What follows belongs to an exercise in optimizing a design on an open flow for small area; a production flow would make more cautious choices.
Only simulation tests tie the RTL to the original design; equivalence was not proved.
The series may have gaps, and a smaller design here may also do less where the tests do not look.

**design/flow/run.sh**
```bash
#!/bin/bash
# synth_recipe.tcl (not shown) runs the flow's synth.tcl, then flattens the netlist and writes it again
# the make line also repeats each setting of config.mk as NAME=value (left out here)
make -C /OpenROAD-flow-scripts/flow DESIGN_CONFIG=/design/flow/config.mk WORK_HOME=/design/flow/orfs CLKGATE_MAP_FILE= SYNTH_SCRIPT=/design/flow/synth_recipe.tcl finish
```
**design/flow/design.v**
```verilog
`timescale 1ns/10ps
module CannyEdge(dAddrRegRow, dAddrRegCol, bWE, bCE, InData, OutData,
	OPMode, bOPEnable, dReadReg, dWriteReg,	clk, rst_b);
input 	[2:0]			dAddrRegRow, dAddrRegCol;
input				bWE, bCE;
input 	[8-1:0] 	InData;
output 	[8-1:0] 	OutData;
reg     [8-1:0] 	OutData;
input 	[2:0]			OPMode;
input 				bOPEnable;
input 	[3:0]			dReadReg, dWriteReg;
input				clk, rst_b;
reg 	[8-1:0]	regX[0:24];	 
reg 	[8-1:0]	regY[0:24];	 
reg 	[8-1:0]	regZ[0:24];	 
reg 	[8-1:0]	Out_gf, Out_gradient, Out_direction, Out_bThres;
integer index;
parameter 			dThresHigh = 15;
parameter			dThresLow = 10;
reg 		[31:0]		tpSum;
reg		[1:0]		IntSignal, IntSignal_nxt;
reg signed 	[31:0] 		Gx, Gy, fGx, fGy;
reg signed	[1:0]		dx, dy;
always @(*)
begin
	IntSignal_nxt = IntSignal;
	if(bCE==1'b0)
		IntSignal_nxt = IntSignal;
	else if(bOPEnable==1'b0)
	begin
		if(OPMode == 0 || OPMode == 2 || OPMode == 3)
		begin
			if(IntSignal == 2'b00)
				IntSignal_nxt = 2'b01;
		end
		else if(OPMode == 1)
		begin
			if(IntSignal == 2'b00)
				IntSignal_nxt = 2'b01;
			else if(IntSignal == 2'b01)
				IntSignal_nxt = 2'b10;
			else if(IntSignal == 2'b10)
				IntSignal_nxt = 2'b11;
		end
	end
	else
		IntSignal_nxt = 2'b00;
end
always @(posedge clk or negedge rst_b)
begin
	if(!rst_b)
		IntSignal <= 2'b00;
	else
		IntSignal <= IntSignal_nxt;
end
always @(posedge clk)
begin
	if(!rst_b) begin
	end
	else if(bCE==1'b0 && bWE==1'b0) 
	begin
		if(dWriteReg == 0)
			regX[dAddrRegRow*5+dAddrRegCol] <= InData;
		else if(dWriteReg == 1)
			regY[dAddrRegRow*5+dAddrRegCol] <= InData;
		else if(dWriteReg == 2)
			regZ[dAddrRegRow*5+dAddrRegCol] <= InData;
		else
			regZ[dAddrRegRow*5+dAddrRegCol] <= 8'h00;
	end
	else if(bCE==1'b0 && bWE==1'b1)
	begin
		if(dReadReg == 0)
			OutData <= Out_gf;
		else if(dReadReg == 1)
			OutData <= Out_gradient;
		else if(dReadReg == 2)
			OutData <= Out_direction;
		else if(dReadReg == 3)
			OutData <= regX[dAddrRegRow*5+dAddrRegCol];
		else if(dReadReg == 4)
			OutData <= Out_bThres;
		else
			OutData <= 8'h00;
	end
	else
	begin
		if(bOPEnable==1'b0)
		begin
			if(OPMode == 0)
			begin
				if(IntSignal == 2'b00)	
				begin
					tpSum <= 8'd1*regX[0]+8'd3*regX[1]+8'd4*regX[2]+8'd3*regX[3]+
						 8'd1*regX[4]+8'd3*regX[5]+8'd7*regX[6]+8'd10*regX[7]+
						 8'd7*regX[8]+8'd3*regX[9]+8'd4*regX[10]+8'd10*regX[11]+
						 8'd16*regX[12]+8'd10*regX[13]+8'd4*regX[14]+8'd3*regX[15]+
						 8'd7*regX[16]+8'd10*regX[17]+8'd7*regX[18]+8'd3*regX[19]+
						 8'd1*regX[20]+8'd3*regX[21]+8'd4*regX[22]+8'd3*regX[23]+
						 8'd1*regX[24];
				 end
				 else if(IntSignal == 2'b01)
				 begin
		        		Out_gf <= (tpSum>>7);
		        		tpSum <= tpSum;
				 end
				 else 
				 begin
					Out_gf <= Out_gf;
					tpSum <= 0;
				 end
			end
		else if(OPMode == 1)
		begin
			if(IntSignal == 2'b00)	
			begin
				Gx <= regX[0]*-1 + regX[1]*0 + regX[2]*1 +
				      regX[5]*-2 + regX[6]*0 + regX[7]*2 +
				      regX[10]*-1 + regX[11]*0 + regX[12]*1;
				Gy <= regX[0]*1 + regX[1]*2 + regX[2]*1 +
				      regX[5]*0 + regX[6]*0 + regX[7]*0 +
				      regX[10]*-1 + regX[11]*-2 + regX[12]*-1;
				Out_gradient <= 8'h00; Out_direction <= 8'h00;
				fGx <= 8'h00; fGy <= 8'h00;
			end
			else if(IntSignal == 2'b01) 
			begin
				if(Gx < 0 & Gy < 0)
					Out_gradient <= (-Gx-Gy)>>3;
				else if(Gx >= 0 & Gy < 0)
					Out_gradient <= (Gx-Gy)>>3;
				else if(Gx >= 0 & Gy >= 0)
					Out_gradient <= (Gy+Gx)>>3;
				else if(Gx < 0 & Gy >= 0)
					Out_gradient <= (Gy-Gx)>>3;
				Gx <= Gx;
				Gy <= Gy;
				Out_direction <= 8'h00;
				fGx <= 8'h00; fGy <= 8'h00;
			end
			else if(IntSignal == 2'b10) 
			begin
					if(Gy < 0)
					begin
						fGx <= -1*Gx;
						fGy <= -1*Gy;
					end
					else
					begin
						fGx <= Gx;
						fGy <= Gy;
					end
			end
			else if(IntSignal == 2'b11) 
			begin
				if(fGx >= 0)
				begin
					if(fGy <= (fGx>>>1))
						Out_direction <= 8'd0;
					else if((fGy > (fGx>>>1))&&(fGy <= (5*fGx)>>>1))
						Out_direction <= 8'd45;
					else if(fGy > (5*fGx)>>>1)
						Out_direction <= 8'd90;
				end
				else 
				begin
					if((fGy) <= ((-fGx)>>>1))
						Out_direction <= 8'd0;
					else if(((fGy > (-fGx)>>>1))&&(fGy <= ((-5*fGx)>>>1)))
						Out_direction <= 8'd135;
					else if(fGy > ((-5*fGx)>>>1))
						Out_direction <= 8'd90;
				end
			end
			else
			begin
				Out_gradient <= 8'h00;
				Out_direction <= 8'h00;
				fGx <= 8'h00; fGy <= 8'h00;
				Gx <= 8'h00; Gy <= 8'h00;
			end
		end
		else if(OPMode == 2)
		begin
			if(IntSignal == 2'b00) 
			begin
				if(regY[6] == 8'd0) begin dx <= 1; dy <= 0; end
				else if(regY[6] == 8'd45) begin dx <= 1; dy <= -1; end
				else if(regY[6] == 8'd90) begin dx <= 0; dy <= 1;  end
				else if(regY[6] == 8'd135) begin dx <= -1; dy <= -1; end
				else begin dx <= 1'b0; dy <= 1'b0; end 
			end
			else if(IntSignal == 2'b01) 
			begin
				if((regX[6] >= regX[6+dx+(5*dy)])&&(regX[6] >= regX[6-dx-(5*dy)]))
				begin
					regX[6+dx+(5*dy)] <= 0;
					regX[6-dx-(5*dy)] <= 0;	 
				end
				else
				begin
					regX[6] <= 0;
				end
			end
		end
		else if(OPMode == 3)
		begin
			if(IntSignal == 2'b00) 
			begin
				if(regY[6] == 8'd0) begin dx <= 0; dy <= 1; end
				else if(regY[6] == 8'd45) begin dx <= -1; dy <= -1; end
				else if(regY[6] == 8'd90) begin dx <= 1; dy <= 0;  end
				else if(regY[6] == 8'd135) begin dx <= 1; dy <= -1; end
				else begin dx <= 1'b0; dy <= 1'b0; end
			end	
			else if(IntSignal == 2'b01) begin
				if(regX[6] >= dThresHigh)		 
					Out_bThres <= 1;
				else if(regX[6] <= dThresLow)		 
					Out_bThres <= 0;
				else					 
				begin
					if(regX[6-5*dy-dx] >= dThresHigh || regX[6+5*dy+dx] >= dThresHigh)
						Out_bThres <= 1;
					else if(regZ[6-5*dy-dx] == 1 || regZ[6+5*dy+dx] == 1)
						Out_bThres <= 1;
					else
						Out_bThres <= 0;
				end
			end
		end
	end	
	end  
end
endmodule
```
**design/flow/constraint.sdc**
```tcl
create_clock -name core_clock -period 12.0 [get_ports {clk}]
set_input_delay 2.4000 -clock core_clock [delete_from_list [all_inputs] [get_ports {clk}]]
set_output_delay 2.4000 -clock core_clock [all_outputs]
set_load 0.01 [all_outputs]
```
**design/flow/config.mk**
```make
export PLATFORM = sky130hd
export DESIGN_NAME = CannyEdge
export DESIGN_NICKNAME = CannyEdge
export VERILOG_FILES = /design/flow/design.v
export SDC_FILE = /design/flow/constraint.sdc
export NUM_CORES = 4
export LEC_CHECK = 0
export CAP_MARGIN = 20
export CORE_MARGIN = 2
export CORE_UTILIZATION = 40
export SLEW_MARGIN = 20
```
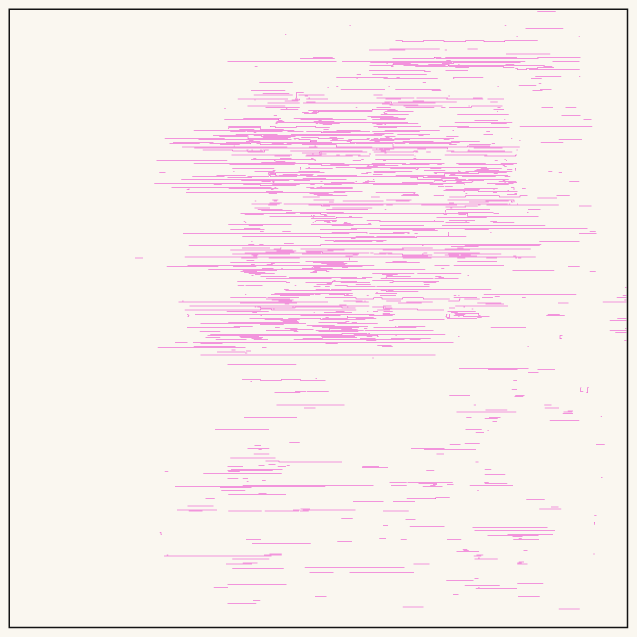
Fig. 1. Metal 3 (run 1).
(1.5 px per um)
nets with wire on the layer: 564
share of all routed wire: 9.1%
wire length on this layer: 18700 um
main direction: horizontal
longest straight run: 234 um

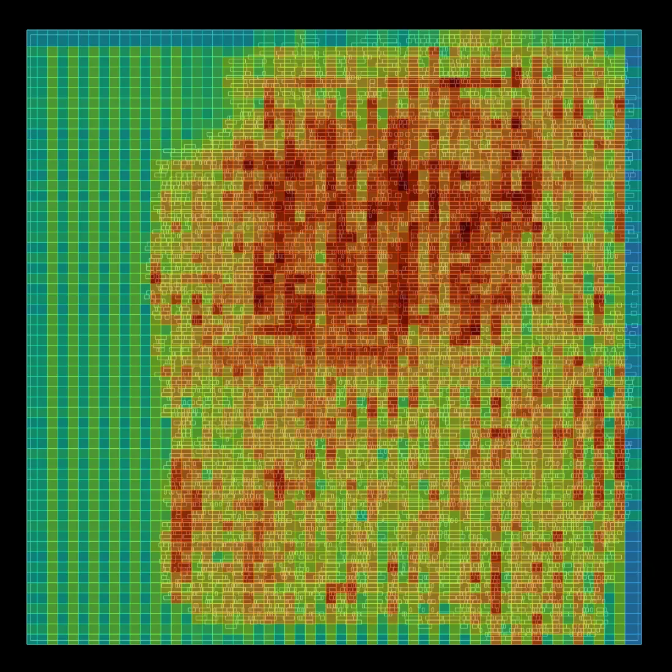
Fig. 2. Congestion heat map (run 1).
met1 Usage GRT: 0.353
layer with the highest usage: met2
met3 GRT Util: 0.0559

==> reports/results.tsv, run 1 <==
metric	value	unit
slowest CP cell	fa_1	
DR iter-0 viols	4440	
share of cells above drive strength 1	0.0738	
Initial Util	0.402	
largest stage delay on the critical path	0.66	ns
multi-input gates	4267	
Final Max Slew Viols	0	
post-synth top area cell	fa_1	
Min-Delay Startpoint	tpSum[8]	
total clock buffers created by CTS	72	
Detailed Route WL	204000	um
Critical Path Stages	39	
Post-Synthesis Cells	6293	
Tapcells	2189	
FF+latch count	637	
Top FF cell, synth	edfxtp_1	
Die Area	169000	um^2
Critical Path End	Gy[31]	
clk sinks	637	
CP endpoint kind	flip-flop	
ClkCell Share	0.0347	
vias in the first global route	47773	
type of the most critical hold path	flip-flop to flip-flop	
RD Place Congestion	0.998	
number of H-tree levels	3	
inverters	1221	
NonClk Buf Share	0.0129	
clock root cell	clkbuf_16	
Core Util, Final	0.437	
status	complete, no violations	
post-DP HPWL	164000	um
Worst Hold Endpoint	Out_gf[1]	
Mapped Area	66300	um^2
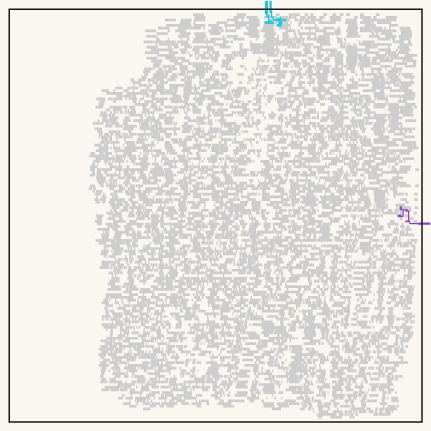
Fig. 3. I/O nets highlighted (run 1).
(1 px per um)
legend:
  cyan:
    port: dAddrRegRow
    direction: input
    edge: north
    end_cells: 5
    wire: 68.9 um
  purple:
    port: bOPEnable
    direction: input
    edge: east
    end_cells: 3
    wire: 48.5 um

## run 1: stage by stage
step	area [um^2]	cells
final	72100	8557
after CTS	72100	8554
after global routing	72100	8556
after global placement	69500	8422
after detailed placement	69600	8422
after floorplan	66300	6293
## run 1: per-layer routing
layer | up-vias | share of wire | track usage
met3 | 317 | 0.091 | 0.0559
li1 | 21131 | - | -
met2 | 1865 | 0.43 | 0.362
met4 | 8 | 0.030 | 0.0724
met1 | 23861 | 0.45 | 0.353
met5 | - | 0.00027 | 0
## run 1: state kept, by name (all words and copies together), names as in the netlist, 2 cells and up
name / flops
regZ: 200
dy: 2
Gy: 32
Gx: 32
fGy: 32
dx: 2
Out_gradient: 8
Out_direction: 6
regY: 8
OutData: 8
tpSum: 8
IntSignal: 2
regX: 256
Out_gf: 8
fGx: 32
## run 1: cell families (layout without fill, tap and decap cells)
logic type      Yosys count  after routing  synth area share
fa+ha+maj              1413           1413             0.352
mux                     517            517             0.116
simple gates           1288           1288            0.0916
compound gates          759            759            0.0740
xor+xnor                290            290            0.0383
buf+inv                1389           1463            0.0791
flops                   637            637             0.250
other cells               0              1                 0
## Run 2: files that changed since run 1, shown whole
==> design/flow/design.v <==
`timescale 1ns/10ps
module CannyEdge(dAddrRegRow, dAddrRegCol, bWE, bCE, InData, OutData,
	OPMode, bOPEnable, dReadReg, dWriteReg,	clk, rst_b);
input 	[2:0]	dAddrRegRow, dAddrRegCol;
input		bWE, bCE;
input 	[7:0] 	InData;
output 	[7:0] 	OutData;
reg     [7:0] 	OutData;
input 	[2:0]	OPMode;
input 		bOPEnable;
input 	[3:0]	dReadReg, dWriteReg;
input		clk, rst_b;
wire cmd_wr = rst_b & ~bCE & ~bWE;
wire cmd_rd = rst_b & ~bCE &  bWE;
wire cmd_op = rst_b &  bCE & ~bOPEnable;
wire cmd_cl = bCE & bOPEnable;
wire op0 = cmd_op & (OPMode == 3'd0);
wire op1 = cmd_op & (OPMode == 3'd1);
wire op2 = cmd_op & (OPMode == 3'd2);
wire op3 = cmd_op & (OPMode == 3'd3);
reg [2:0] cnt;
always @(posedge clk or negedge rst_b)
	if (!rst_b)
		cnt <= 3'd0;
	else if (cmd_cl)
		cnt <= 3'd0;
	else if (cmd_op & ~cnt[2])
		cnt <= cnt + 3'd1;
wire [2:0] r = dAddrRegRow, c = dAddrRegCol;
wire [4:0] rs = { r[2], r[1] & r[0], r[1] & ~r[0], ~r[1] & r[0], ~(r[2] | r[1] | r[0]) };
wire [4:0] cs = { c[2], c[1] & c[0], c[1] & ~c[0], ~c[1] & c[0], ~(c[2] | c[1] | c[0]) };
wire [24:0] es;	 
genvar gi;
generate for (gi = 0; gi < 25; gi = gi + 1) begin : ge
	assign es[gi] = rs[gi/5] & cs[gi%5];
end endgenerate
wire wsx = (dWriteReg == 4'd0);
wire wsy = (dWriteReg == 4'd1);
wire wsz = ~wsx & ~wsy;
reg [7:0] X [0:24];
wire [7:0] Dz = InData & {8{~bCE}};	 
wire [24:0] clr;
generate for (gi = 0; gi < 25; gi = gi + 1) begin : gxr
	always @(posedge clk)
		if ((cmd_wr & wsx & es[gi]) | clr[gi])
			X[gi] <= Dz;
end endgenerate
reg [2:0] ycls;
always @(posedge clk)
	if (cmd_wr & wsy & es[6])
		ycls <= (InData == 8'd0)   ? 3'd0 :
		        (InData == 8'd45)  ? 3'd1 :
		        (InData == 8'd90)  ? 3'd2 :
		        (InData == 8'd135) ? 3'd3 : 3'd4;
wire y0 = (ycls == 3'd0), y45 = (ycls == 3'd1), y90 = (ycls == 3'd2),
     y135 = (ycls == 3'd3), yoth = ycls[2];
reg [12:0] zf;	 
generate for (gi = 0; gi < 13; gi = gi + 1) begin : gz
	if ((gi % 5) < 3) begin : u
		always @(posedge clk)
			if (cmd_wr & wsz & es[gi])
				zf[gi] <= (dWriteReg == 4'd2) & (InData == 8'd1);
	end else begin : n
		always @(*) zf[gi] = 1'b0;
	end
end endgenerate
wire [3:0] slot_rd = {es[24]|es[9]|es[23]|es[22]|es[18]|es[17],
                      es[20]|es[5]|es[21]|es[14]|es[16]|es[13],
                      es[4]|es[3]|es[19]|es[10]|es[8]|es[11],
                      es[0]|es[1]|es[15]|es[2]|es[6]|es[7]|es[12]};
wire [3:0] slot_op = {cnt == 3'd3, cnt == 3'd2, cnt == 3'd1, cnt == 3'd0};
wire [3:0] ss = bCE ? slot_op : slot_rd;
function [7:0] m4; input [3:0] s; input [7:0] a, b, c, d;
	m4 = ({8{s[0]}} & a) | ({8{s[1]}} & b) | ({8{s[2]}} & c) | ({8{s[3]}} & d);
endfunction
wire [7:0] LA = m4(ss, X[0], X[4], X[20], X[24]);
wire [7:0] LB = m4(ss, X[1], X[3], X[5], X[9]);
wire [7:0] LC = m4(ss, X[15], X[19], X[21], X[23]);
wire [7:0] LD = m4(ss, X[2], X[10], X[14], X[22]);
wire [7:0] LE = m4(ss, X[6], X[8], X[16], X[18]);
wire [7:0] LF = m4(ss, X[7], X[11], X[13], X[17]);
wire [7:0] LG = {8{ss[0]}} & X[12];
reg [14:0] gacc;	 
wire [8:0] t3 = LB + LC;
wire [14:0] gnext = (gacc & {15{cnt != 3'd0}}) + LA + t3 + {t3,1'b0} + {LD,2'b0} +
                    {LE,2'b0} + {LE,1'b0} + LE + {LF,3'b0} + {LF,1'b0} + {LG,4'b0};
always @(posedge clk) if (op0 & ~cnt[2]) gacc <= gnext;
wire [9:0] sa = X[2] + {X[7],1'b0} + X[12];
wire [9:0] sb = X[0] + {X[5],1'b0} + X[10];
wire [9:0] sc = X[0] + {X[1],1'b0} + X[2];
wire [9:0] sd = X[10] + {X[11],1'b0} + X[12];
wire [10:0] gx = {1'b0,sa} - {1'b0,sb};
wire [10:0] gy = {1'b0,sc} - {1'b0,sd};
wire [9:0] ax = gx[10] ? -gx[9:0] : gx[9:0];
wire [9:0] ay = gy[10] ? -gy[9:0] : gy[9:0];
wire [10:0] gsum2 = ax + ay;
wire [12:0] ax5 = {ax,2'b00} + ax;
wire le1 = {ay,1'b0} <= {1'b0,ax};
wire le5 = {ay,1'b0} <= ax5;
reg [7:0] r_grad;
reg [1:0] r_dir;	 
always @(posedge clk) if (op1) begin
	r_grad <= gsum2[10:3];
	r_dir  <= le1 ? 2'd0 : le5 ? ((gx[10] == gy[10]) ? 2'd1 : 2'd3) : 2'd2;
end
wire [7:0] xa = ({8{y0}} & X[7]) | ({8{y45}} & X[2]) | ({8{y90}} & X[11]) | ({8{y135}} & X[0]);
wire [7:0] xb = ({8{y0}} & X[5]) | ({8{y45}} & X[10]) | ({8{y90}} & X[1]) | ({8{y135}} & X[12]);
wire keep = ~yoth & (X[6] >= xa) & (X[6] >= xb);
assign clr[0]  = op2 & keep & y135;
assign clr[12] = op2 & keep & y135;
assign clr[2]  = op2 & keep & y45;
assign clr[10] = op2 & keep & y45;
assign clr[1]  = op2 & keep & y90;
assign clr[11] = op2 & keep & y90;
assign clr[5]  = op2 & keep & y0;
assign clr[7]  = op2 & keep & y0;
assign clr[6]  = op2 & ~keep;
assign clr[3] = 1'b0; assign clr[4] = 1'b0; assign clr[8] = 1'b0; assign clr[9] = 1'b0;
generate for (gi = 13; gi < 25; gi = gi + 1) begin : gc
	assign clr[gi] = 1'b0;
end endgenerate
function hi; input [7:0] v; hi = (v >= 8'd15); endfunction
wire nb_hi = (y0 & (hi(X[1]) | hi(X[11]))) | (y45 & (hi(X[0]) | hi(X[12]))) |
             (y90 & (hi(X[5]) | hi(X[7]))) | (y135 & (hi(X[2]) | hi(X[10])));
wire nb_z  = (y0 & (zf[1] | zf[11])) | (y45 & (zf[0] | zf[12])) |
             (y90 & (zf[5] | zf[7])) | (y135 & (zf[2] | zf[10])) | (yoth & zf[6]);
wire th = hi(X[6]) | (~(X[6] <= 8'd10) & (nb_hi | nb_z));
reg r_th;
always @(posedge clk) if (op3) r_th <= th;
wire [6:0] lsel = {es[12],
                   es[7]|es[11]|es[13]|es[17],
                   es[6]|es[8]|es[16]|es[18],
                   es[2]|es[10]|es[14]|es[22],
                   es[15]|es[19]|es[21]|es[23],
                   es[1]|es[3]|es[5]|es[9],
                   es[0]|es[4]|es[20]|es[24]};
wire [7:0] xr = ({8{lsel[0]}} & LA) | ({8{lsel[1]}} & LB) | ({8{lsel[2]}} & LC) |
                ({8{lsel[3]}} & LD) | ({8{lsel[4]}} & LE) | ({8{lsel[5]}} & LF) |
                ({8{lsel[6]}} & LG);
wire [7:0] dirv = {r_dir == 2'd3, r_dir == 2'd2, r_dir == 2'd1, r_dir == 2'd2,
                   r_dir[0] ^ r_dir[1], r_dir[0], r_dir[1], r_dir[0]};
always @(posedge clk)
	if (cmd_rd)
		case (dReadReg)
		4'd0: OutData <= gacc[14:7];
		4'd1: OutData <= r_grad;
		4'd2: OutData <= dirv;
		4'd3: OutData <= xr;
		4'd4: OutData <= {7'd0, r_th};
		default: OutData <= 8'd0;
		endcase
endmodule
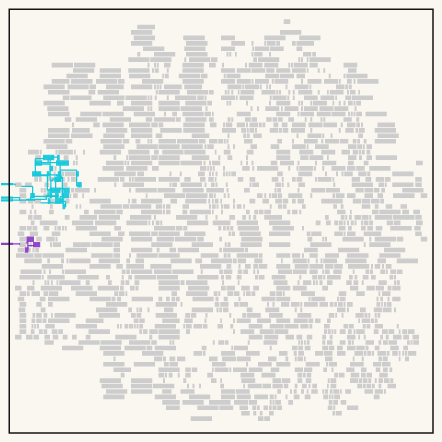
Fig. 4. I/O nets highlighted (run 2).
(2 px per um)
IO Pins: 38
# port buffers: 37

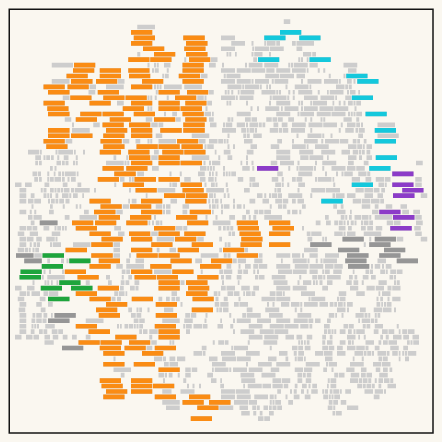
Fig. 5. Register map, names as in the netlist (run 2).
(2 px per um)
legend:
  cyan:
    name_in_the_netlist: gacc
    sequential_cells: 15
    where: north-east
  purple:
    name_in_the_netlist: OutData
    sequential_cells: 8
    where: east
  orange:
    name_in_the_netlist: X
    sequential_cells: 200
  green:
    name_in_the_netlist: zf
    sequential_cells: 9
not coloured: 17

==> run 2 against run 1 <==
Net effect:
- die area decreased by 74%
- flip-flop and latch count decreased by 388
- sequential share of layout area increased by 16 points
- cell area decreased by 73%
- highest routed layer is now met4
==> reports/results.tsv, run 2 <==
metric	value	unit	change
overall routing resource usage	0.237		was 0.244
wire length on met3	4790	um	was 18700 um
Inst Count DP	2008		was 8422
Die Area	44600	um^2	was 169000 um^2
via density per instance	5.92		was 5.51
clk sinks	249		was 637
Largest register FFs	200		was 256
DRC	0		unchanged
Max-Cap Viols	0		unchanged
NonClk Buf Share	0.0264		was 0.0129
CP endpoint kind	flip-flop		unchanged
ClkCell Share	0.0474		was 0.0347
clock root cell	clkbuf_16		unchanged
xor/xnor cell area share of the yosys netlist	0.0305		was 0.0383
largest family of logic cells by synthesized area	adder cells		unchanged
largest stage delay on the critical path	0.85	ns	was 0.66 ns
worst slack, placed	1.18	ns	was 1.44 ns
DR WL met2	23500	um	was 87900 um
FF+latch count	249		was 637
met1 Usage GRT	0.332		was 0.353
Core ar.	42100	um^2	was 165000 um^2
met3 GRT Util	0.0409		was 0.0559
vias in the first global route	12325		was 47.8k
share of cells above drive strength 1	0.0612		was 0.0738
max layer used	met4		was met5
status	complete, no violations		unchanged
fin crit period	10.27	ns	was 10.65 ns
type of the most critical hold path	flip-flop to flip-flop		unchanged
placed cell areas	18200	um^2	was 69600 um^2
DR iter-0 viols	1439		was 4440
Critical Path End	gacc[14]		was Gy[31]
number of H-tree levels	1		was 3
met2 Track Usage GR	0.374		was 0.362
Final Instance Area	19200	um^2	was 72100 um^2
multiplexer share of the synthesized area	0.00663		was 0.116
final cell count without fillers	2059		was 8557
Final Max Slew Viols	0		unchanged
slowest CP cell	clkdlybuf4s50_1		was fa_1
most frequent cells in the layout	246 x edfxtp_1, 180 x inv_1, 134 x fa_1, 124 x ha_1, 120 x nand2_1		was 1217 x inv_1, 749 x fa_1, 656 x ha_1, 615 x nor2_1, 379 x edfxtp_1
Detailed Route WL	52200	um	was 204000 um
Initial Util	0.407		was 0.402
Mapped Area	17200	um^2	was 66300 um^2
clock latency on the worst-skew pair	0.57	ns	was 0.72 ns
inverters	184		was 1221
post-synthesis adder-cell area fraction	0.247		was 0.352
layer with the highest usage	met2		unchanged
multi-input gates	981		was 4267
post-DP HPWL	40800	um	was 164000 um
Largest regs	X x200, gacc x15, zf x9		was regX x256, regZ x200
multi-input combinational area share	0.466		was 0.621
post-synth top area cell	edfxtp_1		was fa_1
Compound-Gate Fraction of Synth Area	0.137		was 0.0740
total clock buffers created by CTS	28		was 72
Biggest register	X		was regX
post-synthesis simple-gate area fraction	0.0934		was 0.0916
Tapcells	539		was 2189
RD Place Congestion	0.978		was 0.998
[run 2: critical path, delay by kind of cell]
family                     cells  cell delay (ns)
AOI/OAI and AO/OA             13             2.87
xor gates and xnor gates       2             0.38
adders and majority gates      7             3.24
buffers and inverters          7             1.28
and+or+nand+nor                3             0.37
[run 2: how the worst min path moves through the flow]
stage,slack (ns),start,end
4_1_cts,0.58,cnt[1],cnt[1]
3_5_place_dp,0.57,cnt[1],cnt[1]
2_1_floorplan,0.52,cnt[1],cnt[1]
5_1_grt,0.62,cnt[1],cnt[1]
6_report,0.58,cnt[1],cnt[1]
3_3_place_gp,0.54,cnt[1],cnt[1]
## Run 3: files that changed since run 2, shown whole
==> design/flow/design.v <==
`timescale 1ns/10ps
module CannyEdge(dAddrRegRow, dAddrRegCol, bWE, bCE, InData, OutData,
	OPMode, bOPEnable, dReadReg, dWriteReg,	clk, rst_b);
input 	[2:0]	dAddrRegRow, dAddrRegCol;
input		bWE, bCE;
input 	[7:0] 	InData;
output 	[7:0] 	OutData;
reg     [7:0] 	OutData;
input 	[2:0]	OPMode;
input 		bOPEnable;
input 	[3:0]	dReadReg, dWriteReg;
input		clk, rst_b;
wire cmd_wr = rst_b & ~bCE & ~bWE;
wire cmd_rd = rst_b & ~bCE &  bWE;
wire cmd_op = rst_b &  bCE & ~bOPEnable;
wire cmd_cl = bCE & bOPEnable;
wire op0 = cmd_op & (OPMode == 3'd0);
wire op1 = cmd_op & (OPMode == 3'd1);
wire op2 = cmd_op & (OPMode == 3'd2);
wire op3 = cmd_op & (OPMode == 3'd3);
reg [2:0] cnt;
always @(posedge clk or negedge rst_b)
	if (!rst_b)
		cnt <= 3'd0;
	else if (cmd_cl)
		cnt <= 3'd0;
	else if (cmd_op & ~cnt[2])
		cnt <= cnt + 3'd1;
wire [2:0] r = dAddrRegRow, c = dAddrRegCol;
wire [4:0] rs = { r[2], r[1] & r[0], r[1] & ~r[0], ~r[1] & r[0], ~(r[2] | r[1] | r[0]) };
wire [4:0] cs = { c[2], c[1] & c[0], c[1] & ~c[0], ~c[1] & c[0], ~(c[2] | c[1] | c[0]) };
wire [24:0] es;	 
genvar gi;
generate for (gi = 0; gi < 25; gi = gi + 1) begin : ge
	assign es[gi] = rs[gi/5] & cs[gi%5];
end endgenerate
wire wsx = (dWriteReg == 4'd0);
wire wsy = (dWriteReg == 4'd1);
wire wsz = ~wsx & ~wsy;
reg [7:0] X [0:24];
wire [7:0] Dz = InData & {8{~bCE}};	 
wire [24:0] clr;
generate for (gi = 0; gi < 25; gi = gi + 1) begin : gxr
	always @(posedge clk)
		if ((cmd_wr & wsx & es[gi]) | clr[gi])
			X[gi] <= Dz;
end endgenerate
reg [2:0] ycls;
always @(posedge clk)
	if (cmd_wr & wsy & es[6])
		ycls <= (InData == 8'd0)   ? 3'd0 :
		        (InData == 8'd45)  ? 3'd1 :
		        (InData == 8'd90)  ? 3'd2 :
		        (InData == 8'd135) ? 3'd3 : 3'd4;
wire y0 = (ycls == 3'd0), y45 = (ycls == 3'd1), y90 = (ycls == 3'd2),
     y135 = (ycls == 3'd3), yoth = ycls[2];
reg [12:0] zf;	 
generate for (gi = 0; gi < 13; gi = gi + 1) begin : gz
	if ((gi % 5) < 3) begin : u
		always @(posedge clk)
			if (cmd_wr & wsz & es[gi])
				zf[gi] <= (dWriteReg == 4'd2) & (InData == 8'd1);
	end else begin : n
		always @(*) zf[gi] = 1'b0;
	end
end endgenerate
wire [3:0] slot_rd = {es[24]|es[9]|es[23]|es[22]|es[18]|es[17],
                      es[20]|es[3]|es[21]|es[14]|es[16]|es[13],
                      es[4]|es[5]|es[19]|es[10]|es[8]|es[11],
                      es[0]|es[1]|es[15]|es[2]|es[6]|es[7]|es[12]};
wire [6:0] lane_rd = {es[12],
                   es[7]|es[11]|es[13]|es[17],
                   es[6]|es[8]|es[16]|es[18],
                   es[2]|es[10]|es[14]|es[22],
                   es[15]|es[19]|es[21]|es[23],
                   es[1]|es[3]|es[5]|es[9],
                   es[0]|es[4]|es[20]|es[24]};
wire [3:0] slot_op = {cnt == 3'd3, cnt == 3'd2, cnt == 3'd1, cnt == 3'd0};
wire [1:0] pq = {ycls[1] ^ OPMode[0], ycls[0]};
wire ph = cnt[0];
reg [3:0] slot_pr;
reg [6:0] lane_pr;	 
always @(*)
	case ({pq, ph})
	3'b000: begin slot_pr = 4'b0001; lane_pr = 7'b0100000; end	 
	3'b001: begin slot_pr = 4'b0010; lane_pr = 7'b0000010; end	 
	3'b010: begin slot_pr = 4'b0001; lane_pr = 7'b0001000; end	 
	3'b011: begin slot_pr = 4'b0010; lane_pr = 7'b0001000; end	 
	3'b100: begin slot_pr = 4'b0010; lane_pr = 7'b0100000; end	 
	3'b101: begin slot_pr = 4'b0001; lane_pr = 7'b0000010; end	 
	3'b110: begin slot_pr = 4'b0001; lane_pr = 7'b0000001; end	 
	default: begin slot_pr = 4'b0001; lane_pr = 7'b1000000; end	 
	endcase
wire [3:0] ss = ~bCE ? slot_rd : OPMode[1] ? slot_pr : slot_op;
wire [6:0] lsel = ~bCE ? lane_rd : (lane_pr & {7{~ycls[2]}});
function [7:0] m4; input [3:0] s; input [7:0] a, b, c, d;
	m4 = ({8{s[0]}} & a) | ({8{s[1]}} & b) | ({8{s[2]}} & c) | ({8{s[3]}} & d);
endfunction
wire [7:0] LA = m4(ss, X[0], X[4], X[20], X[24]);
wire [7:0] LB = m4(ss, X[1], X[5], X[3], X[9]);
wire [7:0] LC = m4(ss, X[15], X[19], X[21], X[23]);
wire [7:0] LD = m4(ss, X[2], X[10], X[14], X[22]);
wire [7:0] LE = m4(ss, X[6], X[8], X[16], X[18]);
wire [7:0] LF = m4(ss, X[7], X[11], X[13], X[17]);
wire [7:0] LG = {8{ss[0]}} & X[12];
wire [7:0] xr = ({8{lsel[0]}} & LA) | ({8{lsel[1]}} & LB) | ({8{lsel[2]}} & LC) |
                ({8{lsel[3]}} & LD) | ({8{lsel[4]}} & LE) | ({8{lsel[5]}} & LF) |
                ({8{lsel[6]}} & LG);
reg [14:0] gacc;
reg gcf;
wire gfirst = (cnt == 3'd0);
wire [14:0] gacc_in = gacc & {15{~gfirst}};
wire gcf_in = gcf & ~gfirst;
wire ga_1 = gacc_in[0] ^ LA[0] ^ LB[0];
wire ga_2 = (gacc_in[0] & LA[0]) | (gacc_in[0] & LB[0]) | (LA[0] & LB[0]);
wire ga_3 = LC[0] ^ LE[0] ^ ga_1;
wire ga_4 = (LC[0] & LE[0]) | (LC[0] & ga_1) | (LE[0] & ga_1);
wire ga_5 = gacc_in[1] ^ LA[1] ^ LB[1];
wire ga_6 = (gacc_in[1] & LA[1]) | (gacc_in[1] & LB[1]) | (LA[1] & LB[1]);
wire ga_7 = LB[0] ^ LC[1] ^ LC[0];
wire ga_8 = (LB[0] & LC[1]) | (LB[0] & LC[0]) | (LC[1] & LC[0]);
wire ga_9 = LE[1] ^ LE[0] ^ LF[0];
wire ga_10 = (LE[1] & LE[0]) | (LE[1] & LF[0]) | (LE[0] & LF[0]);
wire ga_11 = ga_2 ^ ga_5 ^ ga_7;
wire ga_12 = (ga_2 & ga_5) | (ga_2 & ga_7) | (ga_5 & ga_7);
wire ga_13 = ga_9 ^ ga_4 ^ ga_11;
wire ga_14 = (ga_9 & ga_4) | (ga_9 & ga_11) | (ga_4 & ga_11);
wire ga_15 = gacc_in[2] ^ LA[2] ^ LB[2];
wire ga_16 = (gacc_in[2] & LA[2]) | (gacc_in[2] & LB[2]) | (LA[2] & LB[2]);
wire ga_17 = LB[1] ^ LC[2] ^ LC[1];
wire ga_18 = (LB[1] & LC[2]) | (LB[1] & LC[1]) | (LC[2] & LC[1]);
wire ga_19 = LD[0] ^ LE[2] ^ LE[1];
wire ga_20 = (LD[0] & LE[2]) | (LD[0] & LE[1]) | (LE[2] & LE[1]);
wire ga_21 = LE[0] ^ LF[1] ^ ga_6;
wire ga_22 = (LE[0] & LF[1]) | (LE[0] & ga_6) | (LF[1] & ga_6);
wire ga_23 = ga_8 ^ ga_10 ^ ga_15;
wire ga_24 = (ga_8 & ga_10) | (ga_8 & ga_15) | (ga_10 & ga_15);
wire ga_25 = ga_17 ^ ga_19 ^ ga_12;
wire ga_26 = (ga_17 & ga_19) | (ga_17 & ga_12) | (ga_19 & ga_12);
wire ga_27 = ga_21 ^ ga_23 ^ ga_14;
wire ga_28 = (ga_21 & ga_23) | (ga_21 & ga_14) | (ga_23 & ga_14);
wire ga_29 = gacc_in[3] ^ LA[3] ^ LB[3];
wire ga_30 = (gacc_in[3] & LA[3]) | (gacc_in[3] & LB[3]) | (LA[3] & LB[3]);
wire ga_31 = LB[2] ^ LC[3] ^ LC[2];
wire ga_32 = (LB[2] & LC[3]) | (LB[2] & LC[2]) | (LC[3] & LC[2]);
wire ga_33 = LD[1] ^ LE[3] ^ LE[2];
wire ga_34 = (LD[1] & LE[3]) | (LD[1] & LE[2]) | (LE[3] & LE[2]);
wire ga_35 = LE[1] ^ LF[2] ^ LF[0];
wire ga_36 = (LE[1] & LF[2]) | (LE[1] & LF[0]) | (LF[2] & LF[0]);
wire ga_37 = ga_16 ^ ga_18 ^ ga_20;
wire ga_38 = (ga_16 & ga_18) | (ga_16 & ga_20) | (ga_18 & ga_20);
wire ga_39 = ga_29 ^ ga_31 ^ ga_33;
wire ga_40 = (ga_29 & ga_31) | (ga_29 & ga_33) | (ga_31 & ga_33);
wire ga_41 = ga_35 ^ ga_22 ^ ga_24;
wire ga_42 = (ga_35 & ga_22) | (ga_35 & ga_24) | (ga_22 & ga_24);
wire ga_43 = ga_37 ^ ga_39 ^ ga_26;
wire ga_44 = (ga_37 & ga_39) | (ga_37 & ga_26) | (ga_39 & ga_26);
wire ga_45 = ga_41 ^ ga_28 ^ ga_43;
wire ga_46 = (ga_41 & ga_28) | (ga_41 & ga_43) | (ga_28 & ga_43);
wire ga_47 = gacc_in[4] ^ LA[4] ^ LB[4];
wire ga_48 = (gacc_in[4] & LA[4]) | (gacc_in[4] & LB[4]) | (LA[4] & LB[4]);
wire ga_49 = LB[3] ^ LC[4] ^ LC[3];
wire ga_50 = (LB[3] & LC[4]) | (LB[3] & LC[3]) | (LC[4] & LC[3]);
wire ga_51 = LD[2] ^ LE[4] ^ LE[3];
wire ga_52 = (LD[2] & LE[4]) | (LD[2] & LE[3]) | (LE[4] & LE[3]);
wire ga_53 = LE[2] ^ LF[3] ^ LF[1];
wire ga_54 = (LE[2] & LF[3]) | (LE[2] & LF[1]) | (LF[3] & LF[1]);
wire ga_55 = LG[0] ^ ga_30 ^ ga_32;
wire ga_56 = (LG[0] & ga_30) | (LG[0] & ga_32) | (ga_30 & ga_32);
wire ga_57 = ga_34 ^ ga_36 ^ ga_47;
wire ga_58 = (ga_34 & ga_36) | (ga_34 & ga_47) | (ga_36 & ga_47);
wire ga_59 = ga_49 ^ ga_51 ^ ga_53;
wire ga_60 = (ga_49 & ga_51) | (ga_49 & ga_53) | (ga_51 & ga_53);
wire ga_61 = ga_38 ^ ga_40 ^ ga_55;
wire ga_62 = (ga_38 & ga_40) | (ga_38 & ga_55) | (ga_40 & ga_55);
wire ga_63 = ga_57 ^ ga_59 ^ ga_42;
wire ga_64 = (ga_57 & ga_59) | (ga_57 & ga_42) | (ga_59 & ga_42);
wire ga_65 = ga_61 ^ ga_44 ^ ga_63;
wire ga_66 = (ga_61 & ga_44) | (ga_61 & ga_63) | (ga_44 & ga_63);
wire ga_67 = gacc_in[5] ^ LA[5] ^ LB[5];
wire ga_68 = (gacc_in[5] & LA[5]) | (gacc_in[5] & LB[5]) | (LA[5] & LB[5]);
wire ga_69 = LB[4] ^ LC[5] ^ LC[4];
wire ga_70 = (LB[4] & LC[5]) | (LB[4] & LC[4]) | (LC[5] & LC[4]);
wire ga_71 = LD[3] ^ LE[5] ^ LE[4];
wire ga_72 = (LD[3] & LE[5]) | (LD[3] & LE[4]) | (LE[5] & LE[4]);
wire ga_73 = LE[3] ^ LF[4] ^ LF[2];
wire ga_74 = (LE[3] & LF[4]) | (LE[3] & LF[2]) | (LF[4] & LF[2]);
wire ga_75 = LG[1] ^ ga_48 ^ ga_50;
wire ga_76 = (LG[1] & ga_48) | (LG[1] & ga_50) | (ga_48 & ga_50);
wire ga_77 = ga_52 ^ ga_54 ^ ga_67;
wire ga_78 = (ga_52 & ga_54) | (ga_52 & ga_67) | (ga_54 & ga_67);
wire ga_79 = ga_69 ^ ga_71 ^ ga_73;
wire ga_80 = (ga_69 & ga_71) | (ga_69 & ga_73) | (ga_71 & ga_73);
wire ga_81 = ga_56 ^ ga_58 ^ ga_60;
wire ga_82 = (ga_56 & ga_58) | (ga_56 & ga_60) | (ga_58 & ga_60);
wire ga_83 = ga_75 ^ ga_77 ^ ga_79;
wire ga_84 = (ga_75 & ga_77) | (ga_75 & ga_79) | (ga_77 & ga_79);
wire ga_85 = ga_62 ^ ga_81 ^ ga_83;
wire ga_86 = (ga_62 & ga_81) | (ga_62 & ga_83) | (ga_81 & ga_83);
wire ga_87 = ga_64 ^ ga_85 ^ ga_66;
wire ga_88 = (ga_64 & ga_85) | (ga_64 & ga_66) | (ga_85 & ga_66);
wire ga_89 = gacc_in[6] ^ LA[6] ^ LB[6];
wire ga_90 = (gacc_in[6] & LA[6]) | (gacc_in[6] & LB[6]) | (LA[6] & LB[6]);
wire ga_91 = LB[5] ^ LC[6] ^ LC[5];
wire ga_92 = (LB[5] & LC[6]) | (LB[5] & LC[5]) | (LC[6] & LC[5]);
wire ga_93 = LD[4] ^ LE[6] ^ LE[5];
wire ga_94 = (LD[4] & LE[6]) | (LD[4] & LE[5]) | (LE[6] & LE[5]);
wire ga_95 = LE[4] ^ LF[5] ^ LF[3];
wire ga_96 = (LE[4] & LF[5]) | (LE[4] & LF[3]) | (LF[5] & LF[3]);
wire ga_97 = LG[2] ^ ga_68 ^ ga_70;
wire ga_98 = (LG[2] & ga_68) | (LG[2] & ga_70) | (ga_68 & ga_70);
wire ga_99 = ga_72 ^ ga_74 ^ ga_89;
wire ga_100 = (ga_72 & ga_74) | (ga_72 & ga_89) | (ga_74 & ga_89);
wire ga_101 = ga_91 ^ ga_93 ^ ga_95;
wire ga_102 = (ga_91 & ga_93) | (ga_91 & ga_95) | (ga_93 & ga_95);
wire ga_103 = ga_76 ^ ga_78 ^ ga_80;
wire ga_104 = (ga_76 & ga_78) | (ga_76 & ga_80) | (ga_78 & ga_80);
wire ga_105 = ga_97 ^ ga_99 ^ ga_101;
wire ga_106 = (ga_97 & ga_99) | (ga_97 & ga_101) | (ga_99 & ga_101);
wire ga_107 = ga_82 ^ ga_84 ^ ga_103;
wire ga_108 = (ga_82 & ga_84) | (ga_82 & ga_103) | (ga_84 & ga_103);
wire ga_109 = ga_105 ^ ga_86 ^ ga_107;
wire ga_110 = (ga_105 & ga_86) | (ga_105 & ga_107) | (ga_86 & ga_107);
wire ga_111 = gacc_in[7] ^ LA[7] ^ LB[7];
wire ga_112 = (gacc_in[7] & LA[7]) | (gacc_in[7] & LB[7]) | (LA[7] & LB[7]);
wire ga_113 = LB[6] ^ LC[7] ^ LC[6];
wire ga_114 = (LB[6] & LC[7]) | (LB[6] & LC[6]) | (LC[7] & LC[6]);
wire ga_115 = LD[5] ^ LE[7] ^ LE[6];
wire ga_116 = (LD[5] & LE[7]) | (LD[5] & LE[6]) | (LE[7] & LE[6]);
wire ga_117 = LE[5] ^ LF[6] ^ LF[4];
wire ga_118 = (LE[5] & LF[6]) | (LE[5] & LF[4]) | (LF[6] & LF[4]);
wire ga_119 = LG[3] ^ ga_90 ^ ga_92;
wire ga_120 = (LG[3] & ga_90) | (LG[3] & ga_92) | (ga_90 & ga_92);
wire ga_121 = ga_94 ^ ga_96 ^ ga_111;
wire ga_122 = (ga_94 & ga_96) | (ga_94 & ga_111) | (ga_96 & ga_111);
wire ga_123 = ga_113 ^ ga_115 ^ ga_117;
wire ga_124 = (ga_113 & ga_115) | (ga_113 & ga_117) | (ga_115 & ga_117);
wire ga_125 = ga_98 ^ ga_100 ^ ga_102;
wire ga_126 = (ga_98 & ga_100) | (ga_98 & ga_102) | (ga_100 & ga_102);
wire ga_127 = ga_119 ^ ga_121 ^ ga_123;
wire ga_128 = (ga_119 & ga_121) | (ga_119 & ga_123) | (ga_121 & ga_123);
wire ga_129 = ga_104 ^ ga_106 ^ ga_125;
wire ga_130 = (ga_104 & ga_106) | (ga_104 & ga_125) | (ga_106 & ga_125);
wire ga_131 = ga_127 ^ ga_108 ^ ga_129;
wire ga_132 = (ga_127 & ga_108) | (ga_127 & ga_129) | (ga_108 & ga_129);
wire ga_133 = gacc_in[8] ^ LB[7] ^ LC[7];
wire ga_134 = (gacc_in[8] & LB[7]) | (gacc_in[8] & LC[7]) | (LB[7] & LC[7]);
wire ga_135 = LD[6] ^ LE[7] ^ LE[6];
wire ga_136 = (LD[6] & LE[7]) | (LD[6] & LE[6]) | (LE[7] & LE[6]);
wire ga_137 = LF[7] ^ LF[5] ^ LG[4];
wire ga_138 = (LF[7] & LF[5]) | (LF[7] & LG[4]) | (LF[5] & LG[4]);
wire ga_139 = gcf_in ^ ga_112 ^ ga_114;
wire ga_140 = (gcf_in & ga_112) | (gcf_in & ga_114) | (ga_112 & ga_114);
wire ga_141 = ga_116 ^ ga_118 ^ ga_133;
wire ga_142 = (ga_116 & ga_118) | (ga_116 & ga_133) | (ga_118 & ga_133);
wire ga_143 = ga_135 ^ ga_137 ^ ga_120;
wire ga_144 = (ga_135 & ga_137) | (ga_135 & ga_120) | (ga_137 & ga_120);
wire ga_145 = ga_122 ^ ga_124 ^ ga_139;
wire ga_146 = (ga_122 & ga_124) | (ga_122 & ga_139) | (ga_124 & ga_139);
wire ga_147 = ga_141 ^ ga_126 ^ ga_143;
wire ga_148 = (ga_141 & ga_126) | (ga_141 & ga_143) | (ga_126 & ga_143);
wire ga_149 = ga_128 ^ ga_145 ^ ga_130;
wire ga_150 = (ga_128 & ga_145) | (ga_128 & ga_130) | (ga_145 & ga_130);
wire ga_151 = ga_147 ^ ga_132 ^ ga_149;
wire ga_152 = (ga_147 & ga_132) | (ga_147 & ga_149) | (ga_132 & ga_149);
wire ga_153 = gacc_in[9] ^ LD[7] ^ LE[7];
wire ga_154 = (gacc_in[9] & LD[7]) | (gacc_in[9] & LE[7]) | (LD[7] & LE[7]);
wire ga_155 = LF[6] ^ LG[5] ^ ga_134;
wire ga_156 = (LF[6] & LG[5]) | (LF[6] & ga_134) | (LG[5] & ga_134);
wire ga_157 = ga_136 ^ ga_138 ^ ga_153;
wire ga_158 = (ga_136 & ga_138) | (ga_136 & ga_153) | (ga_138 & ga_153);
wire ga_159 = ga_140 ^ ga_142 ^ ga_155;
wire ga_160 = (ga_140 & ga_142) | (ga_140 & ga_155) | (ga_142 & ga_155);
wire ga_161 = ga_157 ^ ga_144 ^ ga_146;
wire ga_162 = (ga_157 & ga_144) | (ga_157 & ga_146) | (ga_144 & ga_146);
wire ga_163 = ga_159 ^ ga_148 ^ ga_161;
wire ga_164 = (ga_159 & ga_148) | (ga_159 & ga_161) | (ga_148 & ga_161);
wire ga_165 = ga_150 ^ ga_163 ^ ga_152;
wire ga_166 = (ga_150 & ga_163) | (ga_150 & ga_152) | (ga_163 & ga_152);
wire ga_167 = gacc_in[10] ^ LF[7] ^ LG[6];
wire ga_168 = (gacc_in[10] & LF[7]) | (gacc_in[10] & LG[6]) | (LF[7] & LG[6]);
wire ga_169 = ga_154 ^ ga_167 ^ ga_156;
wire ga_170 = (ga_154 & ga_167) | (ga_154 & ga_156) | (ga_167 & ga_156);
wire ga_171 = ga_158 ^ ga_160 ^ ga_169;
wire ga_172 = (ga_158 & ga_160) | (ga_158 & ga_169) | (ga_160 & ga_169);
wire ga_173 = ga_162 ^ ga_171 ^ ga_164;
wire ga_174 = (ga_162 & ga_171) | (ga_162 & ga_164) | (ga_171 & ga_164);
wire ga_175 = gacc_in[11] ^ LG[7] ^ ga_168;
wire ga_176 = (gacc_in[11] & LG[7]) | (gacc_in[11] & ga_168) | (LG[7] & ga_168);
wire ga_177 = ga_175 ^ ga_170 ^ ga_172;
wire ga_178 = (ga_175 & ga_170) | (ga_175 & ga_172) | (ga_170 & ga_172);
wire ga_179 = gacc_in[12] ^ ga_176 ^ ga_178;
wire ga_180 = (gacc_in[12] & ga_176) | (gacc_in[12] & ga_178) | (ga_176 & ga_178);
wire ga_181 = ga_25 ^ ga_27;
wire ga_182 = ga_25 & ga_27;
wire ga_183 = ga_45 ^ ga_182;
wire ga_184 = ga_45 & ga_182;
wire ga_185 = ga_46 ^ ga_65 ^ ga_184;
wire ga_186 = (ga_46 & ga_65) | (ga_46 & ga_184) | (ga_65 & ga_184);
wire ga_187 = ga_87 ^ ga_186;
wire ga_188 = ga_87 & ga_186;
wire ga_189 = ga_109 ^ ga_88 ^ ga_188;
wire ga_190 = (ga_109 & ga_88) | (ga_109 & ga_188) | (ga_88 & ga_188);
wire ga_191 = ga_110 ^ ga_131 ^ ga_190;
wire ga_192 = (ga_110 & ga_131) | (ga_110 & ga_190) | (ga_131 & ga_190);
wire ga_193 = ga_173 ^ ga_166;
wire ga_194 = ga_173 & ga_166;
wire ga_195 = ga_177 ^ ga_174 ^ ga_194;
wire ga_196 = (ga_177 & ga_174) | (ga_177 & ga_194) | (ga_174 & ga_194);
wire ga_197 = ga_179 ^ ga_196;
wire ga_198 = ga_179 & ga_196;
wire ga_199 = gacc_in[13] ^ ga_180 ^ ga_198;
wire ga_200 = (gacc_in[13] & ga_180) | (gacc_in[13] & ga_198) | (ga_180 & ga_198);
wire ga_201 = gacc_in[14] ^ ga_200;
wire ga_202 = gacc_in[14] & ga_200;
wire [14:0] gnext = {ga_201, ga_199, ga_197, ga_195, ga_193, ga_165, ga_151, ga_191, ga_189, ga_187, ga_185, ga_183, ga_181, ga_13, ga_3};
wire gcf_next = ga_192;
always @(posedge clk) if (op0 & ~cnt[2]) begin
	gacc <= gnext;
	gcf <= gcf_next;
end
wire [7:0] gf = {gacc[14:8] + {6'd0, gcf}, gacc[7]};
wire [7:0] X0 = X[0], X1 = X[1], X2 = X[2], X5 = X[5], X7 = X[7], X10 = X[10], X11 = X[11], X12 = X[12];
wire sb_1 = X2[0] ^ ~X10[0] ^ 1'b1;
wire sb_2 = (X2[0] & ~X10[0]) | (X2[0] & 1'b1) | (~X10[0] & 1'b1);
wire sb_3 = X2[1] ^ ~X10[1] ^ sb_2;
wire sb_4 = (X2[1] & ~X10[1]) | (X2[1] & sb_2) | (~X10[1] & sb_2);
wire sb_5 = X2[2] ^ ~X10[2] ^ sb_4;
wire sb_6 = (X2[2] & ~X10[2]) | (X2[2] & sb_4) | (~X10[2] & sb_4);
wire sb_7 = X2[3] ^ ~X10[3] ^ sb_6;
wire sb_8 = (X2[3] & ~X10[3]) | (X2[3] & sb_6) | (~X10[3] & sb_6);
wire sb_9 = X2[4] ^ ~X10[4] ^ sb_8;
wire sb_10 = (X2[4] & ~X10[4]) | (X2[4] & sb_8) | (~X10[4] & sb_8);
wire sb_11 = X2[5] ^ ~X10[5] ^ sb_10;
wire sb_12 = (X2[5] & ~X10[5]) | (X2[5] & sb_10) | (~X10[5] & sb_10);
wire sb_13 = X2[6] ^ ~X10[6] ^ sb_12;
wire sb_14 = (X2[6] & ~X10[6]) | (X2[6] & sb_12) | (~X10[6] & sb_12);
wire sb_15 = X2[7] ^ ~X10[7] ^ sb_14;
wire sb_16 = (X2[7] & ~X10[7]) | (X2[7] & sb_14) | (~X10[7] & sb_14);
wire sb_17 = 1'b1 ^ sb_16;
wire [8:0] sS = {sb_17, sb_15, sb_13, sb_11, sb_9, sb_7, sb_5, sb_3, sb_1};
wire sb_19 = X12[0] ^ ~X0[0] ^ 1'b1;
wire sb_20 = (X12[0] & ~X0[0]) | (X12[0] & 1'b1) | (~X0[0] & 1'b1);
wire sb_21 = X12[1] ^ ~X0[1] ^ sb_20;
wire sb_22 = (X12[1] & ~X0[1]) | (X12[1] & sb_20) | (~X0[1] & sb_20);
wire sb_23 = X12[2] ^ ~X0[2] ^ sb_22;
wire sb_24 = (X12[2] & ~X0[2]) | (X12[2] & sb_22) | (~X0[2] & sb_22);
wire sb_25 = X12[3] ^ ~X0[3] ^ sb_24;
wire sb_26 = (X12[3] & ~X0[3]) | (X12[3] & sb_24) | (~X0[3] & sb_24);
wire sb_27 = X12[4] ^ ~X0[4] ^ sb_26;
wire sb_28 = (X12[4] & ~X0[4]) | (X12[4] & sb_26) | (~X0[4] & sb_26);
wire sb_29 = X12[5] ^ ~X0[5] ^ sb_28;
wire sb_30 = (X12[5] & ~X0[5]) | (X12[5] & sb_28) | (~X0[5] & sb_28);
wire sb_31 = X12[6] ^ ~X0[6] ^ sb_30;
wire sb_32 = (X12[6] & ~X0[6]) | (X12[6] & sb_30) | (~X0[6] & sb_30);
wire sb_33 = X12[7] ^ ~X0[7] ^ sb_32;
wire sb_34 = (X12[7] & ~X0[7]) | (X12[7] & sb_32) | (~X0[7] & sb_32);
wire sb_35 = 1'b1 ^ sb_34;
wire [8:0] sT = {sb_35, sb_33, sb_31, sb_29, sb_27, sb_25, sb_23, sb_21, sb_19};
wire sb_37 = X7[0] ^ ~X5[0] ^ 1'b1;
wire sb_38 = (X7[0] & ~X5[0]) | (X7[0] & 1'b1) | (~X5[0] & 1'b1);
wire sb_39 = X7[1] ^ ~X5[1] ^ sb_38;
wire sb_40 = (X7[1] & ~X5[1]) | (X7[1] & sb_38) | (~X5[1] & sb_38);
wire sb_41 = X7[2] ^ ~X5[2] ^ sb_40;
wire sb_42 = (X7[2] & ~X5[2]) | (X7[2] & sb_40) | (~X5[2] & sb_40);
wire sb_43 = X7[3] ^ ~X5[3] ^ sb_42;
wire sb_44 = (X7[3] & ~X5[3]) | (X7[3] & sb_42) | (~X5[3] & sb_42);
wire sb_45 = X7[4] ^ ~X5[4] ^ sb_44;
wire sb_46 = (X7[4] & ~X5[4]) | (X7[4] & sb_44) | (~X5[4] & sb_44);
wire sb_47 = X7[5] ^ ~X5[5] ^ sb_46;
wire sb_48 = (X7[5] & ~X5[5]) | (X7[5] & sb_46) | (~X5[5] & sb_46);
wire sb_49 = X7[6] ^ ~X5[6] ^ sb_48;
wire sb_50 = (X7[6] & ~X5[6]) | (X7[6] & sb_48) | (~X5[6] & sb_48);
wire sb_51 = X7[7] ^ ~X5[7] ^ sb_50;
wire sb_52 = (X7[7] & ~X5[7]) | (X7[7] & sb_50) | (~X5[7] & sb_50);
wire sb_53 = 1'b1 ^ sb_52;
wire [8:0] sU = {sb_53, sb_51, sb_49, sb_47, sb_45, sb_43, sb_41, sb_39, sb_37};
wire sb_55 = X1[0] ^ ~X11[0] ^ 1'b1;
wire sb_56 = (X1[0] & ~X11[0]) | (X1[0] & 1'b1) | (~X11[0] & 1'b1);
wire sb_57 = X1[1] ^ ~X11[1] ^ sb_56;
wire sb_58 = (X1[1] & ~X11[1]) | (X1[1] & sb_56) | (~X11[1] & sb_56);
wire sb_59 = X1[2] ^ ~X11[2] ^ sb_58;
wire sb_60 = (X1[2] & ~X11[2]) | (X1[2] & sb_58) | (~X11[2] & sb_58);
wire sb_61 = X1[3] ^ ~X11[3] ^ sb_60;
wire sb_62 = (X1[3] & ~X11[3]) | (X1[3] & sb_60) | (~X11[3] & sb_60);
wire sb_63 = X1[4] ^ ~X11[4] ^ sb_62;
wire sb_64 = (X1[4] & ~X11[4]) | (X1[4] & sb_62) | (~X11[4] & sb_62);
wire sb_65 = X1[5] ^ ~X11[5] ^ sb_64;
wire sb_66 = (X1[5] & ~X11[5]) | (X1[5] & sb_64) | (~X11[5] & sb_64);
wire sb_67 = X1[6] ^ ~X11[6] ^ sb_66;
wire sb_68 = (X1[6] & ~X11[6]) | (X1[6] & sb_66) | (~X11[6] & sb_66);
wire sb_69 = X1[7] ^ ~X11[7] ^ sb_68;
wire sb_70 = (X1[7] & ~X11[7]) | (X1[7] & sb_68) | (~X11[7] & sb_68);
wire sb_71 = 1'b1 ^ sb_70;
wire [8:0] sV = {sb_71, sb_69, sb_67, sb_65, sb_63, sb_61, sb_59, sb_57, sb_55};
wire sb_73 = sS[0] ^ sT[0];
wire sb_74 = sS[0] & sT[0];
wire sb_75 = sU[0] ^ sb_74 ^ sS[1];
wire sb_76 = (sU[0] & sb_74) | (sU[0] & sS[1]) | (sb_74 & sS[1]);
wire sb_77 = sT[1] ^ sb_75;
wire sb_78 = sT[1] & sb_75;
wire sb_79 = sU[1] ^ sS[2] ^ sT[2];
wire sb_80 = (sU[1] & sS[2]) | (sU[1] & sT[2]) | (sS[2] & sT[2]);
wire sb_81 = sb_76 ^ sb_78 ^ sb_79;
wire sb_82 = (sb_76 & sb_78) | (sb_76 & sb_79) | (sb_78 & sb_79);
wire sb_83 = sU[2] ^ sS[3] ^ sT[3];
wire sb_84 = (sU[2] & sS[3]) | (sU[2] & sT[3]) | (sS[3] & sT[3]);
wire sb_85 = sb_80 ^ sb_82 ^ sb_83;
wire sb_86 = (sb_80 & sb_82) | (sb_80 & sb_83) | (sb_82 & sb_83);
wire sb_87 = sU[3] ^ sS[4] ^ sT[4];
wire sb_88 = (sU[3] & sS[4]) | (sU[3] & sT[4]) | (sS[4] & sT[4]);
wire sb_89 = sb_84 ^ sb_86 ^ sb_87;
wire sb_90 = (sb_84 & sb_86) | (sb_84 & sb_87) | (sb_86 & sb_87);
wire sb_91 = sU[4] ^ sS[5] ^ sT[5];
wire sb_92 = (sU[4] & sS[5]) | (sU[4] & sT[5]) | (sS[5] & sT[5]);
wire sb_93 = sb_88 ^ sb_90 ^ sb_91;
wire sb_94 = (sb_88 & sb_90) | (sb_88 & sb_91) | (sb_90 & sb_91);
wire sb_95 = sU[5] ^ sS[6] ^ sT[6];
wire sb_96 = (sU[5] & sS[6]) | (sU[5] & sT[6]) | (sS[6] & sT[6]);
wire sb_97 = sb_92 ^ sb_94 ^ sb_95;
wire sb_98 = (sb_92 & sb_94) | (sb_92 & sb_95) | (sb_94 & sb_95);
wire sb_99 = sU[6] ^ sS[7] ^ sT[7];
wire sb_100 = (sU[6] & sS[7]) | (sU[6] & sT[7]) | (sS[7] & sT[7]);
wire sb_101 = sb_96 ^ sb_98 ^ sb_99;
wire sb_102 = (sb_96 & sb_98) | (sb_96 & sb_99) | (sb_98 & sb_99);
wire sb_103 = sU[7] ^ ~sS[8] ^ ~sT[8];
wire sb_104 = (sU[7] & ~sS[8]) | (sU[7] & ~sT[8]) | (~sS[8] & ~sT[8]);
wire sb_105 = sb_100 ^ sb_103 ^ sb_102;
wire sb_106 = (sb_100 & sb_103) | (sb_100 & sb_102) | (sb_103 & sb_102);
wire sb_107 = ~sU[8] ^ sb_104 ^ sb_106;
wire sb_108 = (~sU[8] & sb_104) | (~sU[8] & sb_106) | (sb_104 & sb_106);
wire sb_109 = 1'b1 ^ sb_108;
wire [10:0] gx = {sb_109, sb_107, sb_105, sb_101, sb_97, sb_93, sb_89, sb_85, sb_81, sb_77, sb_73};
wire sb_111 = 1'b1 ^ sS[0] ^ ~sT[0];
wire sb_112 = (1'b1 & sS[0]) | (1'b1 & ~sT[0]) | (sS[0] & ~sT[0]);
wire sb_113 = sV[0] ^ sS[1] ^ ~sT[1];
wire sb_114 = (sV[0] & sS[1]) | (sV[0] & ~sT[1]) | (sS[1] & ~sT[1]);
wire sb_115 = sb_112 ^ sb_113;
wire sb_116 = sb_112 & sb_113;
wire sb_117 = sV[1] ^ sS[2] ^ ~sT[2];
wire sb_118 = (sV[1] & sS[2]) | (sV[1] & ~sT[2]) | (sS[2] & ~sT[2]);
wire sb_119 = sb_114 ^ sb_116 ^ sb_117;
wire sb_120 = (sb_114 & sb_116) | (sb_114 & sb_117) | (sb_116 & sb_117);
wire sb_121 = sV[2] ^ sS[3] ^ ~sT[3];
wire sb_122 = (sV[2] & sS[3]) | (sV[2] & ~sT[3]) | (sS[3] & ~sT[3]);
wire sb_123 = sb_118 ^ sb_120 ^ sb_121;
wire sb_124 = (sb_118 & sb_120) | (sb_118 & sb_121) | (sb_120 & sb_121);
wire sb_125 = sV[3] ^ sS[4] ^ ~sT[4];
wire sb_126 = (sV[3] & sS[4]) | (sV[3] & ~sT[4]) | (sS[4] & ~sT[4]);
wire sb_127 = sb_122 ^ sb_124 ^ sb_125;
wire sb_128 = (sb_122 & sb_124) | (sb_122 & sb_125) | (sb_124 & sb_125);
wire sb_129 = sV[4] ^ sS[5] ^ ~sT[5];
wire sb_130 = (sV[4] & sS[5]) | (sV[4] & ~sT[5]) | (sS[5] & ~sT[5]);
wire sb_131 = sb_126 ^ sb_128 ^ sb_129;
wire sb_132 = (sb_126 & sb_128) | (sb_126 & sb_129) | (sb_128 & sb_129);
wire sb_133 = sV[5] ^ sS[6] ^ ~sT[6];
wire sb_134 = (sV[5] & sS[6]) | (sV[5] & ~sT[6]) | (sS[6] & ~sT[6]);
wire sb_135 = sb_130 ^ sb_132 ^ sb_133;
wire sb_136 = (sb_130 & sb_132) | (sb_130 & sb_133) | (sb_132 & sb_133);
wire sb_137 = sV[6] ^ sS[7] ^ ~sT[7];
wire sb_138 = (sV[6] & sS[7]) | (sV[6] & ~sT[7]) | (sS[7] & ~sT[7]);
wire sb_139 = sb_134 ^ sb_136 ^ sb_137;
wire sb_140 = (sb_134 & sb_136) | (sb_134 & sb_137) | (sb_136 & sb_137);
wire sb_141 = sV[7] ^ ~sS[8] ^ sT[8];
wire sb_142 = (sV[7] & ~sS[8]) | (sV[7] & sT[8]) | (~sS[8] & sT[8]);
wire sb_143 = sb_138 ^ sb_141 ^ sb_140;
wire sb_144 = (sb_138 & sb_141) | (sb_138 & sb_140) | (sb_141 & sb_140);
wire sb_145 = ~sV[8] ^ sb_142 ^ sb_144;
wire sb_146 = (~sV[8] & sb_142) | (~sV[8] & sb_144) | (sb_142 & sb_144);
wire sb_147 = 1'b1 ^ sb_146;
wire [10:0] gy = {sb_147, sb_145, sb_143, sb_139, sb_135, sb_131, sb_127, sb_123, sb_119, sb_115, sb_111};
reg sx, sy;
always @(posedge clk) begin sx <= gx[10]; sy <= gy[10]; end
wire [9:0] axp = gx[9:0] ^ {10{sx}};
wire [9:0] ayp = gy[9:0] ^ {10{sy}};
wire sb_149 = axp[0] ^ ayp[0] ^ sx;
wire sb_150 = (axp[0] & ayp[0]) | (axp[0] & sx) | (ayp[0] & sx);
wire sb_151 = sy ^ sb_149;
wire sb_152 = sy & sb_149;
wire sb_153 = axp[1] ^ ayp[1] ^ sb_150;
wire sb_154 = (axp[1] & ayp[1]) | (axp[1] & sb_150) | (ayp[1] & sb_150);
wire sb_155 = sb_152 ^ sb_153;
wire sb_156 = sb_152 & sb_153;
wire sb_157 = axp[2] ^ ayp[2] ^ sb_154;
wire sb_158 = (axp[2] & ayp[2]) | (axp[2] & sb_154) | (ayp[2] & sb_154);
wire sb_159 = sb_156 ^ sb_157;
wire sb_160 = sb_156 & sb_157;
wire sb_161 = axp[3] ^ ayp[3] ^ sb_158;
wire sb_162 = (axp[3] & ayp[3]) | (axp[3] & sb_158) | (ayp[3] & sb_158);
wire sb_163 = sb_160 ^ sb_161;
wire sb_164 = sb_160 & sb_161;
wire sb_165 = axp[4] ^ ayp[4] ^ sb_162;
wire sb_166 = (axp[4] & ayp[4]) | (axp[4] & sb_162) | (ayp[4] & sb_162);
wire sb_167 = sb_164 ^ sb_165;
wire sb_168 = sb_164 & sb_165;
wire sb_169 = axp[5] ^ ayp[5] ^ sb_166;
wire sb_170 = (axp[5] & ayp[5]) | (axp[5] & sb_166) | (ayp[5] & sb_166);
wire sb_171 = sb_168 ^ sb_169;
wire sb_172 = sb_168 & sb_169;
wire sb_173 = axp[6] ^ ayp[6] ^ sb_170;
wire sb_174 = (axp[6] & ayp[6]) | (axp[6] & sb_170) | (ayp[6] & sb_170);
wire sb_175 = sb_172 ^ sb_173;
wire sb_176 = sb_172 & sb_173;
wire sb_177 = axp[7] ^ ayp[7] ^ sb_174;
wire sb_178 = (axp[7] & ayp[7]) | (axp[7] & sb_174) | (ayp[7] & sb_174);
wire sb_179 = sb_176 ^ sb_177;
wire sb_180 = sb_176 & sb_177;
wire sb_181 = axp[8] ^ ayp[8] ^ sb_178;
wire sb_182 = (axp[8] & ayp[8]) | (axp[8] & sb_178) | (ayp[8] & sb_178);
wire sb_183 = sb_180 ^ sb_181;
wire sb_184 = sb_180 & sb_181;
wire sb_185 = axp[9] ^ ayp[9] ^ sb_182;
wire sb_186 = (axp[9] & ayp[9]) | (axp[9] & sb_182) | (ayp[9] & sb_182);
wire sb_187 = sb_184 ^ sb_185;
wire sb_188 = sb_184 & sb_185;
wire sb_189 = sb_186 ^ sb_188;
wire [10:0] gsum2 = {sb_189, sb_187, sb_183, sb_179, sb_175, sb_171, sb_167, sb_163, sb_159, sb_155, sb_151};
wire sb_191 = axp[0] ^ sx;
wire sb_192 = axp[0] & sx;
wire sb_193 = axp[1] ^ ~ayp[0] ^ ~sy;
wire sb_194 = (axp[1] & ~ayp[0]) | (axp[1] & ~sy) | (~ayp[0] & ~sy);
wire sb_195 = sb_192 ^ sb_193;
wire sb_196 = sb_192 & sb_193;
wire sb_197 = axp[2] ^ ~ayp[1] ^ sb_194;
wire sb_198 = (axp[2] & ~ayp[1]) | (axp[2] & sb_194) | (~ayp[1] & sb_194);
wire sb_199 = sb_196 ^ sb_197;
wire sb_200 = sb_196 & sb_197;
wire sb_201 = axp[3] ^ ~ayp[2] ^ sb_198;
wire sb_202 = (axp[3] & ~ayp[2]) | (axp[3] & sb_198) | (~ayp[2] & sb_198);
wire sb_203 = sb_200 ^ sb_201;
wire sb_204 = sb_200 & sb_201;
wire sb_205 = axp[4] ^ ~ayp[3] ^ sb_202;
wire sb_206 = (axp[4] & ~ayp[3]) | (axp[4] & sb_202) | (~ayp[3] & sb_202);
wire sb_207 = sb_204 ^ sb_205;
wire sb_208 = sb_204 & sb_205;
wire sb_209 = axp[5] ^ ~ayp[4] ^ sb_206;
wire sb_210 = (axp[5] & ~ayp[4]) | (axp[5] & sb_206) | (~ayp[4] & sb_206);
wire sb_211 = sb_208 ^ sb_209;
wire sb_212 = sb_208 & sb_209;
wire sb_213 = axp[6] ^ ~ayp[5] ^ sb_210;
wire sb_214 = (axp[6] & ~ayp[5]) | (axp[6] & sb_210) | (~ayp[5] & sb_210);
wire sb_215 = sb_212 ^ sb_213;
wire sb_216 = sb_212 & sb_213;
wire sb_217 = axp[7] ^ ~ayp[6] ^ sb_214;
wire sb_218 = (axp[7] & ~ayp[6]) | (axp[7] & sb_214) | (~ayp[6] & sb_214);
wire sb_219 = sb_216 ^ sb_217;
wire sb_220 = sb_216 & sb_217;
wire sb_221 = axp[8] ^ ~ayp[7] ^ sb_218;
wire sb_222 = (axp[8] & ~ayp[7]) | (axp[8] & sb_218) | (~ayp[7] & sb_218);
wire sb_223 = sb_220 ^ sb_221;
wire sb_224 = sb_220 & sb_221;
wire sb_225 = axp[9] ^ ~ayp[8] ^ sb_222;
wire sb_226 = (axp[9] & ~ayp[8]) | (axp[9] & sb_222) | (~ayp[8] & sb_222);
wire sb_227 = sb_224 ^ sb_225;
wire sb_228 = sb_224 & sb_225;
wire sb_229 = ~ayp[9] ^ sb_226 ^ sb_228;
wire sb_230 = (~ayp[9] & sb_226) | (~ayp[9] & sb_228) | (sb_226 & sb_228);
wire sb_231 = 1'b1 ^ sb_230;
wire [11:0] dd = {sb_231, sb_229, sb_227, sb_223, sb_219, sb_215, sb_211, sb_207, sb_203, sb_199, sb_195, sb_191};
wire sb_233 = axp[0] ^ sx ^ dd[2];
wire sb_234 = (axp[0] & sx) | (axp[0] & dd[2]) | (sx & dd[2]);
wire sb_235 = axp[1] ^ dd[3] ^ sb_234;
wire sb_236 = (axp[1] & dd[3]) | (axp[1] & sb_234) | (dd[3] & sb_234);
wire sb_237 = axp[2] ^ dd[4] ^ sb_236;
wire sb_238 = (axp[2] & dd[4]) | (axp[2] & sb_236) | (dd[4] & sb_236);
wire sb_239 = axp[3] ^ dd[5] ^ sb_238;
wire sb_240 = (axp[3] & dd[5]) | (axp[3] & sb_238) | (dd[5] & sb_238);
wire sb_241 = axp[4] ^ dd[6] ^ sb_240;
wire sb_242 = (axp[4] & dd[6]) | (axp[4] & sb_240) | (dd[6] & sb_240);
wire sb_243 = axp[5] ^ dd[7] ^ sb_242;
wire sb_244 = (axp[5] & dd[7]) | (axp[5] & sb_242) | (dd[7] & sb_242);
wire sb_245 = axp[6] ^ dd[8] ^ sb_244;
wire sb_246 = (axp[6] & dd[8]) | (axp[6] & sb_244) | (dd[8] & sb_244);
wire sb_247 = axp[7] ^ dd[9] ^ sb_246;
wire sb_248 = (axp[7] & dd[9]) | (axp[7] & sb_246) | (dd[9] & sb_246);
wire sb_249 = axp[8] ^ sb_248 ^ dd[10];
wire sb_250 = (axp[8] & sb_248) | (axp[8] & dd[10]) | (sb_248 & dd[10]);
wire sb_251 = axp[9] ^ 1'b1 ^ ~dd[11];
wire sb_252 = (axp[9] & 1'b1) | (axp[9] & ~dd[11]) | (1'b1 & ~dd[11]);
wire sb_253 = sb_250 ^ sb_251;
wire sb_254 = sb_250 & sb_251;
wire sb_255 = 1'b1 ^ sb_252 ^ sb_254;
wire sb_256 = (1'b1 & sb_252) | (1'b1 & sb_254) | (sb_252 & sb_254);
wire sb_257 = 1'b1 ^ sb_256;
wire [13:0] ee = {sb_257, sb_255, sb_253, sb_249, sb_247, sb_245, sb_243, sb_241, sb_239, sb_237, sb_235, sb_233, dd[1], dd[0]};
wire le1 = ~dd[11];	 
wire le5 = ~ee[13];	 
reg [7:0] r_grad;
reg [1:0] r_dir;	 
always @(posedge clk) if (op1) begin
	r_grad <= gsum2[10:3];
	r_dir  <= le1 ? 2'd0 : le5 ? ((sx == sy) ? 2'd1 : 2'd3) : 2'd2;
end
function hi; input [7:0] v; hi = (v >= 8'd15); endfunction
wire ge6 = (X[6] >= xr);	 
wire hin = hi(xr);		 
reg nf;			 
always @(posedge clk) nf <= OPMode[0] ? hin : ge6;
wire at1 = (cnt == 3'd1);
wire keep = ~ycls[2] & nf & ge6;
wire nms = op2 & at1;
assign clr[7]  = nms & keep & (ycls[1:0] == 2'd0);
assign clr[5]  = nms & keep & (ycls[1:0] == 2'd0);
assign clr[2]  = nms & keep & (ycls[1:0] == 2'd1);
assign clr[10] = nms & keep & (ycls[1:0] == 2'd1);
assign clr[11] = nms & keep & (ycls[1:0] == 2'd2);
assign clr[1]  = nms & keep & (ycls[1:0] == 2'd2);
assign clr[0]  = nms & keep & (ycls[1:0] == 2'd3);
assign clr[12] = nms & keep & (ycls[1:0] == 2'd3);
assign clr[6]  = nms & ~keep;
assign clr[3] = 1'b0; assign clr[4] = 1'b0; assign clr[8] = 1'b0; assign clr[9] = 1'b0;
generate for (gi = 13; gi < 25; gi = gi + 1) begin : gc
	assign clr[gi] = 1'b0;
end endgenerate
wire nb_z  = (y0 & (zf[1] | zf[11])) | (y45 & (zf[0] | zf[12])) |
             (y90 & (zf[5] | zf[7])) | (y135 & (zf[2] | zf[10])) | (yoth & zf[6]);
wire th = hi(X[6]) | (~(X[6] <= 8'd10) & (nf | hin | nb_z));
reg r_th;
always @(posedge clk) if (op3 & at1) r_th <= th;
wire [7:0] dirv = {r_dir == 2'd3, r_dir == 2'd2, r_dir == 2'd1, r_dir == 2'd2,
                   r_dir[0] ^ r_dir[1], r_dir[0], r_dir[1], r_dir[0]};
always @(posedge clk)
	if (cmd_rd)
		case (dReadReg)
		4'd0: OutData <= gf;
		4'd1: OutData <= r_grad;
		4'd2: OutData <= dirv;
		4'd3: OutData <= xr;
		4'd4: OutData <= {7'd0, r_th};
		default: OutData <= 8'd0;
		endcase
endmodule
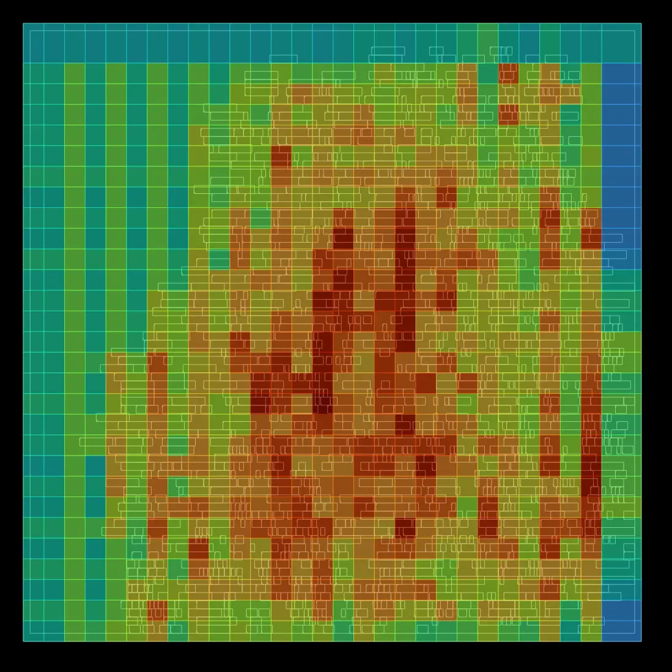
Fig. 6. Congestion heat map (run 3).
detailed-route wire length per cell: 24.0 um
met1 Usage GRT: 0.300
met3 GRT Util: 0.0315
met2 Track Usage GR: 0.365

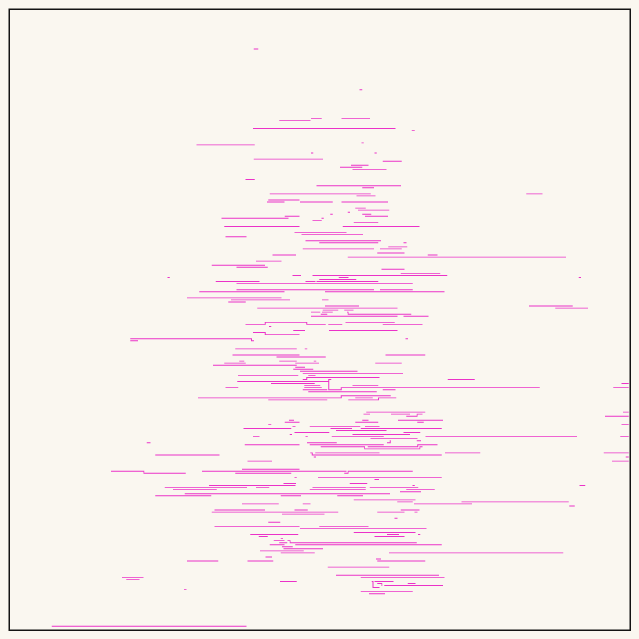
Fig. 7. Metal 3 (run 3).
(3 px per um)
share of all routed wire: 7.8%
nets with wire on the layer: 161
main direction: horizontal
wire length on this layer: 3570 um
longest straight run: 72.5 um

==> run 3 against run 2 <==
Net effect:
- still clean on timing, DRC and antenna
- setup slack better by 0.44 ns
- clock skew is 0.027 ns higher
- cell area is 4.8% lower
- global-route usage is 1.7 points lower
- final cell count is 7.6% lower
- critical path type unchanged
- critical endpoint unchanged
- largest cell class unchanged
==> reports/results.tsv, run 3 <==
metric	value	unit	change
status	complete, no violations		unchanged
Final Max Slew Viols	0		unchanged
worst path buffer plus inverter count	8		was 7
multiplexer share of the synthesized area	0.00458		was 0.00663
share of cells above drive strength 1	0.0781		was 0.0612
Biggest register	X		unchanged
Commonest cells post-synth	247 x edfxtp_1, 244 x inv_1, 168 x fa_1, 70 x nor2_1, 69 x nand2_1		was 246 x edfxtp_1, 180 x inv_1, 134 x fa_1, 124 x ha_1, 120 x nand2_1
Inst Count DP	1850		was 2008
worst slew pin tran	1.14	ns	was 1.18 ns
max layer used	met4		unchanged
largest family of logic cells by synthesized area	adder cells		unchanged
CP endpoint kind	flip-flop		unchanged
post-synth top area cell	edfxtp_1		unchanged
Largest regs	X x200, gacc x15, zf x9		unchanged
RD Place Congestion	0.923		was 0.978
Critical Path Stages	24		was 32
Max-Cap Viols	0		unchanged
slowest CP cell	clkdlybuf4s50_1		unchanged
Compound-Gate Fraction of Synth Area	0.118		was 0.137
IO Pins	38		unchanged
via density per instance	5.55		was 5.92
DRC	0		unchanged
Worst Hold Endpoint	cnt[2]		was cnt[1]
overall routing resource usage	0.221		was 0.237
R2R setup slack	3.30	ns	was 4.07 ns
DR WL met2	21700	um	was 23500 um
share of the clock period used by the worst path	0.819		was 0.856
Min-Delay Startpoint	cnt[2]		was cnt[1]
post-synthesis simple-gate area fraction	0.0747		was 0.0934
Routed met1 length	18800	um	was 22000 um
most frequent cells in the layout	247 x edfxtp_1, 244 x inv_1, 168 x fa_1, 69 x nand2_1, 69 x nor2_1		was 246 x edfxtp_1, 180 x inv_1, 134 x fa_1, 124 x ha_1, 120 x nand2_1
register clock-pin slew on the reported worst setup and hold paths	0.06	ns	about the same
xor/xnor cell area share of the yosys netlist	0.0198		was 0.0305
wire length on met3	3570	um	was 4790 um
DR iter-0 viols	1079		was 1439
vias in the first global route	10726		was 12.3k
clock root cell	clkbuf_16		unchanged
Initial Util	0.403		was 0.407
Mapped Area	16400	um^2	was 17200 um^2
post-synthesis adder-cell area fraction	0.247		about the same
placed cell areas	17400	um^2	was 18200 um^2
post-DP HPWL	34900	um	was 40800 um
fin crit period	9.83	ns	was 10.27 ns
Critical Path End	gacc[14]		unchanged
Largest register FFs	200		unchanged
Core ar.	40600	um^2	was 42100 um^2
total clock buffers created by CTS	27		was 28
Top FF cell, synth	edfxtp_1		unchanged
clk sinks	253		was 249
Final Instance Area	18300	um^2	was 19200 um^2
number of H-tree levels	1		unchanged
type of the most critical hold path	flip-flop to flip-flop		unchanged
Detailed Route WL	45600	um	was 52200 um
layer with the highest usage	met2		unchanged
delay-heaviest family, CP	adder cells		unchanged
clock latency on the worst-skew pair	0.59	ns	was 0.57 ns
critical path arrival	10.12	ns	was 10.58 ns
Post-Synthesis Cells	1309		was 1460
largest stage delay on the critical path	1.12	ns	was 0.85 ns
[run 3: cell types whose count changed in the layout (fill, tap and decap cells not counted), moves of 12 or more]
cell      previous run  this run
o21ai_1             22         0
nand2_1            120        69
a21o_1              21         9
xnor2_1             41        15
a222oi_1            55        13
nor2_1              81        69
inv_1              180       244
ha_1               124        49
a22o_1               7        41
a221o_1              1        17
fa_1               134       168
o21bai_1            19         2
[run 3: per-stage QoR]
step | utilization | setup WS, ns
floorplan | - | 3.45
global placement | 0.427 | 1.70
detailed placement | 0.427 | 1.67
CTS | 0.449 | 2.24
global route | 0.449 | 1.77
finish | 0.449 | 2.17
[run 3: area by class of cell]
cell class | count | area, um^2
repair buffers | 67 | 593
fillers | 3612 | 22400
flip-flops and latches | 253 | 7550
well taps | 532 | 666
clock buffers | 31 | 691
multi-input cells | 755 | 7660
inverters | 245 | 920
clock inverters | 19 | 175
==> inputs of run 4 (changes only) <==
--- a/design/flow/config.mk
+++ b/design/flow/config.mk
@@ -7,5 +7,7 @@
 export LEC_CHECK = 0
-export CAP_MARGIN = 20
+export CAP_MARGIN = 0
 export CORE_MARGIN = 2
 export CORE_UTILIZATION = 40
-export SLEW_MARGIN = 20
+export CTS_BUF_LIST = sky130_fd_sc_hd__clkbuf_8
+export CTS_CLUSTER_SIZE = 30
+export SLEW_MARGIN = 0
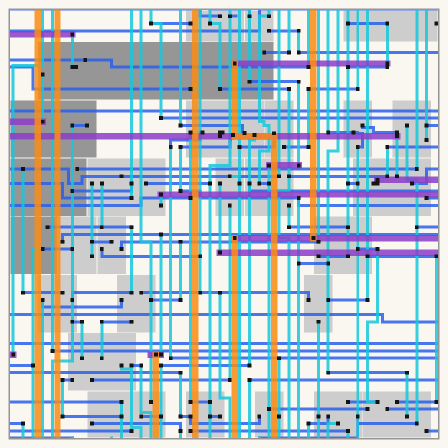
Fig. 8. A small window of the routed layout (run 4).
Region (93, 93) to (113, 113) um. Cells in grey, sequential cells in the stronger grey; small squares are vias.
legend:
  cyan:
    layer: metal 2
  blue:
    layer: metal 1
  orange:
    layer: metal 4
  purple:
    layer: metal 3
cells with their middle in the window: 24
sequential cells in the window: 1
most frequent: nand2_1 (5)
netlist names of flops here include: X (1)

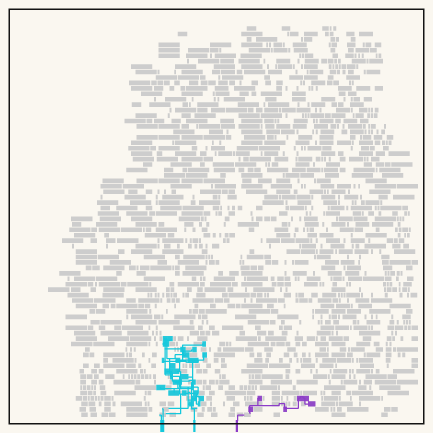
Fig. 9. I/O nets highlighted (run 4).
(2 px per um)
legend:
  purple:
    port: bOPEnable
    direction: input
    edge: south
    end_cells: 6
    wire: 59.6 um
  cyan:
    port: dAddrRegRow
    direction: input
    edge: south
    end_cells: 29
    wire: 327 um

==> run 4 against run 3 <==
Net effect:
- highest routed layer unchanged
- count of clock-buffer cells in the layout increased by 12
- setup slack improved by 0.056 ns
- register-to-register slack improved by 0.02 ns
- synthesized area unchanged
- flip-flop and latch count unchanged
- still clean
- non-clock buffer count decreased by 2
- largest cell class unchanged
- critical path depth unchanged
==> reports/results.tsv, run 4 <==
metric	value	unit	change
critical path arrival	10.09	ns	was 10.12 ns
post-synthesis simple-gate area fraction	0.0747		unchanged
clk sinks	253		unchanged
clock latency on the worst-skew pair	0.61	ns	was 0.59 ns
register clock-pin slew on the reported worst setup and hold paths	0.06	ns	about the same
post-DP HPWL	34900	um	unchanged
status	complete, no violations		unchanged
worst slew pin tran	1.23	ns	was 1.14 ns
DR iter-0 viols	1172		was 1079
worst slack, placed	1.67	ns	unchanged
# port buffers	37		unchanged
Mapped Area	16400	um^2	unchanged
type of the most critical hold path	flip-flop to flip-flop		unchanged
Max-Cap Viols	0		unchanged
overall routing resource usage	0.223		was 0.221
fin worst setup slack	2.23	ns	was 2.17 ns
Commonest cells post-synth	247 x edfxtp_1, 244 x inv_1, 168 x fa_1, 70 x nor2_1, 69 x nand2_1		unchanged
IO Pins	38		unchanged
CP endpoint kind	flip-flop		unchanged
most frequent cells in the layout	257 x inv_1, 247 x edfxtp_1, 168 x fa_1, 69 x nand2_1, 69 x nor2_1		was 247 x edfxtp_1, 244 x inv_1, 168 x fa_1, 69 x nand2_1, 69 x nor2_1
detailed-route wire length per cell	23.8	um	was 24.0 um
placed cell areas	17400	um^2	unchanged
largest family of logic cells by synthesized area	adder cells		unchanged
delay-heaviest family, CP	adder cells		unchanged
xor/xnor cell area share of the yosys netlist	0.0198		unchanged
worst path buffer plus inverter count	6		was 8
Post-Synthesis Cells	1309		unchanged
Core Util, Final	0.449		about the same
==> run 4: cell counts after synthesis <==
Identical to the previous run, type by type.
==> run 4: layout make-up <==
cell class / instances / area (um^2) / area share
Multi-Input combinational cell: 755 / 7650 / 0.419
Inverter: 245 / 920 / 0.0504
Tap cell: 532 / 666 / 0.0365
Antenna cell: 2 / 5.00 / 0.000274
Clock buffer: 43 / 592 / 0.0325
Sequential cell: 253 / 7550 / 0.414
Clock inverter: 33 / 272 / 0.0149
Timing Repair Buffer: 65 / 581 / 0.0318
==> run 4: metal layers <==
layer  vias up  track usage  wire length (um)
li1       4673            -                 -
met1      5333        0.297             18600
met2       505        0.360             21600
met3       104       0.0396              3750
met4         0       0.0916              1890
met5         -            0                 0
==> run 4: path summary, 6_finish.rpt <==
check | from | end | slack (ns) | cells after the start
worst max-delay path | dAddrRegRow[0] | gacc[14] | 2.23 | 24
worst min-delay path | cnt[2] | cnt[2] | 0.61 | 2
worst max register to register | X[12][0] | r_dir[1] | 3.32 | 26
worst min register to register | cnt[2] | cnt[2] | 0.61 | 2
max in group asynchronous | rst_b | cnt[2] | 9.73 | 1
min in group asynchronous | rst_b | cnt[1] | 2.04 | 1
==> inputs of run 5 (changes only) <==
--- a/design/flow/config.mk
+++ b/design/flow/config.mk
@@ -7,7 +7,9 @@
 export LEC_CHECK = 0
-export CAP_MARGIN = 0
+export CAP_MARGIN = 20
 export CORE_MARGIN = 2
-export CORE_UTILIZATION = 40
+export CORE_UTILIZATION = 70
 export CTS_BUF_LIST = sky130_fd_sc_hd__clkbuf_8
-export CTS_CLUSTER_SIZE = 30
-export SLEW_MARGIN = 0
+export CTS_CLUSTER_DIAMETER = 60
+export CTS_CLUSTER_SIZE = 12
+export PLACE_DENSITY = 0.8
+export SLEW_MARGIN = 20
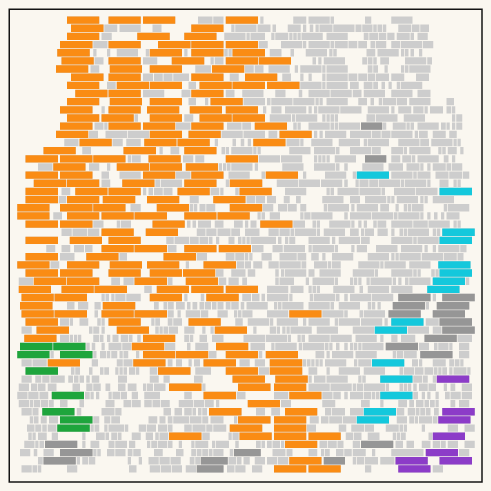
Fig. 10. Register map, names as in the netlist (run 5).
(3 px per um)
legend:
  purple:
    name_in_the_netlist: OutData
    sequential_cells: 8
    where: south-east
  green:
    name_in_the_netlist: zf
    sequential_cells: 9
    where: south-west
  cyan:
    name_in_the_netlist: gacc
    sequential_cells: 15
  orange:
    name_in_the_netlist: X
    sequential_cells: 200
not coloured: 21

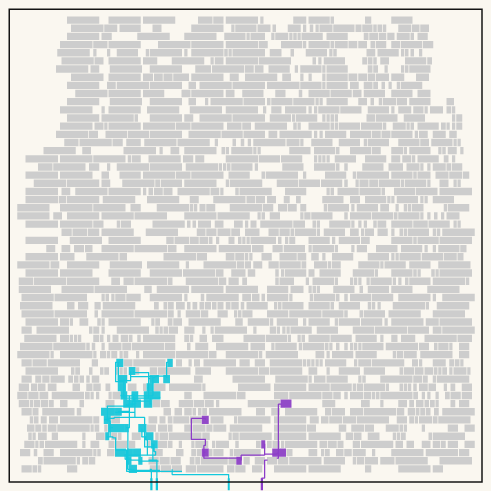
Fig. 11. I/O nets highlighted (run 5).
(3 px per um)

==> run 5 against run 4 <==
Net effect:
- largest cell class unchanged
- die area decreased by 42%
- critical path depth unchanged
- still clean on timing, DRC and antenna
- final cell count is 13% lower
==> reports/results.tsv, run 5 <==
metric	value	unit	change
Commonest cells post-synth	247 x edfxtp_1, 244 x inv_1, 168 x fa_1, 70 x nor2_1, 69 x nand2_1		unchanged
post-synthesis simple-gate area fraction	0.0747		unchanged
Core Util, Final	0.755		was 0.449
slowest CP cell	clkdlybuf4s50_1		unchanged
share of the clock period used by the worst path	0.798		was 0.814
Biggest register	X		unchanged
final cell count without fillers	1672		was 1928
DRC	0		unchanged
fin crit period	9.57	ns	was 9.77 ns
Compound-Gate Fraction of Synth Area	0.118		unchanged
detailed-route wire length per cell	25.1	um	was 23.8 um
Mapped Area	16400	um^2	unchanged
register clock-pin slew on the reported worst setup and hold paths	0.08	ns	was 0.06 ns
Detailed Route WL	42000	um	was 45900 um
RD Place Congestion	0.997		was 0.923
Final Instance Area	17600	um^2	was 18200 um^2
Inst Count DP	1631		was 1850
share of cells above drive strength 1	0.0673		was 0.0861
placed cell areas	17100	um^2	was 17400 um^2
met2 Track Usage GR	0.539		was 0.360
delay-heaviest family, CP	adder cells		unchanged
multiplexer share of the synthesized area	0.00458		unchanged
Top FF cell, synth	edfxtp_1		unchanged
clk sinks	253		unchanged
Initial Util	0.705		was 0.403
Antenna diodes	0		was 2
worst hold stages	2		unchanged
status	complete, no violations		unchanged
# port buffers	37		unchanged
DR WL met2	18900	um	was 21600 um
worst slew pin tran	1.23	ns	about the same
post-DP HPWL	32100	um	was 34900 um
met3 GRT Util	0.0969		was 0.0396
post-synthesis adder-cell area fraction	0.247		unchanged
Min-Delay Startpoint	cnt[2]		unchanged
largest family of logic cells by synthesized area	adder cells		unchanged
layer with the highest usage	met2		unchanged
largest stage delay on the critical path	0.87	ns	about the same
clock root cell	clkbuf_8		unchanged
Largest regs	X x200, gacc x15, zf x9		unchanged
Die Area	24700	um^2	was 42600 um^2
via density per instance	6.42		was 5.51
worst path buffer plus inverter count	6		unchanged
Worst Hold Endpoint	cnt[2]		unchanged
DR iter-0 viols	1432		was 1172
vias in the first global route	10802		was 10.9k
R2R setup slack	3.25	ns	was 3.32 ns
IO Pins	38		unchanged
max layer used	met4		unchanged
-- run 5: cell counts after synthesis --
Identical to the previous run, type by type.
-- run 5: cell families after synthesis --
family	count (synthesis)
AOI/OAI and AO/OA	242
DFF	253
xor gates and xnor gates	37
adders and majority gates	224
and+or+nand+nor	245
buffers and inverters	301
muxes	7
-- run 5: worst max-delay path by stage --
stage              startpoint       end  depth (start not counted)
2_1_floorplan  dAddrRegCol[0]  gacc[14]                         27
3_3_place_gp   dAddrRegCol[0]  gacc[14]                         24
3_5_place_dp   dAddrRegRow[0]  gacc[14]                         24
4_1_cts        dAddrRegRow[0]  gacc[14]                         24
5_1_grt        dAddrRegRow[1]  gacc[14]                         24
6_report       dAddrRegRow[0]  gacc[14]                         24
-- run 5: final cells by class --
| type | count | area (um^2) |
|---|---|---|
| clock buffers | 28 | 385 |
| inverters | 245 | 920 |
| repair buffers | 59 | 536 |
| clock inverters | 13 | 120 |
| well taps | 319 | 399 |
| flip-flops and latches | 253 | 7550 |
| fillers | 1455 | 5700 |
| multi-input cells | 755 | 7650 |
==> inputs of run 6 (changes only) <==
--- a/design/flow/config.mk
+++ b/design/flow/config.mk
@@ -10,5 +10,5 @@
 export CORE_UTILIZATION = 70
-export CTS_BUF_LIST = sky130_fd_sc_hd__clkbuf_8
-export CTS_CLUSTER_DIAMETER = 60
-export CTS_CLUSTER_SIZE = 12
+export CTS_BUF_LIST = sky130_fd_sc_hd__clkbuf_16
+export CTS_CLUSTER_DIAMETER = 100
+export CTS_CLUSTER_SIZE = 20
 export PLACE_DENSITY = 0.8
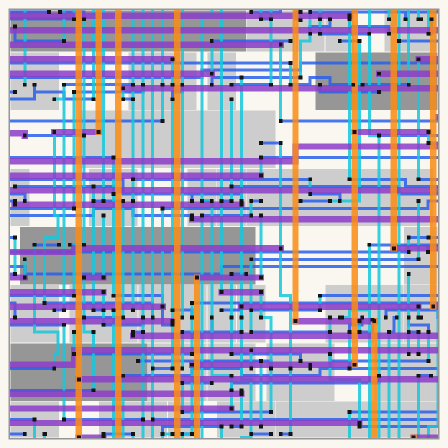
Fig. 12. A small window of the routed layout (run 6).
Region (69, 69) to (89, 89) um. Cells in grey, sequential cells in the stronger grey; small squares are vias.

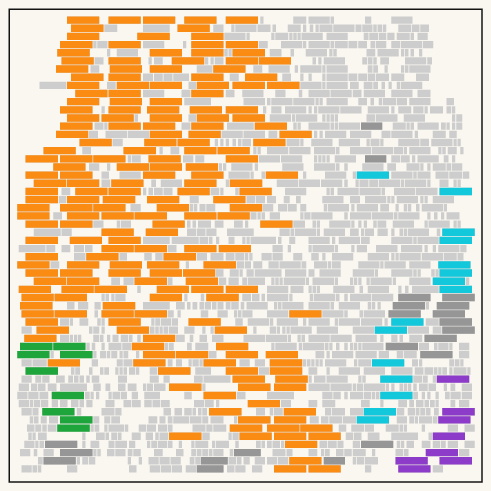
Fig. 13. Register map, names as in the netlist (run 6).
(3 px per um)
Seq. cell area: 7550 um^2
Seq/total area: 0.432

==> run 6 against run 5 <==
Net effect:
- setup slack lost 0.11 ns
- first-iteration DRC count shrank 1.7%
- still clean
- via count shrank 0.30%
- maximum frequency shrank 1.1%
==> reports/results.tsv, run 6 <==
metric	value	unit	change
multi-input logic area	7650	um^2	unchanged
CP endpoint kind	flip-flop		unchanged
DRC	0		unchanged
DR WL met2	18900	um	about the same
Fill cells	1474		was 1455
status	complete, no violations		unchanged
worst slack, placed	1.97	ns	unchanged
FF+latch count	253		unchanged
NonClk Buf Share	0.0306		was 0.0305
clock buffer count	16		was 28
share of the clock period used by the worst path	0.807		was 0.798
Routed met1 length	15700	um	was 15800 um
delay-heaviest family, CP	adder cells		unchanged
Top FF cell, synth	edfxtp_1		unchanged
detailed-route wire length per cell	25.3	um	was 25.1 um
vias in the first global route	10699		was 10.8k
cell type taking the most area	multi-input combinational cells		unchanged
final cell count without fillers	1653		was 1672
Max-Cap Viols	0		unchanged
Worst Hold Endpoint	cnt[2]		unchanged
worst r2r src	X[12][0]		unchanged
worst path buffer plus inverter count	6		unchanged
Final Max Slew Viols	0		unchanged
Largest register FFs	200		unchanged
worst r2r dst	r_dir[1]		unchanged
clk sinks	253		unchanged
met2 Track Usage GR	0.546		was 0.539
fin worst setup slack	2.32	ns	was 2.43 ns
Min-Delay Startpoint	cnt[2]		unchanged
Largest regs	X x200, gacc x15, zf x9		unchanged
inverters	245		unchanged
post-synth top area cell	edfxtp_1		unchanged
Inst Count DP	1631		unchanged
R2R setup slack	3.28	ns	was 3.25 ns
xor/xnor cell area share of the yosys netlist	0.0198		unchanged
total clock buffers created by CTS	16		was 28
ClkCell Share	0.0252		was 0.0288
multi-input gates	755		unchanged
number of H-tree levels	1		unchanged
wire length on met3	5090	um	was 5120 um
IO Pins	38		unchanged
post-DP HPWL	32100	um	unchanged
largest stage delay on the critical path	0.87	ns	about the same
largest family of logic cells by synthesized area	adder cells		unchanged
most frequent cells in the layout	248 x inv_1, 247 x edfxtp_1, 168 x fa_1, 69 x nand2_1, 69 x nor2_1		was 249 x inv_1, 247 x edfxtp_1, 168 x fa_1, 69 x nand2_1, 69 x nor2_1
worst hold stages	2		unchanged
Tapcells	319		unchanged
DR iter-0 viols	1407		was 1432
Detailed Route WL	41900	um	was 42000 um
fin crit period	9.68	ns	was 9.57 ns
max layer used	met4		unchanged
RD Place Congestion	0.997		unchanged
type of the most critical hold path	flip-flop to flip-flop		unchanged
Compound-Gate Fraction of Synth Area	0.118		unchanged
met1 Usage GRT	0.483		was 0.485
register clock-pin slew on the reported worst setup and hold paths	0.09	ns	was 0.08 ns
Post-Synthesis Cells	1309		unchanged
==> run 6: cell types whose count changed in the layout (fill, tap and decap cells not counted), sizes merged <==
cell      previous run  this run
inv                254       250
clkinv               2         1
clkbuf              28        16
clkinvlp             1         0
bufinv               1         0
==> run 6: worst max path at each step <==
stage | cells after the start | end
3_3_place_gp | 24 | gacc[14]
3_5_place_dp | 24 | gacc[14]
2_1_floorplan | 27 | gacc[14]
5_1_grt | 24 | gacc[14]
6_report | 24 | gacc[14]
4_1_cts | 24 | gacc[14]
==> run 6: through the flow <==
step | hold WS, ns | cell area [um^2] | util
finish | 0.596 | 17500 | 0.752
global route | 0.668 | 17500 | 0.752
CTS | 0.592 | 17500 | 0.752
detailed placement | 0.573 | 17100 | 0.733
global placement | 0.551 | 17000 | 0.733
floorplan | 0.529 | 16400 | -
==> inputs of run 7 (changes only) <==
==> design/flow/flow/run.sh (new file) <==
#!/bin/bash
# Layout flow: the standard synthesis; then invopt.py, a netlist pass that
# removes inverters around full adders (same function, same registers); then
# the standard layout, with the port buffers made of the smallest buffer.
# Each tool's output goes to a log file of its own in this folder.
set -euo pipefail
R="$PWD/orfs/results/sky130hd/CannyEdge/base"
bash standard.sh synth > synth.log 2>&1
cp "$R/1_2_yosys.v" std_1_2_yosys.v
python3 flow/invopt.py std_1_2_yosys.v "$R/1_2_yosys.v" > invopt.log 2>&1
rm -f "$R/1_synth.odb" "$R/1_synth.sdc"
export BUFFER_PORTS_ARGS="-buffer_cell sky130_fd_sc_hd__buf_1"
bash standard.sh > layout.log 2>&1
==> design/flow/flow/invopt.py (new file) <==
#!/usr/bin/env python3
"""Removes inverters around full adders in a mapped sky130hd netlist.

A full adder is self-dual: FA(~a,~b,~c) = (~sum, ~cout). For each fa cell,
this script flips it (feeds it the complement of each input and complements
both outputs) when that lowers the number of inverters: an input driven by an
inverter is fed from the inverter's input instead, and an output that drives
inverters feeds their loads directly. Inverters left without loads are
deleted. The function of the netlist is unchanged; registers are untouched.

usage: invopt.py in.v out.v
"""
import re, sys
from collections import defaultdict

src = open(sys.argv[1]).read()
m_mod = re.search(r'^module .*?;\n', src, re.S | re.M)
body_start = m_mod.end()
end = src.rindex('endmodule')
body = src[body_start:end]
cell_re = re.compile(r'^\s*(sky130_fd_sc_hd__\w+)\s+(\\\S+\s|\S+)\s*\((.*?)\);\n', re.S | re.M)
pin_re = re.compile(r'\.(\w+)\(\s*(.*?)\s*\)(?:,|\s*$)', re.S)

decl_lines = []
cells = {}
order = []
pos = 0
first_cell = None
for m in cell_re.finditer(body):
    if first_cell is None:
        first_cell = m.start()
    typ, name, pins = m.group(1), m.group(2).strip(), m.group(3)
    pd = {}
    for pm in pin_re.finditer(pins):
        pd[pm.group(1)] = pm.group(2).strip()
    cells[name] = {'type': typ, 'pins': pd}
    order.append(name)
decls = body[:first_cell]
rest = cell_re.sub('', body[first_cell:])
if rest.strip():
    sys.exit("unexpected netlist content: " + rest.strip()[:200])

OUTPINS = {'X', 'Y', 'Q', 'Q_N', 'SUM', 'COUT', 'HI', 'LO'}
ports = set()
for m in re.finditer(r'^\s*(input|output)\s+(\[\d+:\d+\]\s+)?(\S+);', decls, re.M):
    ports.add(m.group(3))

def is_port(net):
    base = net.split('[')[0]
    return base in ports or net in ports

drv = {}
loads = defaultdict(set)
def rebuild():
    drv.clear(); loads.clear()
    for n, c in cells.items():
        for p, net in c['pins'].items():
            if p in OUTPINS:
                drv[net] = (n, p)
            else:
                loads[net].add((n, p))
rebuild()

def is_inv(n):
    return n in cells and cells[n]['type'].startswith('sky130_fd_sc_hd__inv_')

def inv_of(net):
    """an existing inverter whose input is net, or None"""
    for (c, p) in loads.get(net, ()):
        if is_inv(c):
            return c
    return None

cnt = [0]
newwires = []
def newnet():
    cnt[0] += 1
    n = f"_invopt_n{cnt[0]}_"
    newwires.append(n)
    return n

def newinv(a, y):
    cnt[0] += 1
    name = f"_invopt_i{cnt[0]}_"
    cells[name] = {'type': 'sky130_fd_sc_hd__inv_1', 'pins': {'A': a, 'Y': y}}
    order.append(name)
    drv[y] = (name, 'Y'); loads[a].add((name, 'A'))
    return name

def connect(c, p, net):
    old = cells[c]['pins'][p]
    loads[old].discard((c, p))
    cells[c]['pins'][p] = net
    loads[net].add((c, p))

def delete_if_dead(c):
    if c in cells and is_inv(c):
        y = cells[c]['pins']['Y']
        if not loads.get(y) and not is_port(y):
            a = cells[c]['pins']['A']
            loads[a].discard((c, 'A'))
            del drv[y]
            del cells[c]
            return True
    return False

def gain(f):
    c = cells[f]
    g = 0
    for p in ('A', 'B', 'CIN'):
        n = c['pins'][p]
        d = drv.get(n)
        if d and is_inv(d[0]):
            if len(loads[n]) == 1 and not is_port(n):
                g += 1
        elif n.startswith("1'") or n.startswith("1'b"):
            pass
        else:
            if inv_of(n) is None:
                g -= 1
    for p in ('SUM', 'COUT'):
        n = c['pins'][p]
        if is_port(n):
            return -99
        ls = loads.get(n, set())
        invs = [x for x in ls if is_inv(x[0])]
        others = [x for x in ls if not is_inv(x[0])]
        g += len(invs)
        if others:
            g -= 1
    return g

def flip(f):
    c = cells[f]
    for p in ('A', 'B', 'CIN'):
        n = c['pins'][p]
        d = drv.get(n)
        if n in ("1'h0", "1'b0"):
            connect(f, p, "1'h1")
        elif n in ("1'h1", "1'b1"):
            connect(f, p, "1'h0")
        elif d and is_inv(d[0]):
            src_net = cells[d[0]]['pins']['A']
            connect(f, p, src_net)
            delete_if_dead(d[0])
        else:
            i = inv_of(n)
            if i is None:
                y = newnet()
                newinv(n, y)
                connect(f, p, y)
            else:
                connect(f, p, cells[i]['pins']['Y'])
    for p in ('SUM', 'COUT'):
        n = c['pins'][p]
        pn = newnet()
        del drv[n]
        c['pins'][p] = pn
        drv[pn] = (f, p)
        ls = list(loads.get(n, set()))
        for (lc, lp) in ls:
            if is_inv(lc):
                y = cells[lc]['pins']['Y']
                for (c2, p2) in list(loads.get(y, set())):
                    connect(c2, p2, pn)
                if is_port(y):
                    # keep the inverter as a buffer-less path is not possible
                    continue
                loads[n].discard((lc, 'A'))
                del drv[y]
                del cells[lc]
        if loads.get(n):
            newinv(pn, n)

def ninv():
    return sum(1 for c in cells if is_inv(c))

before = ninv()
fas = [n for n in order if cells[n]['type'].startswith('sky130_fd_sc_hd__fa_')]
def descend():
    changed = True
    p = 0
    while changed and p < 50:
        changed = False
        p += 1
        for f in fas:
            if gain(f) > 0:
                flip(f)
                changed = True
    return p
passes = descend()
# plateau moves: flip adders whose flip keeps the count, then descend again;
# deterministic order, stop when a round brings no gain
for rnd in range(20):
    start = ninv()
    for f in fas:
        if gain(f) == 0:
            flip(f)
            descend()
    if ninv() >= start:
        break
after = ninv()
print(f"inverters: {before} -> {after} (greedy, then plateau moves)", file=sys.stderr)

def fmt(net):
    return net + ' ' if net.startswith('\\') else net

out = [src[:body_start], decls]
for w in newwires:
    out.append(f"  wire {w};\n")
for n in order:
    if n not in cells:
        continue
    c = cells[n]
    pins = ",\n".join(f"    .{p}({fmt(v)})" for p, v in c['pins'].items())
    out.append(f"  {c['type']} {fmt(n)} (\n{pins}\n  );\n")
out.append(src[end:])
open(sys.argv[2], 'w').write("".join(out))
==> design/flow/standard.sh (new file) <==
#!/bin/bash
# synth_recipe.tcl (not shown) runs the flow's synth.tcl, then flattens the netlist and writes it again
# the make line also repeats each setting of config.mk as NAME=value (left out here)
make -C /OpenROAD-flow-scripts/flow DESIGN_CONFIG=/design/flow/config.mk WORK_HOME=/design/flow/orfs CLKGATE_MAP_FILE= SYNTH_SCRIPT=/design/flow/synth_recipe.tcl "${@:-finish}"
removed: design/flow/run.sh
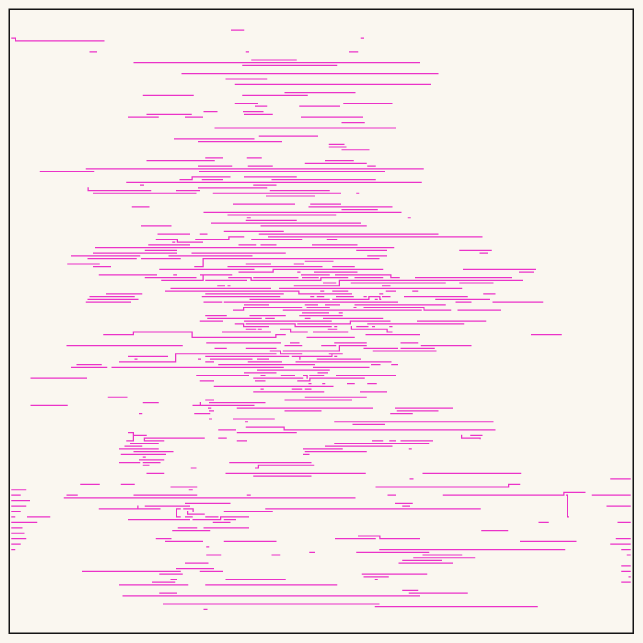
Fig. 14. Metal 3 (run 7).
(4 px per um)
met3 GRT Util: 0.0806
Detailed Route WL: 40300 um
via count: 10.4k

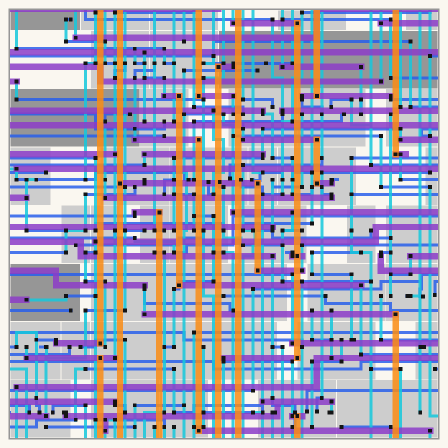
Fig. 15. A small window of the routed layout (run 7).
Region (68, 68) to (88, 88) um. Cells in grey, sequential cells in the stronger grey; small squares are vias.
legend:
  purple:
    layer: metal 3
  cyan:
    layer: metal 2
  orange:
    layer: metal 4
  blue:
    layer: metal 1
cells with their middle in the window: 34
sequential cells in the window: 2
most frequent: nand2_1 (8), a222oi_1 (4)
netlist names of flops here include: X (2)

==> run 7 against run 6 <==
Net effect:
- count of clock-buffer cells in the layout is the same
- sequential share of layout area grew 1.5 points
- via count shrank 2.7%
- synthesized cell count shrank 6.1%
- flip-flop and latch count is the same
- cell area shrank 3.4%
- die area shrank 1.8%
- global-route usage shrank 0.44 points
- critical path type unchanged
==> reports/results.tsv, run 7 <==
metric	value	unit	change
status	complete, no violations		unchanged
worst reg2reg path depth	22		was 26
number of H-tree levels	1		unchanged
Min-Delay Startpoint	cnt[2]		unchanged
detailed-route wire length per cell	26.2	um	was 25.3 um
worst path buffer plus inverter count	6		unchanged
register clock-pin slew on the reported worst setup and hold paths	0.09	ns	about the same
worst r2r src	X[0][0]		was X[12][0]
multi-input logic area	7660	um^2	was 7650 um^2
clock latency on the worst-skew pair	0.52	ns	was 0.51 ns
Largest register FFs	200		unchanged
Worst Hold Endpoint	cnt[2]		unchanged
type of the most critical hold path	flip-flop to flip-flop		unchanged
RD Place Congestion	1.01		was 0.997
Biggest register	X		unchanged
Final Max Slew Viols	0		unchanged
clock root cell	clkbuf_16		unchanged
placed cell areas	16400	um^2	was 17100 um^2
Post-Synthesis Cells	1229		was 1309
Seq. cell area	7550	um^2	unchanged
Die Area	24200	um^2	was 24700 um^2
# port buffers	37		unchanged
worst hold stages	2		unchanged
Mapped Area	16100	um^2	was 16400 um^2
overall routing resource usage	0.347		was 0.351
Largest regs	X x200, gacc x15, zf x9		unchanged
post-DP HPWL	31000	um	was 32100 um
slowest CP cell	buf_1		was clkdlybuf4s50_1
Fill cells	1395		was 1474
max layer used	met4		unchanged
critical path arrival	9.51	ns	was 9.95 ns
worst slew pin tran	1.27	ns	was 1.19 ns
WS Path Type	input pin to flip-flop		unchanged
Routed met1 length	15300	um	was 15700 um
wire length on met3	4970	um	was 5090 um
DRC	0		unchanged
share of the clock period used by the worst path	0.770		was 0.807
via density per instance	6.78		was 6.47
vias in the first global route	10307		was 10.7k
Core ar.	22600	um^2	was 23300 um^2
Initial Util	0.713		was 0.705
fin crit period	9.24	ns	was 9.68 ns
total clock buffers created by CTS	16		unchanged
clk sinks	253		unchanged
R2R setup slack	3.13	ns	was 3.28 ns
Final Instance Area	16900	um^2	was 17500 um^2
run 7: cell type report:
cell class / instances / share of cell area
clock buffer: 16 / 0.0237
clock inverter: 6 / 0.00237
inverter: 165 / 0.0366
multi-input combinational: 755 / 0.453
sequential: 253 / 0.447
tap: 285 / 0.0211
timing repair buffer: 56 / 0.0164
run 7: worst max-delay path by stage:
stage / slack [ns] / from / cells past startpoint / endpoint
after floorplan: 3.34 / OPMode[0] / 25 / gacc[14]
after global placement: 2.46 / dAddrRegRow[0] / 18 / gacc[7]
after detailed placement: 2.32 / dAddrRegRow[1] / 18 / gacc[7]
after CTS: 2.84 / dAddrRegRow[0] / 18 / gacc[7]
after global routing: 2.38 / dAddrRegRow[1] / 18 / gacc[7]
final: 2.76 / dAddrRegRow[0] / 24 / gacc[14]
run 7: metal layers:
metal	track usage	up-vias
li1	-	4422
met1	0.491	5112
met2	0.541	750
met3	0.0806	131
met4	0.118	0
met5	0	-
==> inputs of run 8 (changes only) <==
==> design/flow/flow/run.sh (replaced) <==
#!/bin/bash
# Layout flow.
#  1. the standard synthesis (standard.sh synth).
#  2. The same synthesis script once more, with yosys synth's -noabc, so that
#     the full adders written in the RTL reach extract_fa unchanged (fewer
#     inverters). regmap.py checks that it has exactly the standard
#     synthesis's registers (paired by Q net, same cell types) and gives them
#     the standard instance names; if not, the standard netlist is used.
#  3. invopt.py removes inverters around full adders (same function, same
#     registers).
#  4. the standard layout from that netlist, with the port buffers made of
#     the smallest buffer, clock tree synthesis without dummy loads, and
#     power recovery (downsizing of gates off the critical paths) after global
#     routing.
# Each tool's output goes to a log file of its own in this folder.
set -euo pipefail
R="$PWD/orfs/results/sky130hd/CannyEdge/base"
bash standard.sh synth > synth.log 2>&1
cp "$R/1_2_yosys.v" std_1_2_yosys.v
sed 's/yosys synth -nofsm -noshare /yosys synth -nofsm -noshare -noabc /' synth_recipe.tcl > synth_noabc.tcl
sed -e "s|SYNTH_SCRIPT=[^ ]*|SYNTH_SCRIPT=$PWD/synth_noabc.tcl|" \
    -e "s|WORK_HOME=[^ ]*|WORK_HOME=$PWD/orfs_alt|" standard.sh > standard_alt.sh
SRC=std_1_2_yosys.v
if bash standard_alt.sh synth > synth_alt.log 2>&1 &&
   python3 flow/regmap.py std_1_2_yosys.v orfs_alt/results/sky130hd/CannyEdge/base/1_2_yosys.v alt_1_2_yosys.v > regmap.log 2>&1; then
  SRC=alt_1_2_yosys.v
fi
echo "netlist: $SRC" >> regmap.log
python3 flow/invopt.py "$SRC" "$R/1_2_yosys.v" > invopt.log 2>&1
rm -f "$R/1_synth.odb" "$R/1_synth.sdc"
export BUFFER_PORTS_ARGS="-buffer_cell sky130_fd_sc_hd__buf_1"
export CTS_ARGS="-sink_clustering_enable -repair_clock_nets -sink_clustering_size 20 -sink_clustering_max_diameter 100 -buf_list sky130_fd_sc_hd__clkbuf_16 -dont_use_dummy_load"
export RECOVER_POWER=100
bash standard.sh > layout.log 2>&1
==> design/flow/flow/regmap.py (new file) <==
#!/usr/bin/env python3
"""Gives the registers of an alternative synthesis netlist the instance names
of the standard synthesis.

usage: regmap.py std.v alt.v out.v

Registers are paired by the net on their Q pin. The script fails (exit 1),
writing nothing, unless both netlists have the same number of registers, each
Q net appears once in each, and paired registers have the same cell type.
"""
import re, sys

SEQ = re.compile(r'sky130_fd_sc_hd__(?:s?e?df\w*|dl\w*)_\d+$')
cell_re = re.compile(r'^(\s*)(sky130_fd_sc_hd__\w+)\s+(\\\S+\s|\S+)(\s*\()(.*?\);\n)', re.S | re.M)

def regs(txt):
    out = {}
    for m in cell_re.finditer(txt):
        typ, name = m.group(2), m.group(3).strip()
        if SEQ.match(typ):
            q = re.search(r'\.Q\(\s*(.*?)\s*\)', m.group(5))
            if not q:
                sys.exit(f"register {name} without Q pin")
            q = q.group(1)
            if q in out:
                sys.exit(f"Q net {q} driven twice")
            out[q] = (typ, name)
    return out

std = open(sys.argv[1]).read()
alt = open(sys.argv[2]).read()
rs, ra = regs(std), regs(alt)
if set(rs) != set(ra):
    sys.exit(f"register sets differ: {sorted(set(rs) ^ set(ra))[:10]}")
for q in rs:
    if rs[q][0] != ra[q][0]:
        sys.exit(f"register on {q}: {rs[q][0]} vs {ra[q][0]}")
newname = {ra[q][1]: rs[q][1] for q in rs}
stdnames = set(newname.values())
taken = set(m.group(3).strip() for m in cell_re.finditer(alt))
def fmt(n):
    return n + ' ' if n.startswith('\\') else n
k = [0]
def sub(m):
    name = m.group(3).strip()
    if name in newname:
        name = newname[name]
    elif name in stdnames:
        k[0] += 1
        name = f"_regmap_c{k[0]}_"
        assert name not in taken
    return f"{m.group(1)}{m.group(2)} {fmt(name)}{m.group(4)}{m.group(5)}"
out = cell_re.sub(sub, alt)
chk = regs(out)
assert all(chk[q] == rs[q] for q in rs)
open(sys.argv[3], 'w').write(out)
print(f"{len(rs)} registers renamed to the standard synthesis names, {k[0]} other cells renamed")
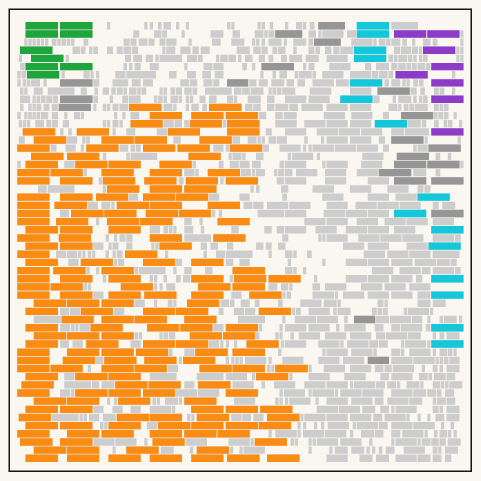
Fig. 16. Register map, names as in the netlist (run 8).
(3 px per um)
legend:
  cyan:
    name_in_the_netlist: gacc
    sequential_cells: 15
  purple:
    name_in_the_netlist: OutData
    sequential_cells: 8
    where: north-east
  orange:
    name_in_the_netlist: X
    sequential_cells: 200
  green:
    name_in_the_netlist: zf
    sequential_cells: 9
    where: north-west

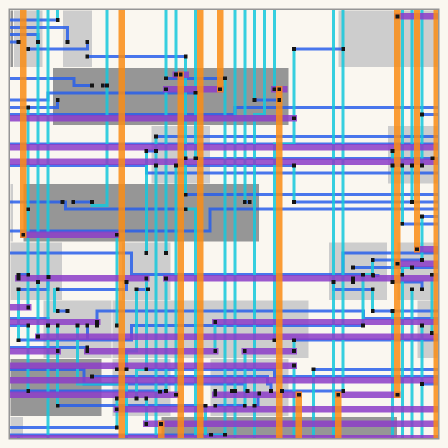
Fig. 17. A small window of the routed layout (run 8).
Region (67, 67) to (87, 87) um. Cells in grey, sequential cells in the stronger grey; small squares are vias.
legend:
  orange:
    layer: metal 4
  purple:
    layer: metal 3
  blue:
    layer: metal 1
  cyan:
    layer: metal 2
most frequent: a22oi_1 (5), nand2_1 (3)
sequential cells in the window: 2
netlist names of flops here include: X (2)
cells with their middle in the window: 16

==> run 8 against run 7 <==
Net effect:
- now fails the layout checks on capacitance limit, slew limit
- clock skew grew 0.0060 ns
- first-iteration DRC count grew 7.8%
- via count shrank 3.4%
- maximum frequency shrank 10%
- setup slack lost 1.0 ns
- largest cell class is now registers
- highest routed layer unchanged
==> reports/results.tsv, run 8 <==
metric	value	unit	change
status	complete, but fails checks		was complete, no violations
layout check faults	capacitance limit, slew limit		
Die Area	23600	um^2	was 24200 um^2
met2 Track Usage GR	0.548		was 0.541
via count	10062		was 10.4k
Antenna diodes	0		unchanged
Detailed Route WL	41100	um	was 40300 um
worst r2r src	X[12][0]		was X[0][0]
placed cell areas	16100	um^2	was 16400 um^2
largest stage delay on the critical path	1.04	ns	was 0.54 ns
layer with the highest usage	met2		unchanged
register clock-pin slew on the reported worst setup and hold paths	0.09	ns	about the same
Core ar.	21900	um^2	was 22600 um^2
CP endpoint kind	flip-flop		unchanged
Final Max Slew Viols	52		was 0
DR iter-0 viols	1554		was 1442
wire length on met3	4890	um	was 4970 um
worst reg2reg path depth	27		was 22
worst hold stages	1		was 2
Max-Cap Viols	2		was 0
clk sinks	253		unchanged
Initial Util	0.715		was 0.713
detailed-route wire length per cell	28.0	um	was 26.2 um
DR WL met2	18700	um	was 18300 um
most frequent cells in the layout	247 x edfxtp_1, 175 x fa_1, 104 x inv_1, 96 x nand2_1, 78 x nor2_1		was 247 x edfxtp_1, 168 x inv_1, 168 x fa_1, 69 x nand2_1, 69 x nor2_1
worst slew pin tran	1.86	ns	was 1.27 ns
RD Place Congestion	1.01		about the same
delay-heaviest family, CP	adder cells		unchanged
vias in the first global route	10004		was 10.3k
slowest CP cell	clkbuf_1		was buf_1
worst path buffer plus inverter count	4		was 6
overall routing resource usage	0.355		was 0.347
Largest regs	X x200, gacc x15, zf x9		unchanged
Final Instance Area	16400	um^2	was 16900 um^2
Routed met1 length	15600	um	was 15300 um
met1 Usage GRT	0.513		was 0.491
clock root cell	clkbuf_16		unchanged
Mapped Area	15600	um^2	was 16100 um^2
type of the most critical hold path	flip-flop to flip-flop		unchanged
DRC	0		unchanged
Worst Hold Endpoint	r_th		was cnt[2]
[run 8: through the flow]
stage	worst slack (ns)	instances	hold slack [ns]	utilization
finish	1.74	1469	0.689	0.750
CTS	2.53	1469	0.683	0.753
detailed placement	2.05	1453	0.664	0.735
global placement	2.14	1453	0.653	0.735
global route	1.28	1469	0.696	0.750
floorplan	3.04	1164	0.572	-
[run 8: cell type report]
cell class / instances / area, um^2
Fill cell: 1385 / 5460
Timing Repair Buffer: 56 / 240
Sequential cell: 253 / 7550
Clock buffer: 16 / 400
Inverter: 106 / 398
Multi-Input combinational cell: 758 / 7490
Tap cell: 280 / 350
[run 8: worst max-delay path by stage]
stage / start / end / slack (ns) / cells past startpoint
final: bCE / gacc[14] / 1.74 / 20
after global routing: bCE / gacc[14] / 1.28 / 20
after CTS: dAddrRegCol[0] / gacc[14] / 2.53 / 18
after detailed placement: dAddrRegCol[0] / gacc[14] / 2.05 / 18
after global placement: dAddrRegRow[1] / gacc[14] / 2.14 / 18
after floorplan: dAddrRegCol[1] / gacc[14] / 3.04 / 21

==> layout pictures side by side <==
Metal 3.
shot_01.png
(4 px per um)
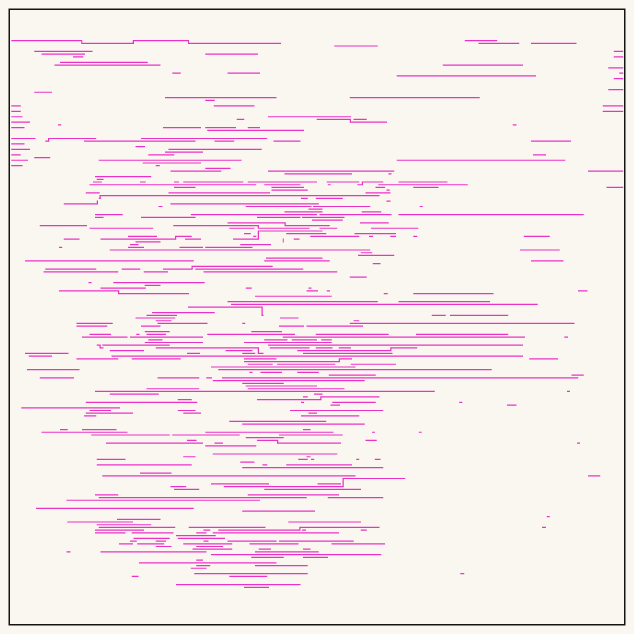
shot_02.png
(4 px per um)
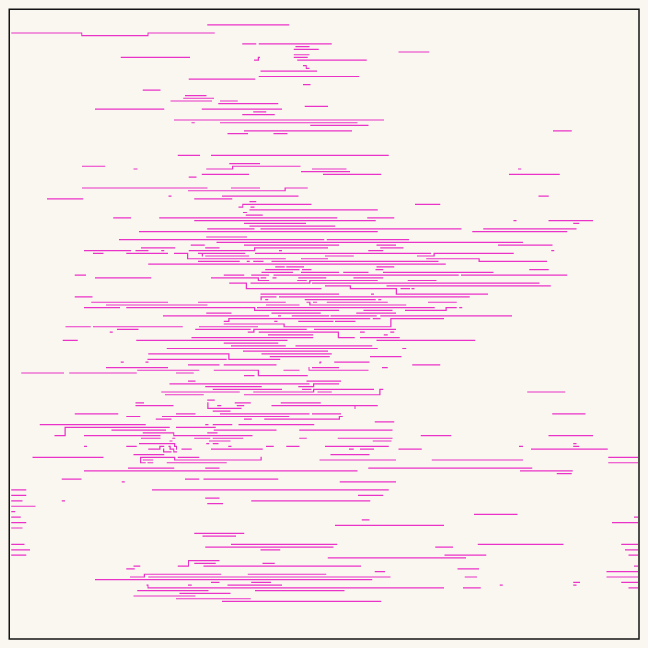
shot_03.png
(3 px per um)
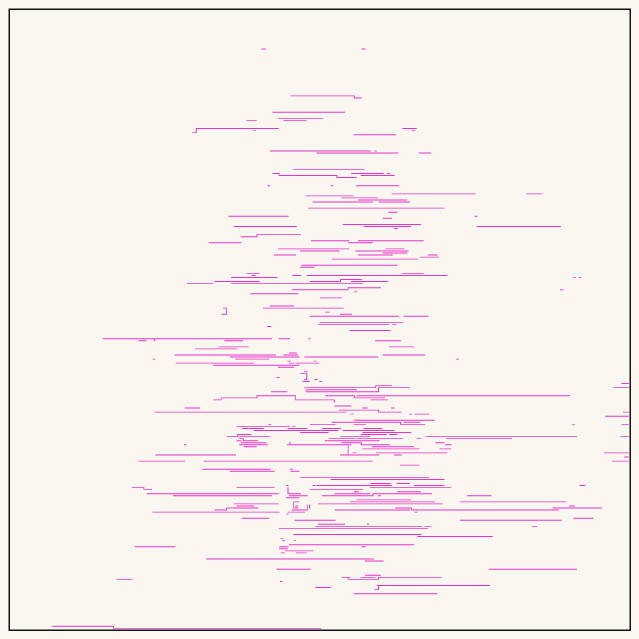
shot_04.png
(3 px per um)
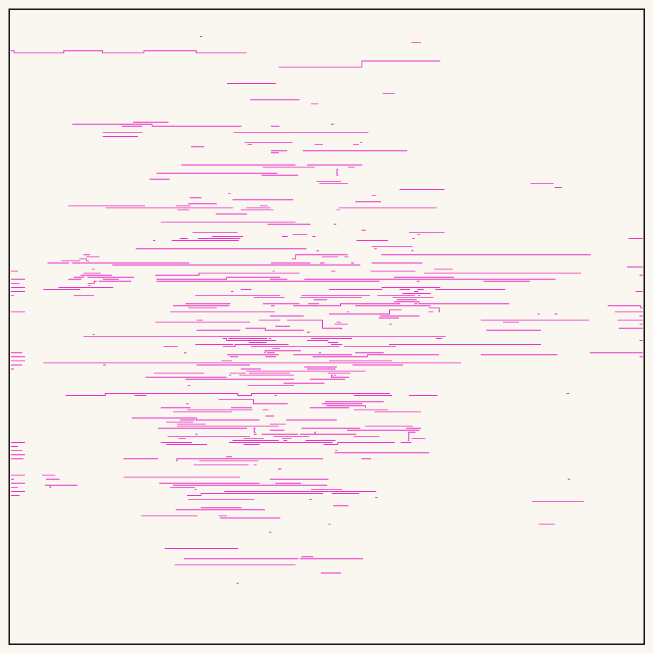
For run 8, see shot_01.png.
For run 2, see shot_04.png.
For run 5, see shot_02.png.
For run 4, see shot_03.png.


==> gallery <==
I/O nets highlighted.
picture 1
(3 px per um)
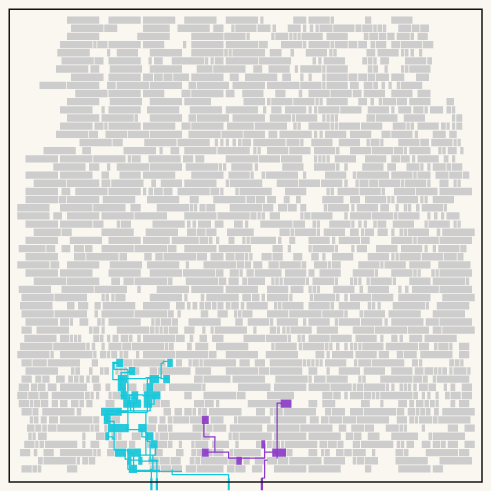
picture 2
(3 px per um)
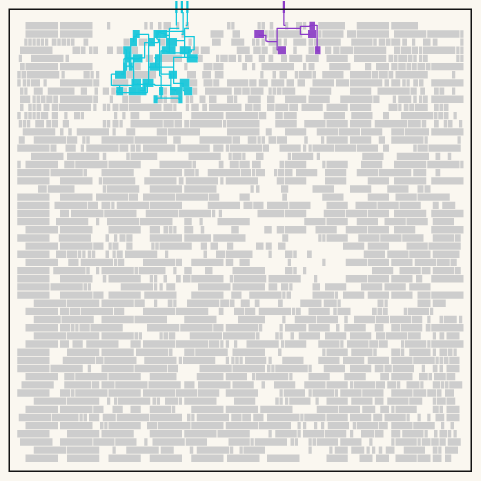
picture 3
(2 px per um)
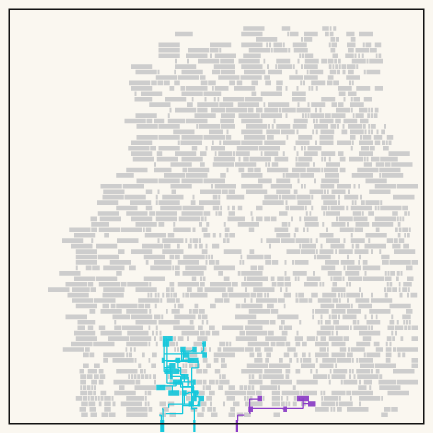
picture 2 -> run 8
picture 3 -> run 3
picture 1 -> run 6
The one with the most cells is picture 3.
The one with the largest die is picture 3.

[afterwards: timing with drivers on the ports]
The flow's constraints put no driver on any port. The routed layouts listed below were extracted and timed again, unchanged, in two steps.
Step 1 (the two cells are an assumption about what drives the block):
set clk [get_ports {clk}]
set_driving_cell -lib_cell sky130_fd_sc_hd__clkbuf_16 $clk
set_driving_cell -lib_cell sky130_fd_sc_hd__buf_2 [delete_from_list [all_inputs] $clk]
Step 2 adds t to the input delays and takes it off the output delays; t is the mean of the earliest and latest rising clock arrival at the registers after step 1. Input paths then give back, and output paths get back, about the clock's delay inside the block.
a / b / c = no drivers / after step 1 / after step 2; a / b = the first two.
run	t, ns	setup slack, ns	worst slew at a driven data input, ns
run 1	0.768	1.349 / 1.349 / 1.349	0.09
run 2	0.613	1.730 / 1.762 / 1.149	0.03
run 3	0.616	2.172 / 2.204 / 1.588	0.03
run 4	0.634	2.229 / 2.258 / 1.624	0.03
run 5	0.649	2.425 / 2.448 / 1.800	0.04
run 6	0.554	2.317 / 2.344 / 1.790	0.04
run 7	0.561	2.761 / 2.785 / 2.224	0.03
run 8	0.540	1.736 / 1.762 / 1.222	0.03
For run 5, which loses most, drivers alone change the setup slack by +0.023 ns; drivers and shift together by -0.625 ns.
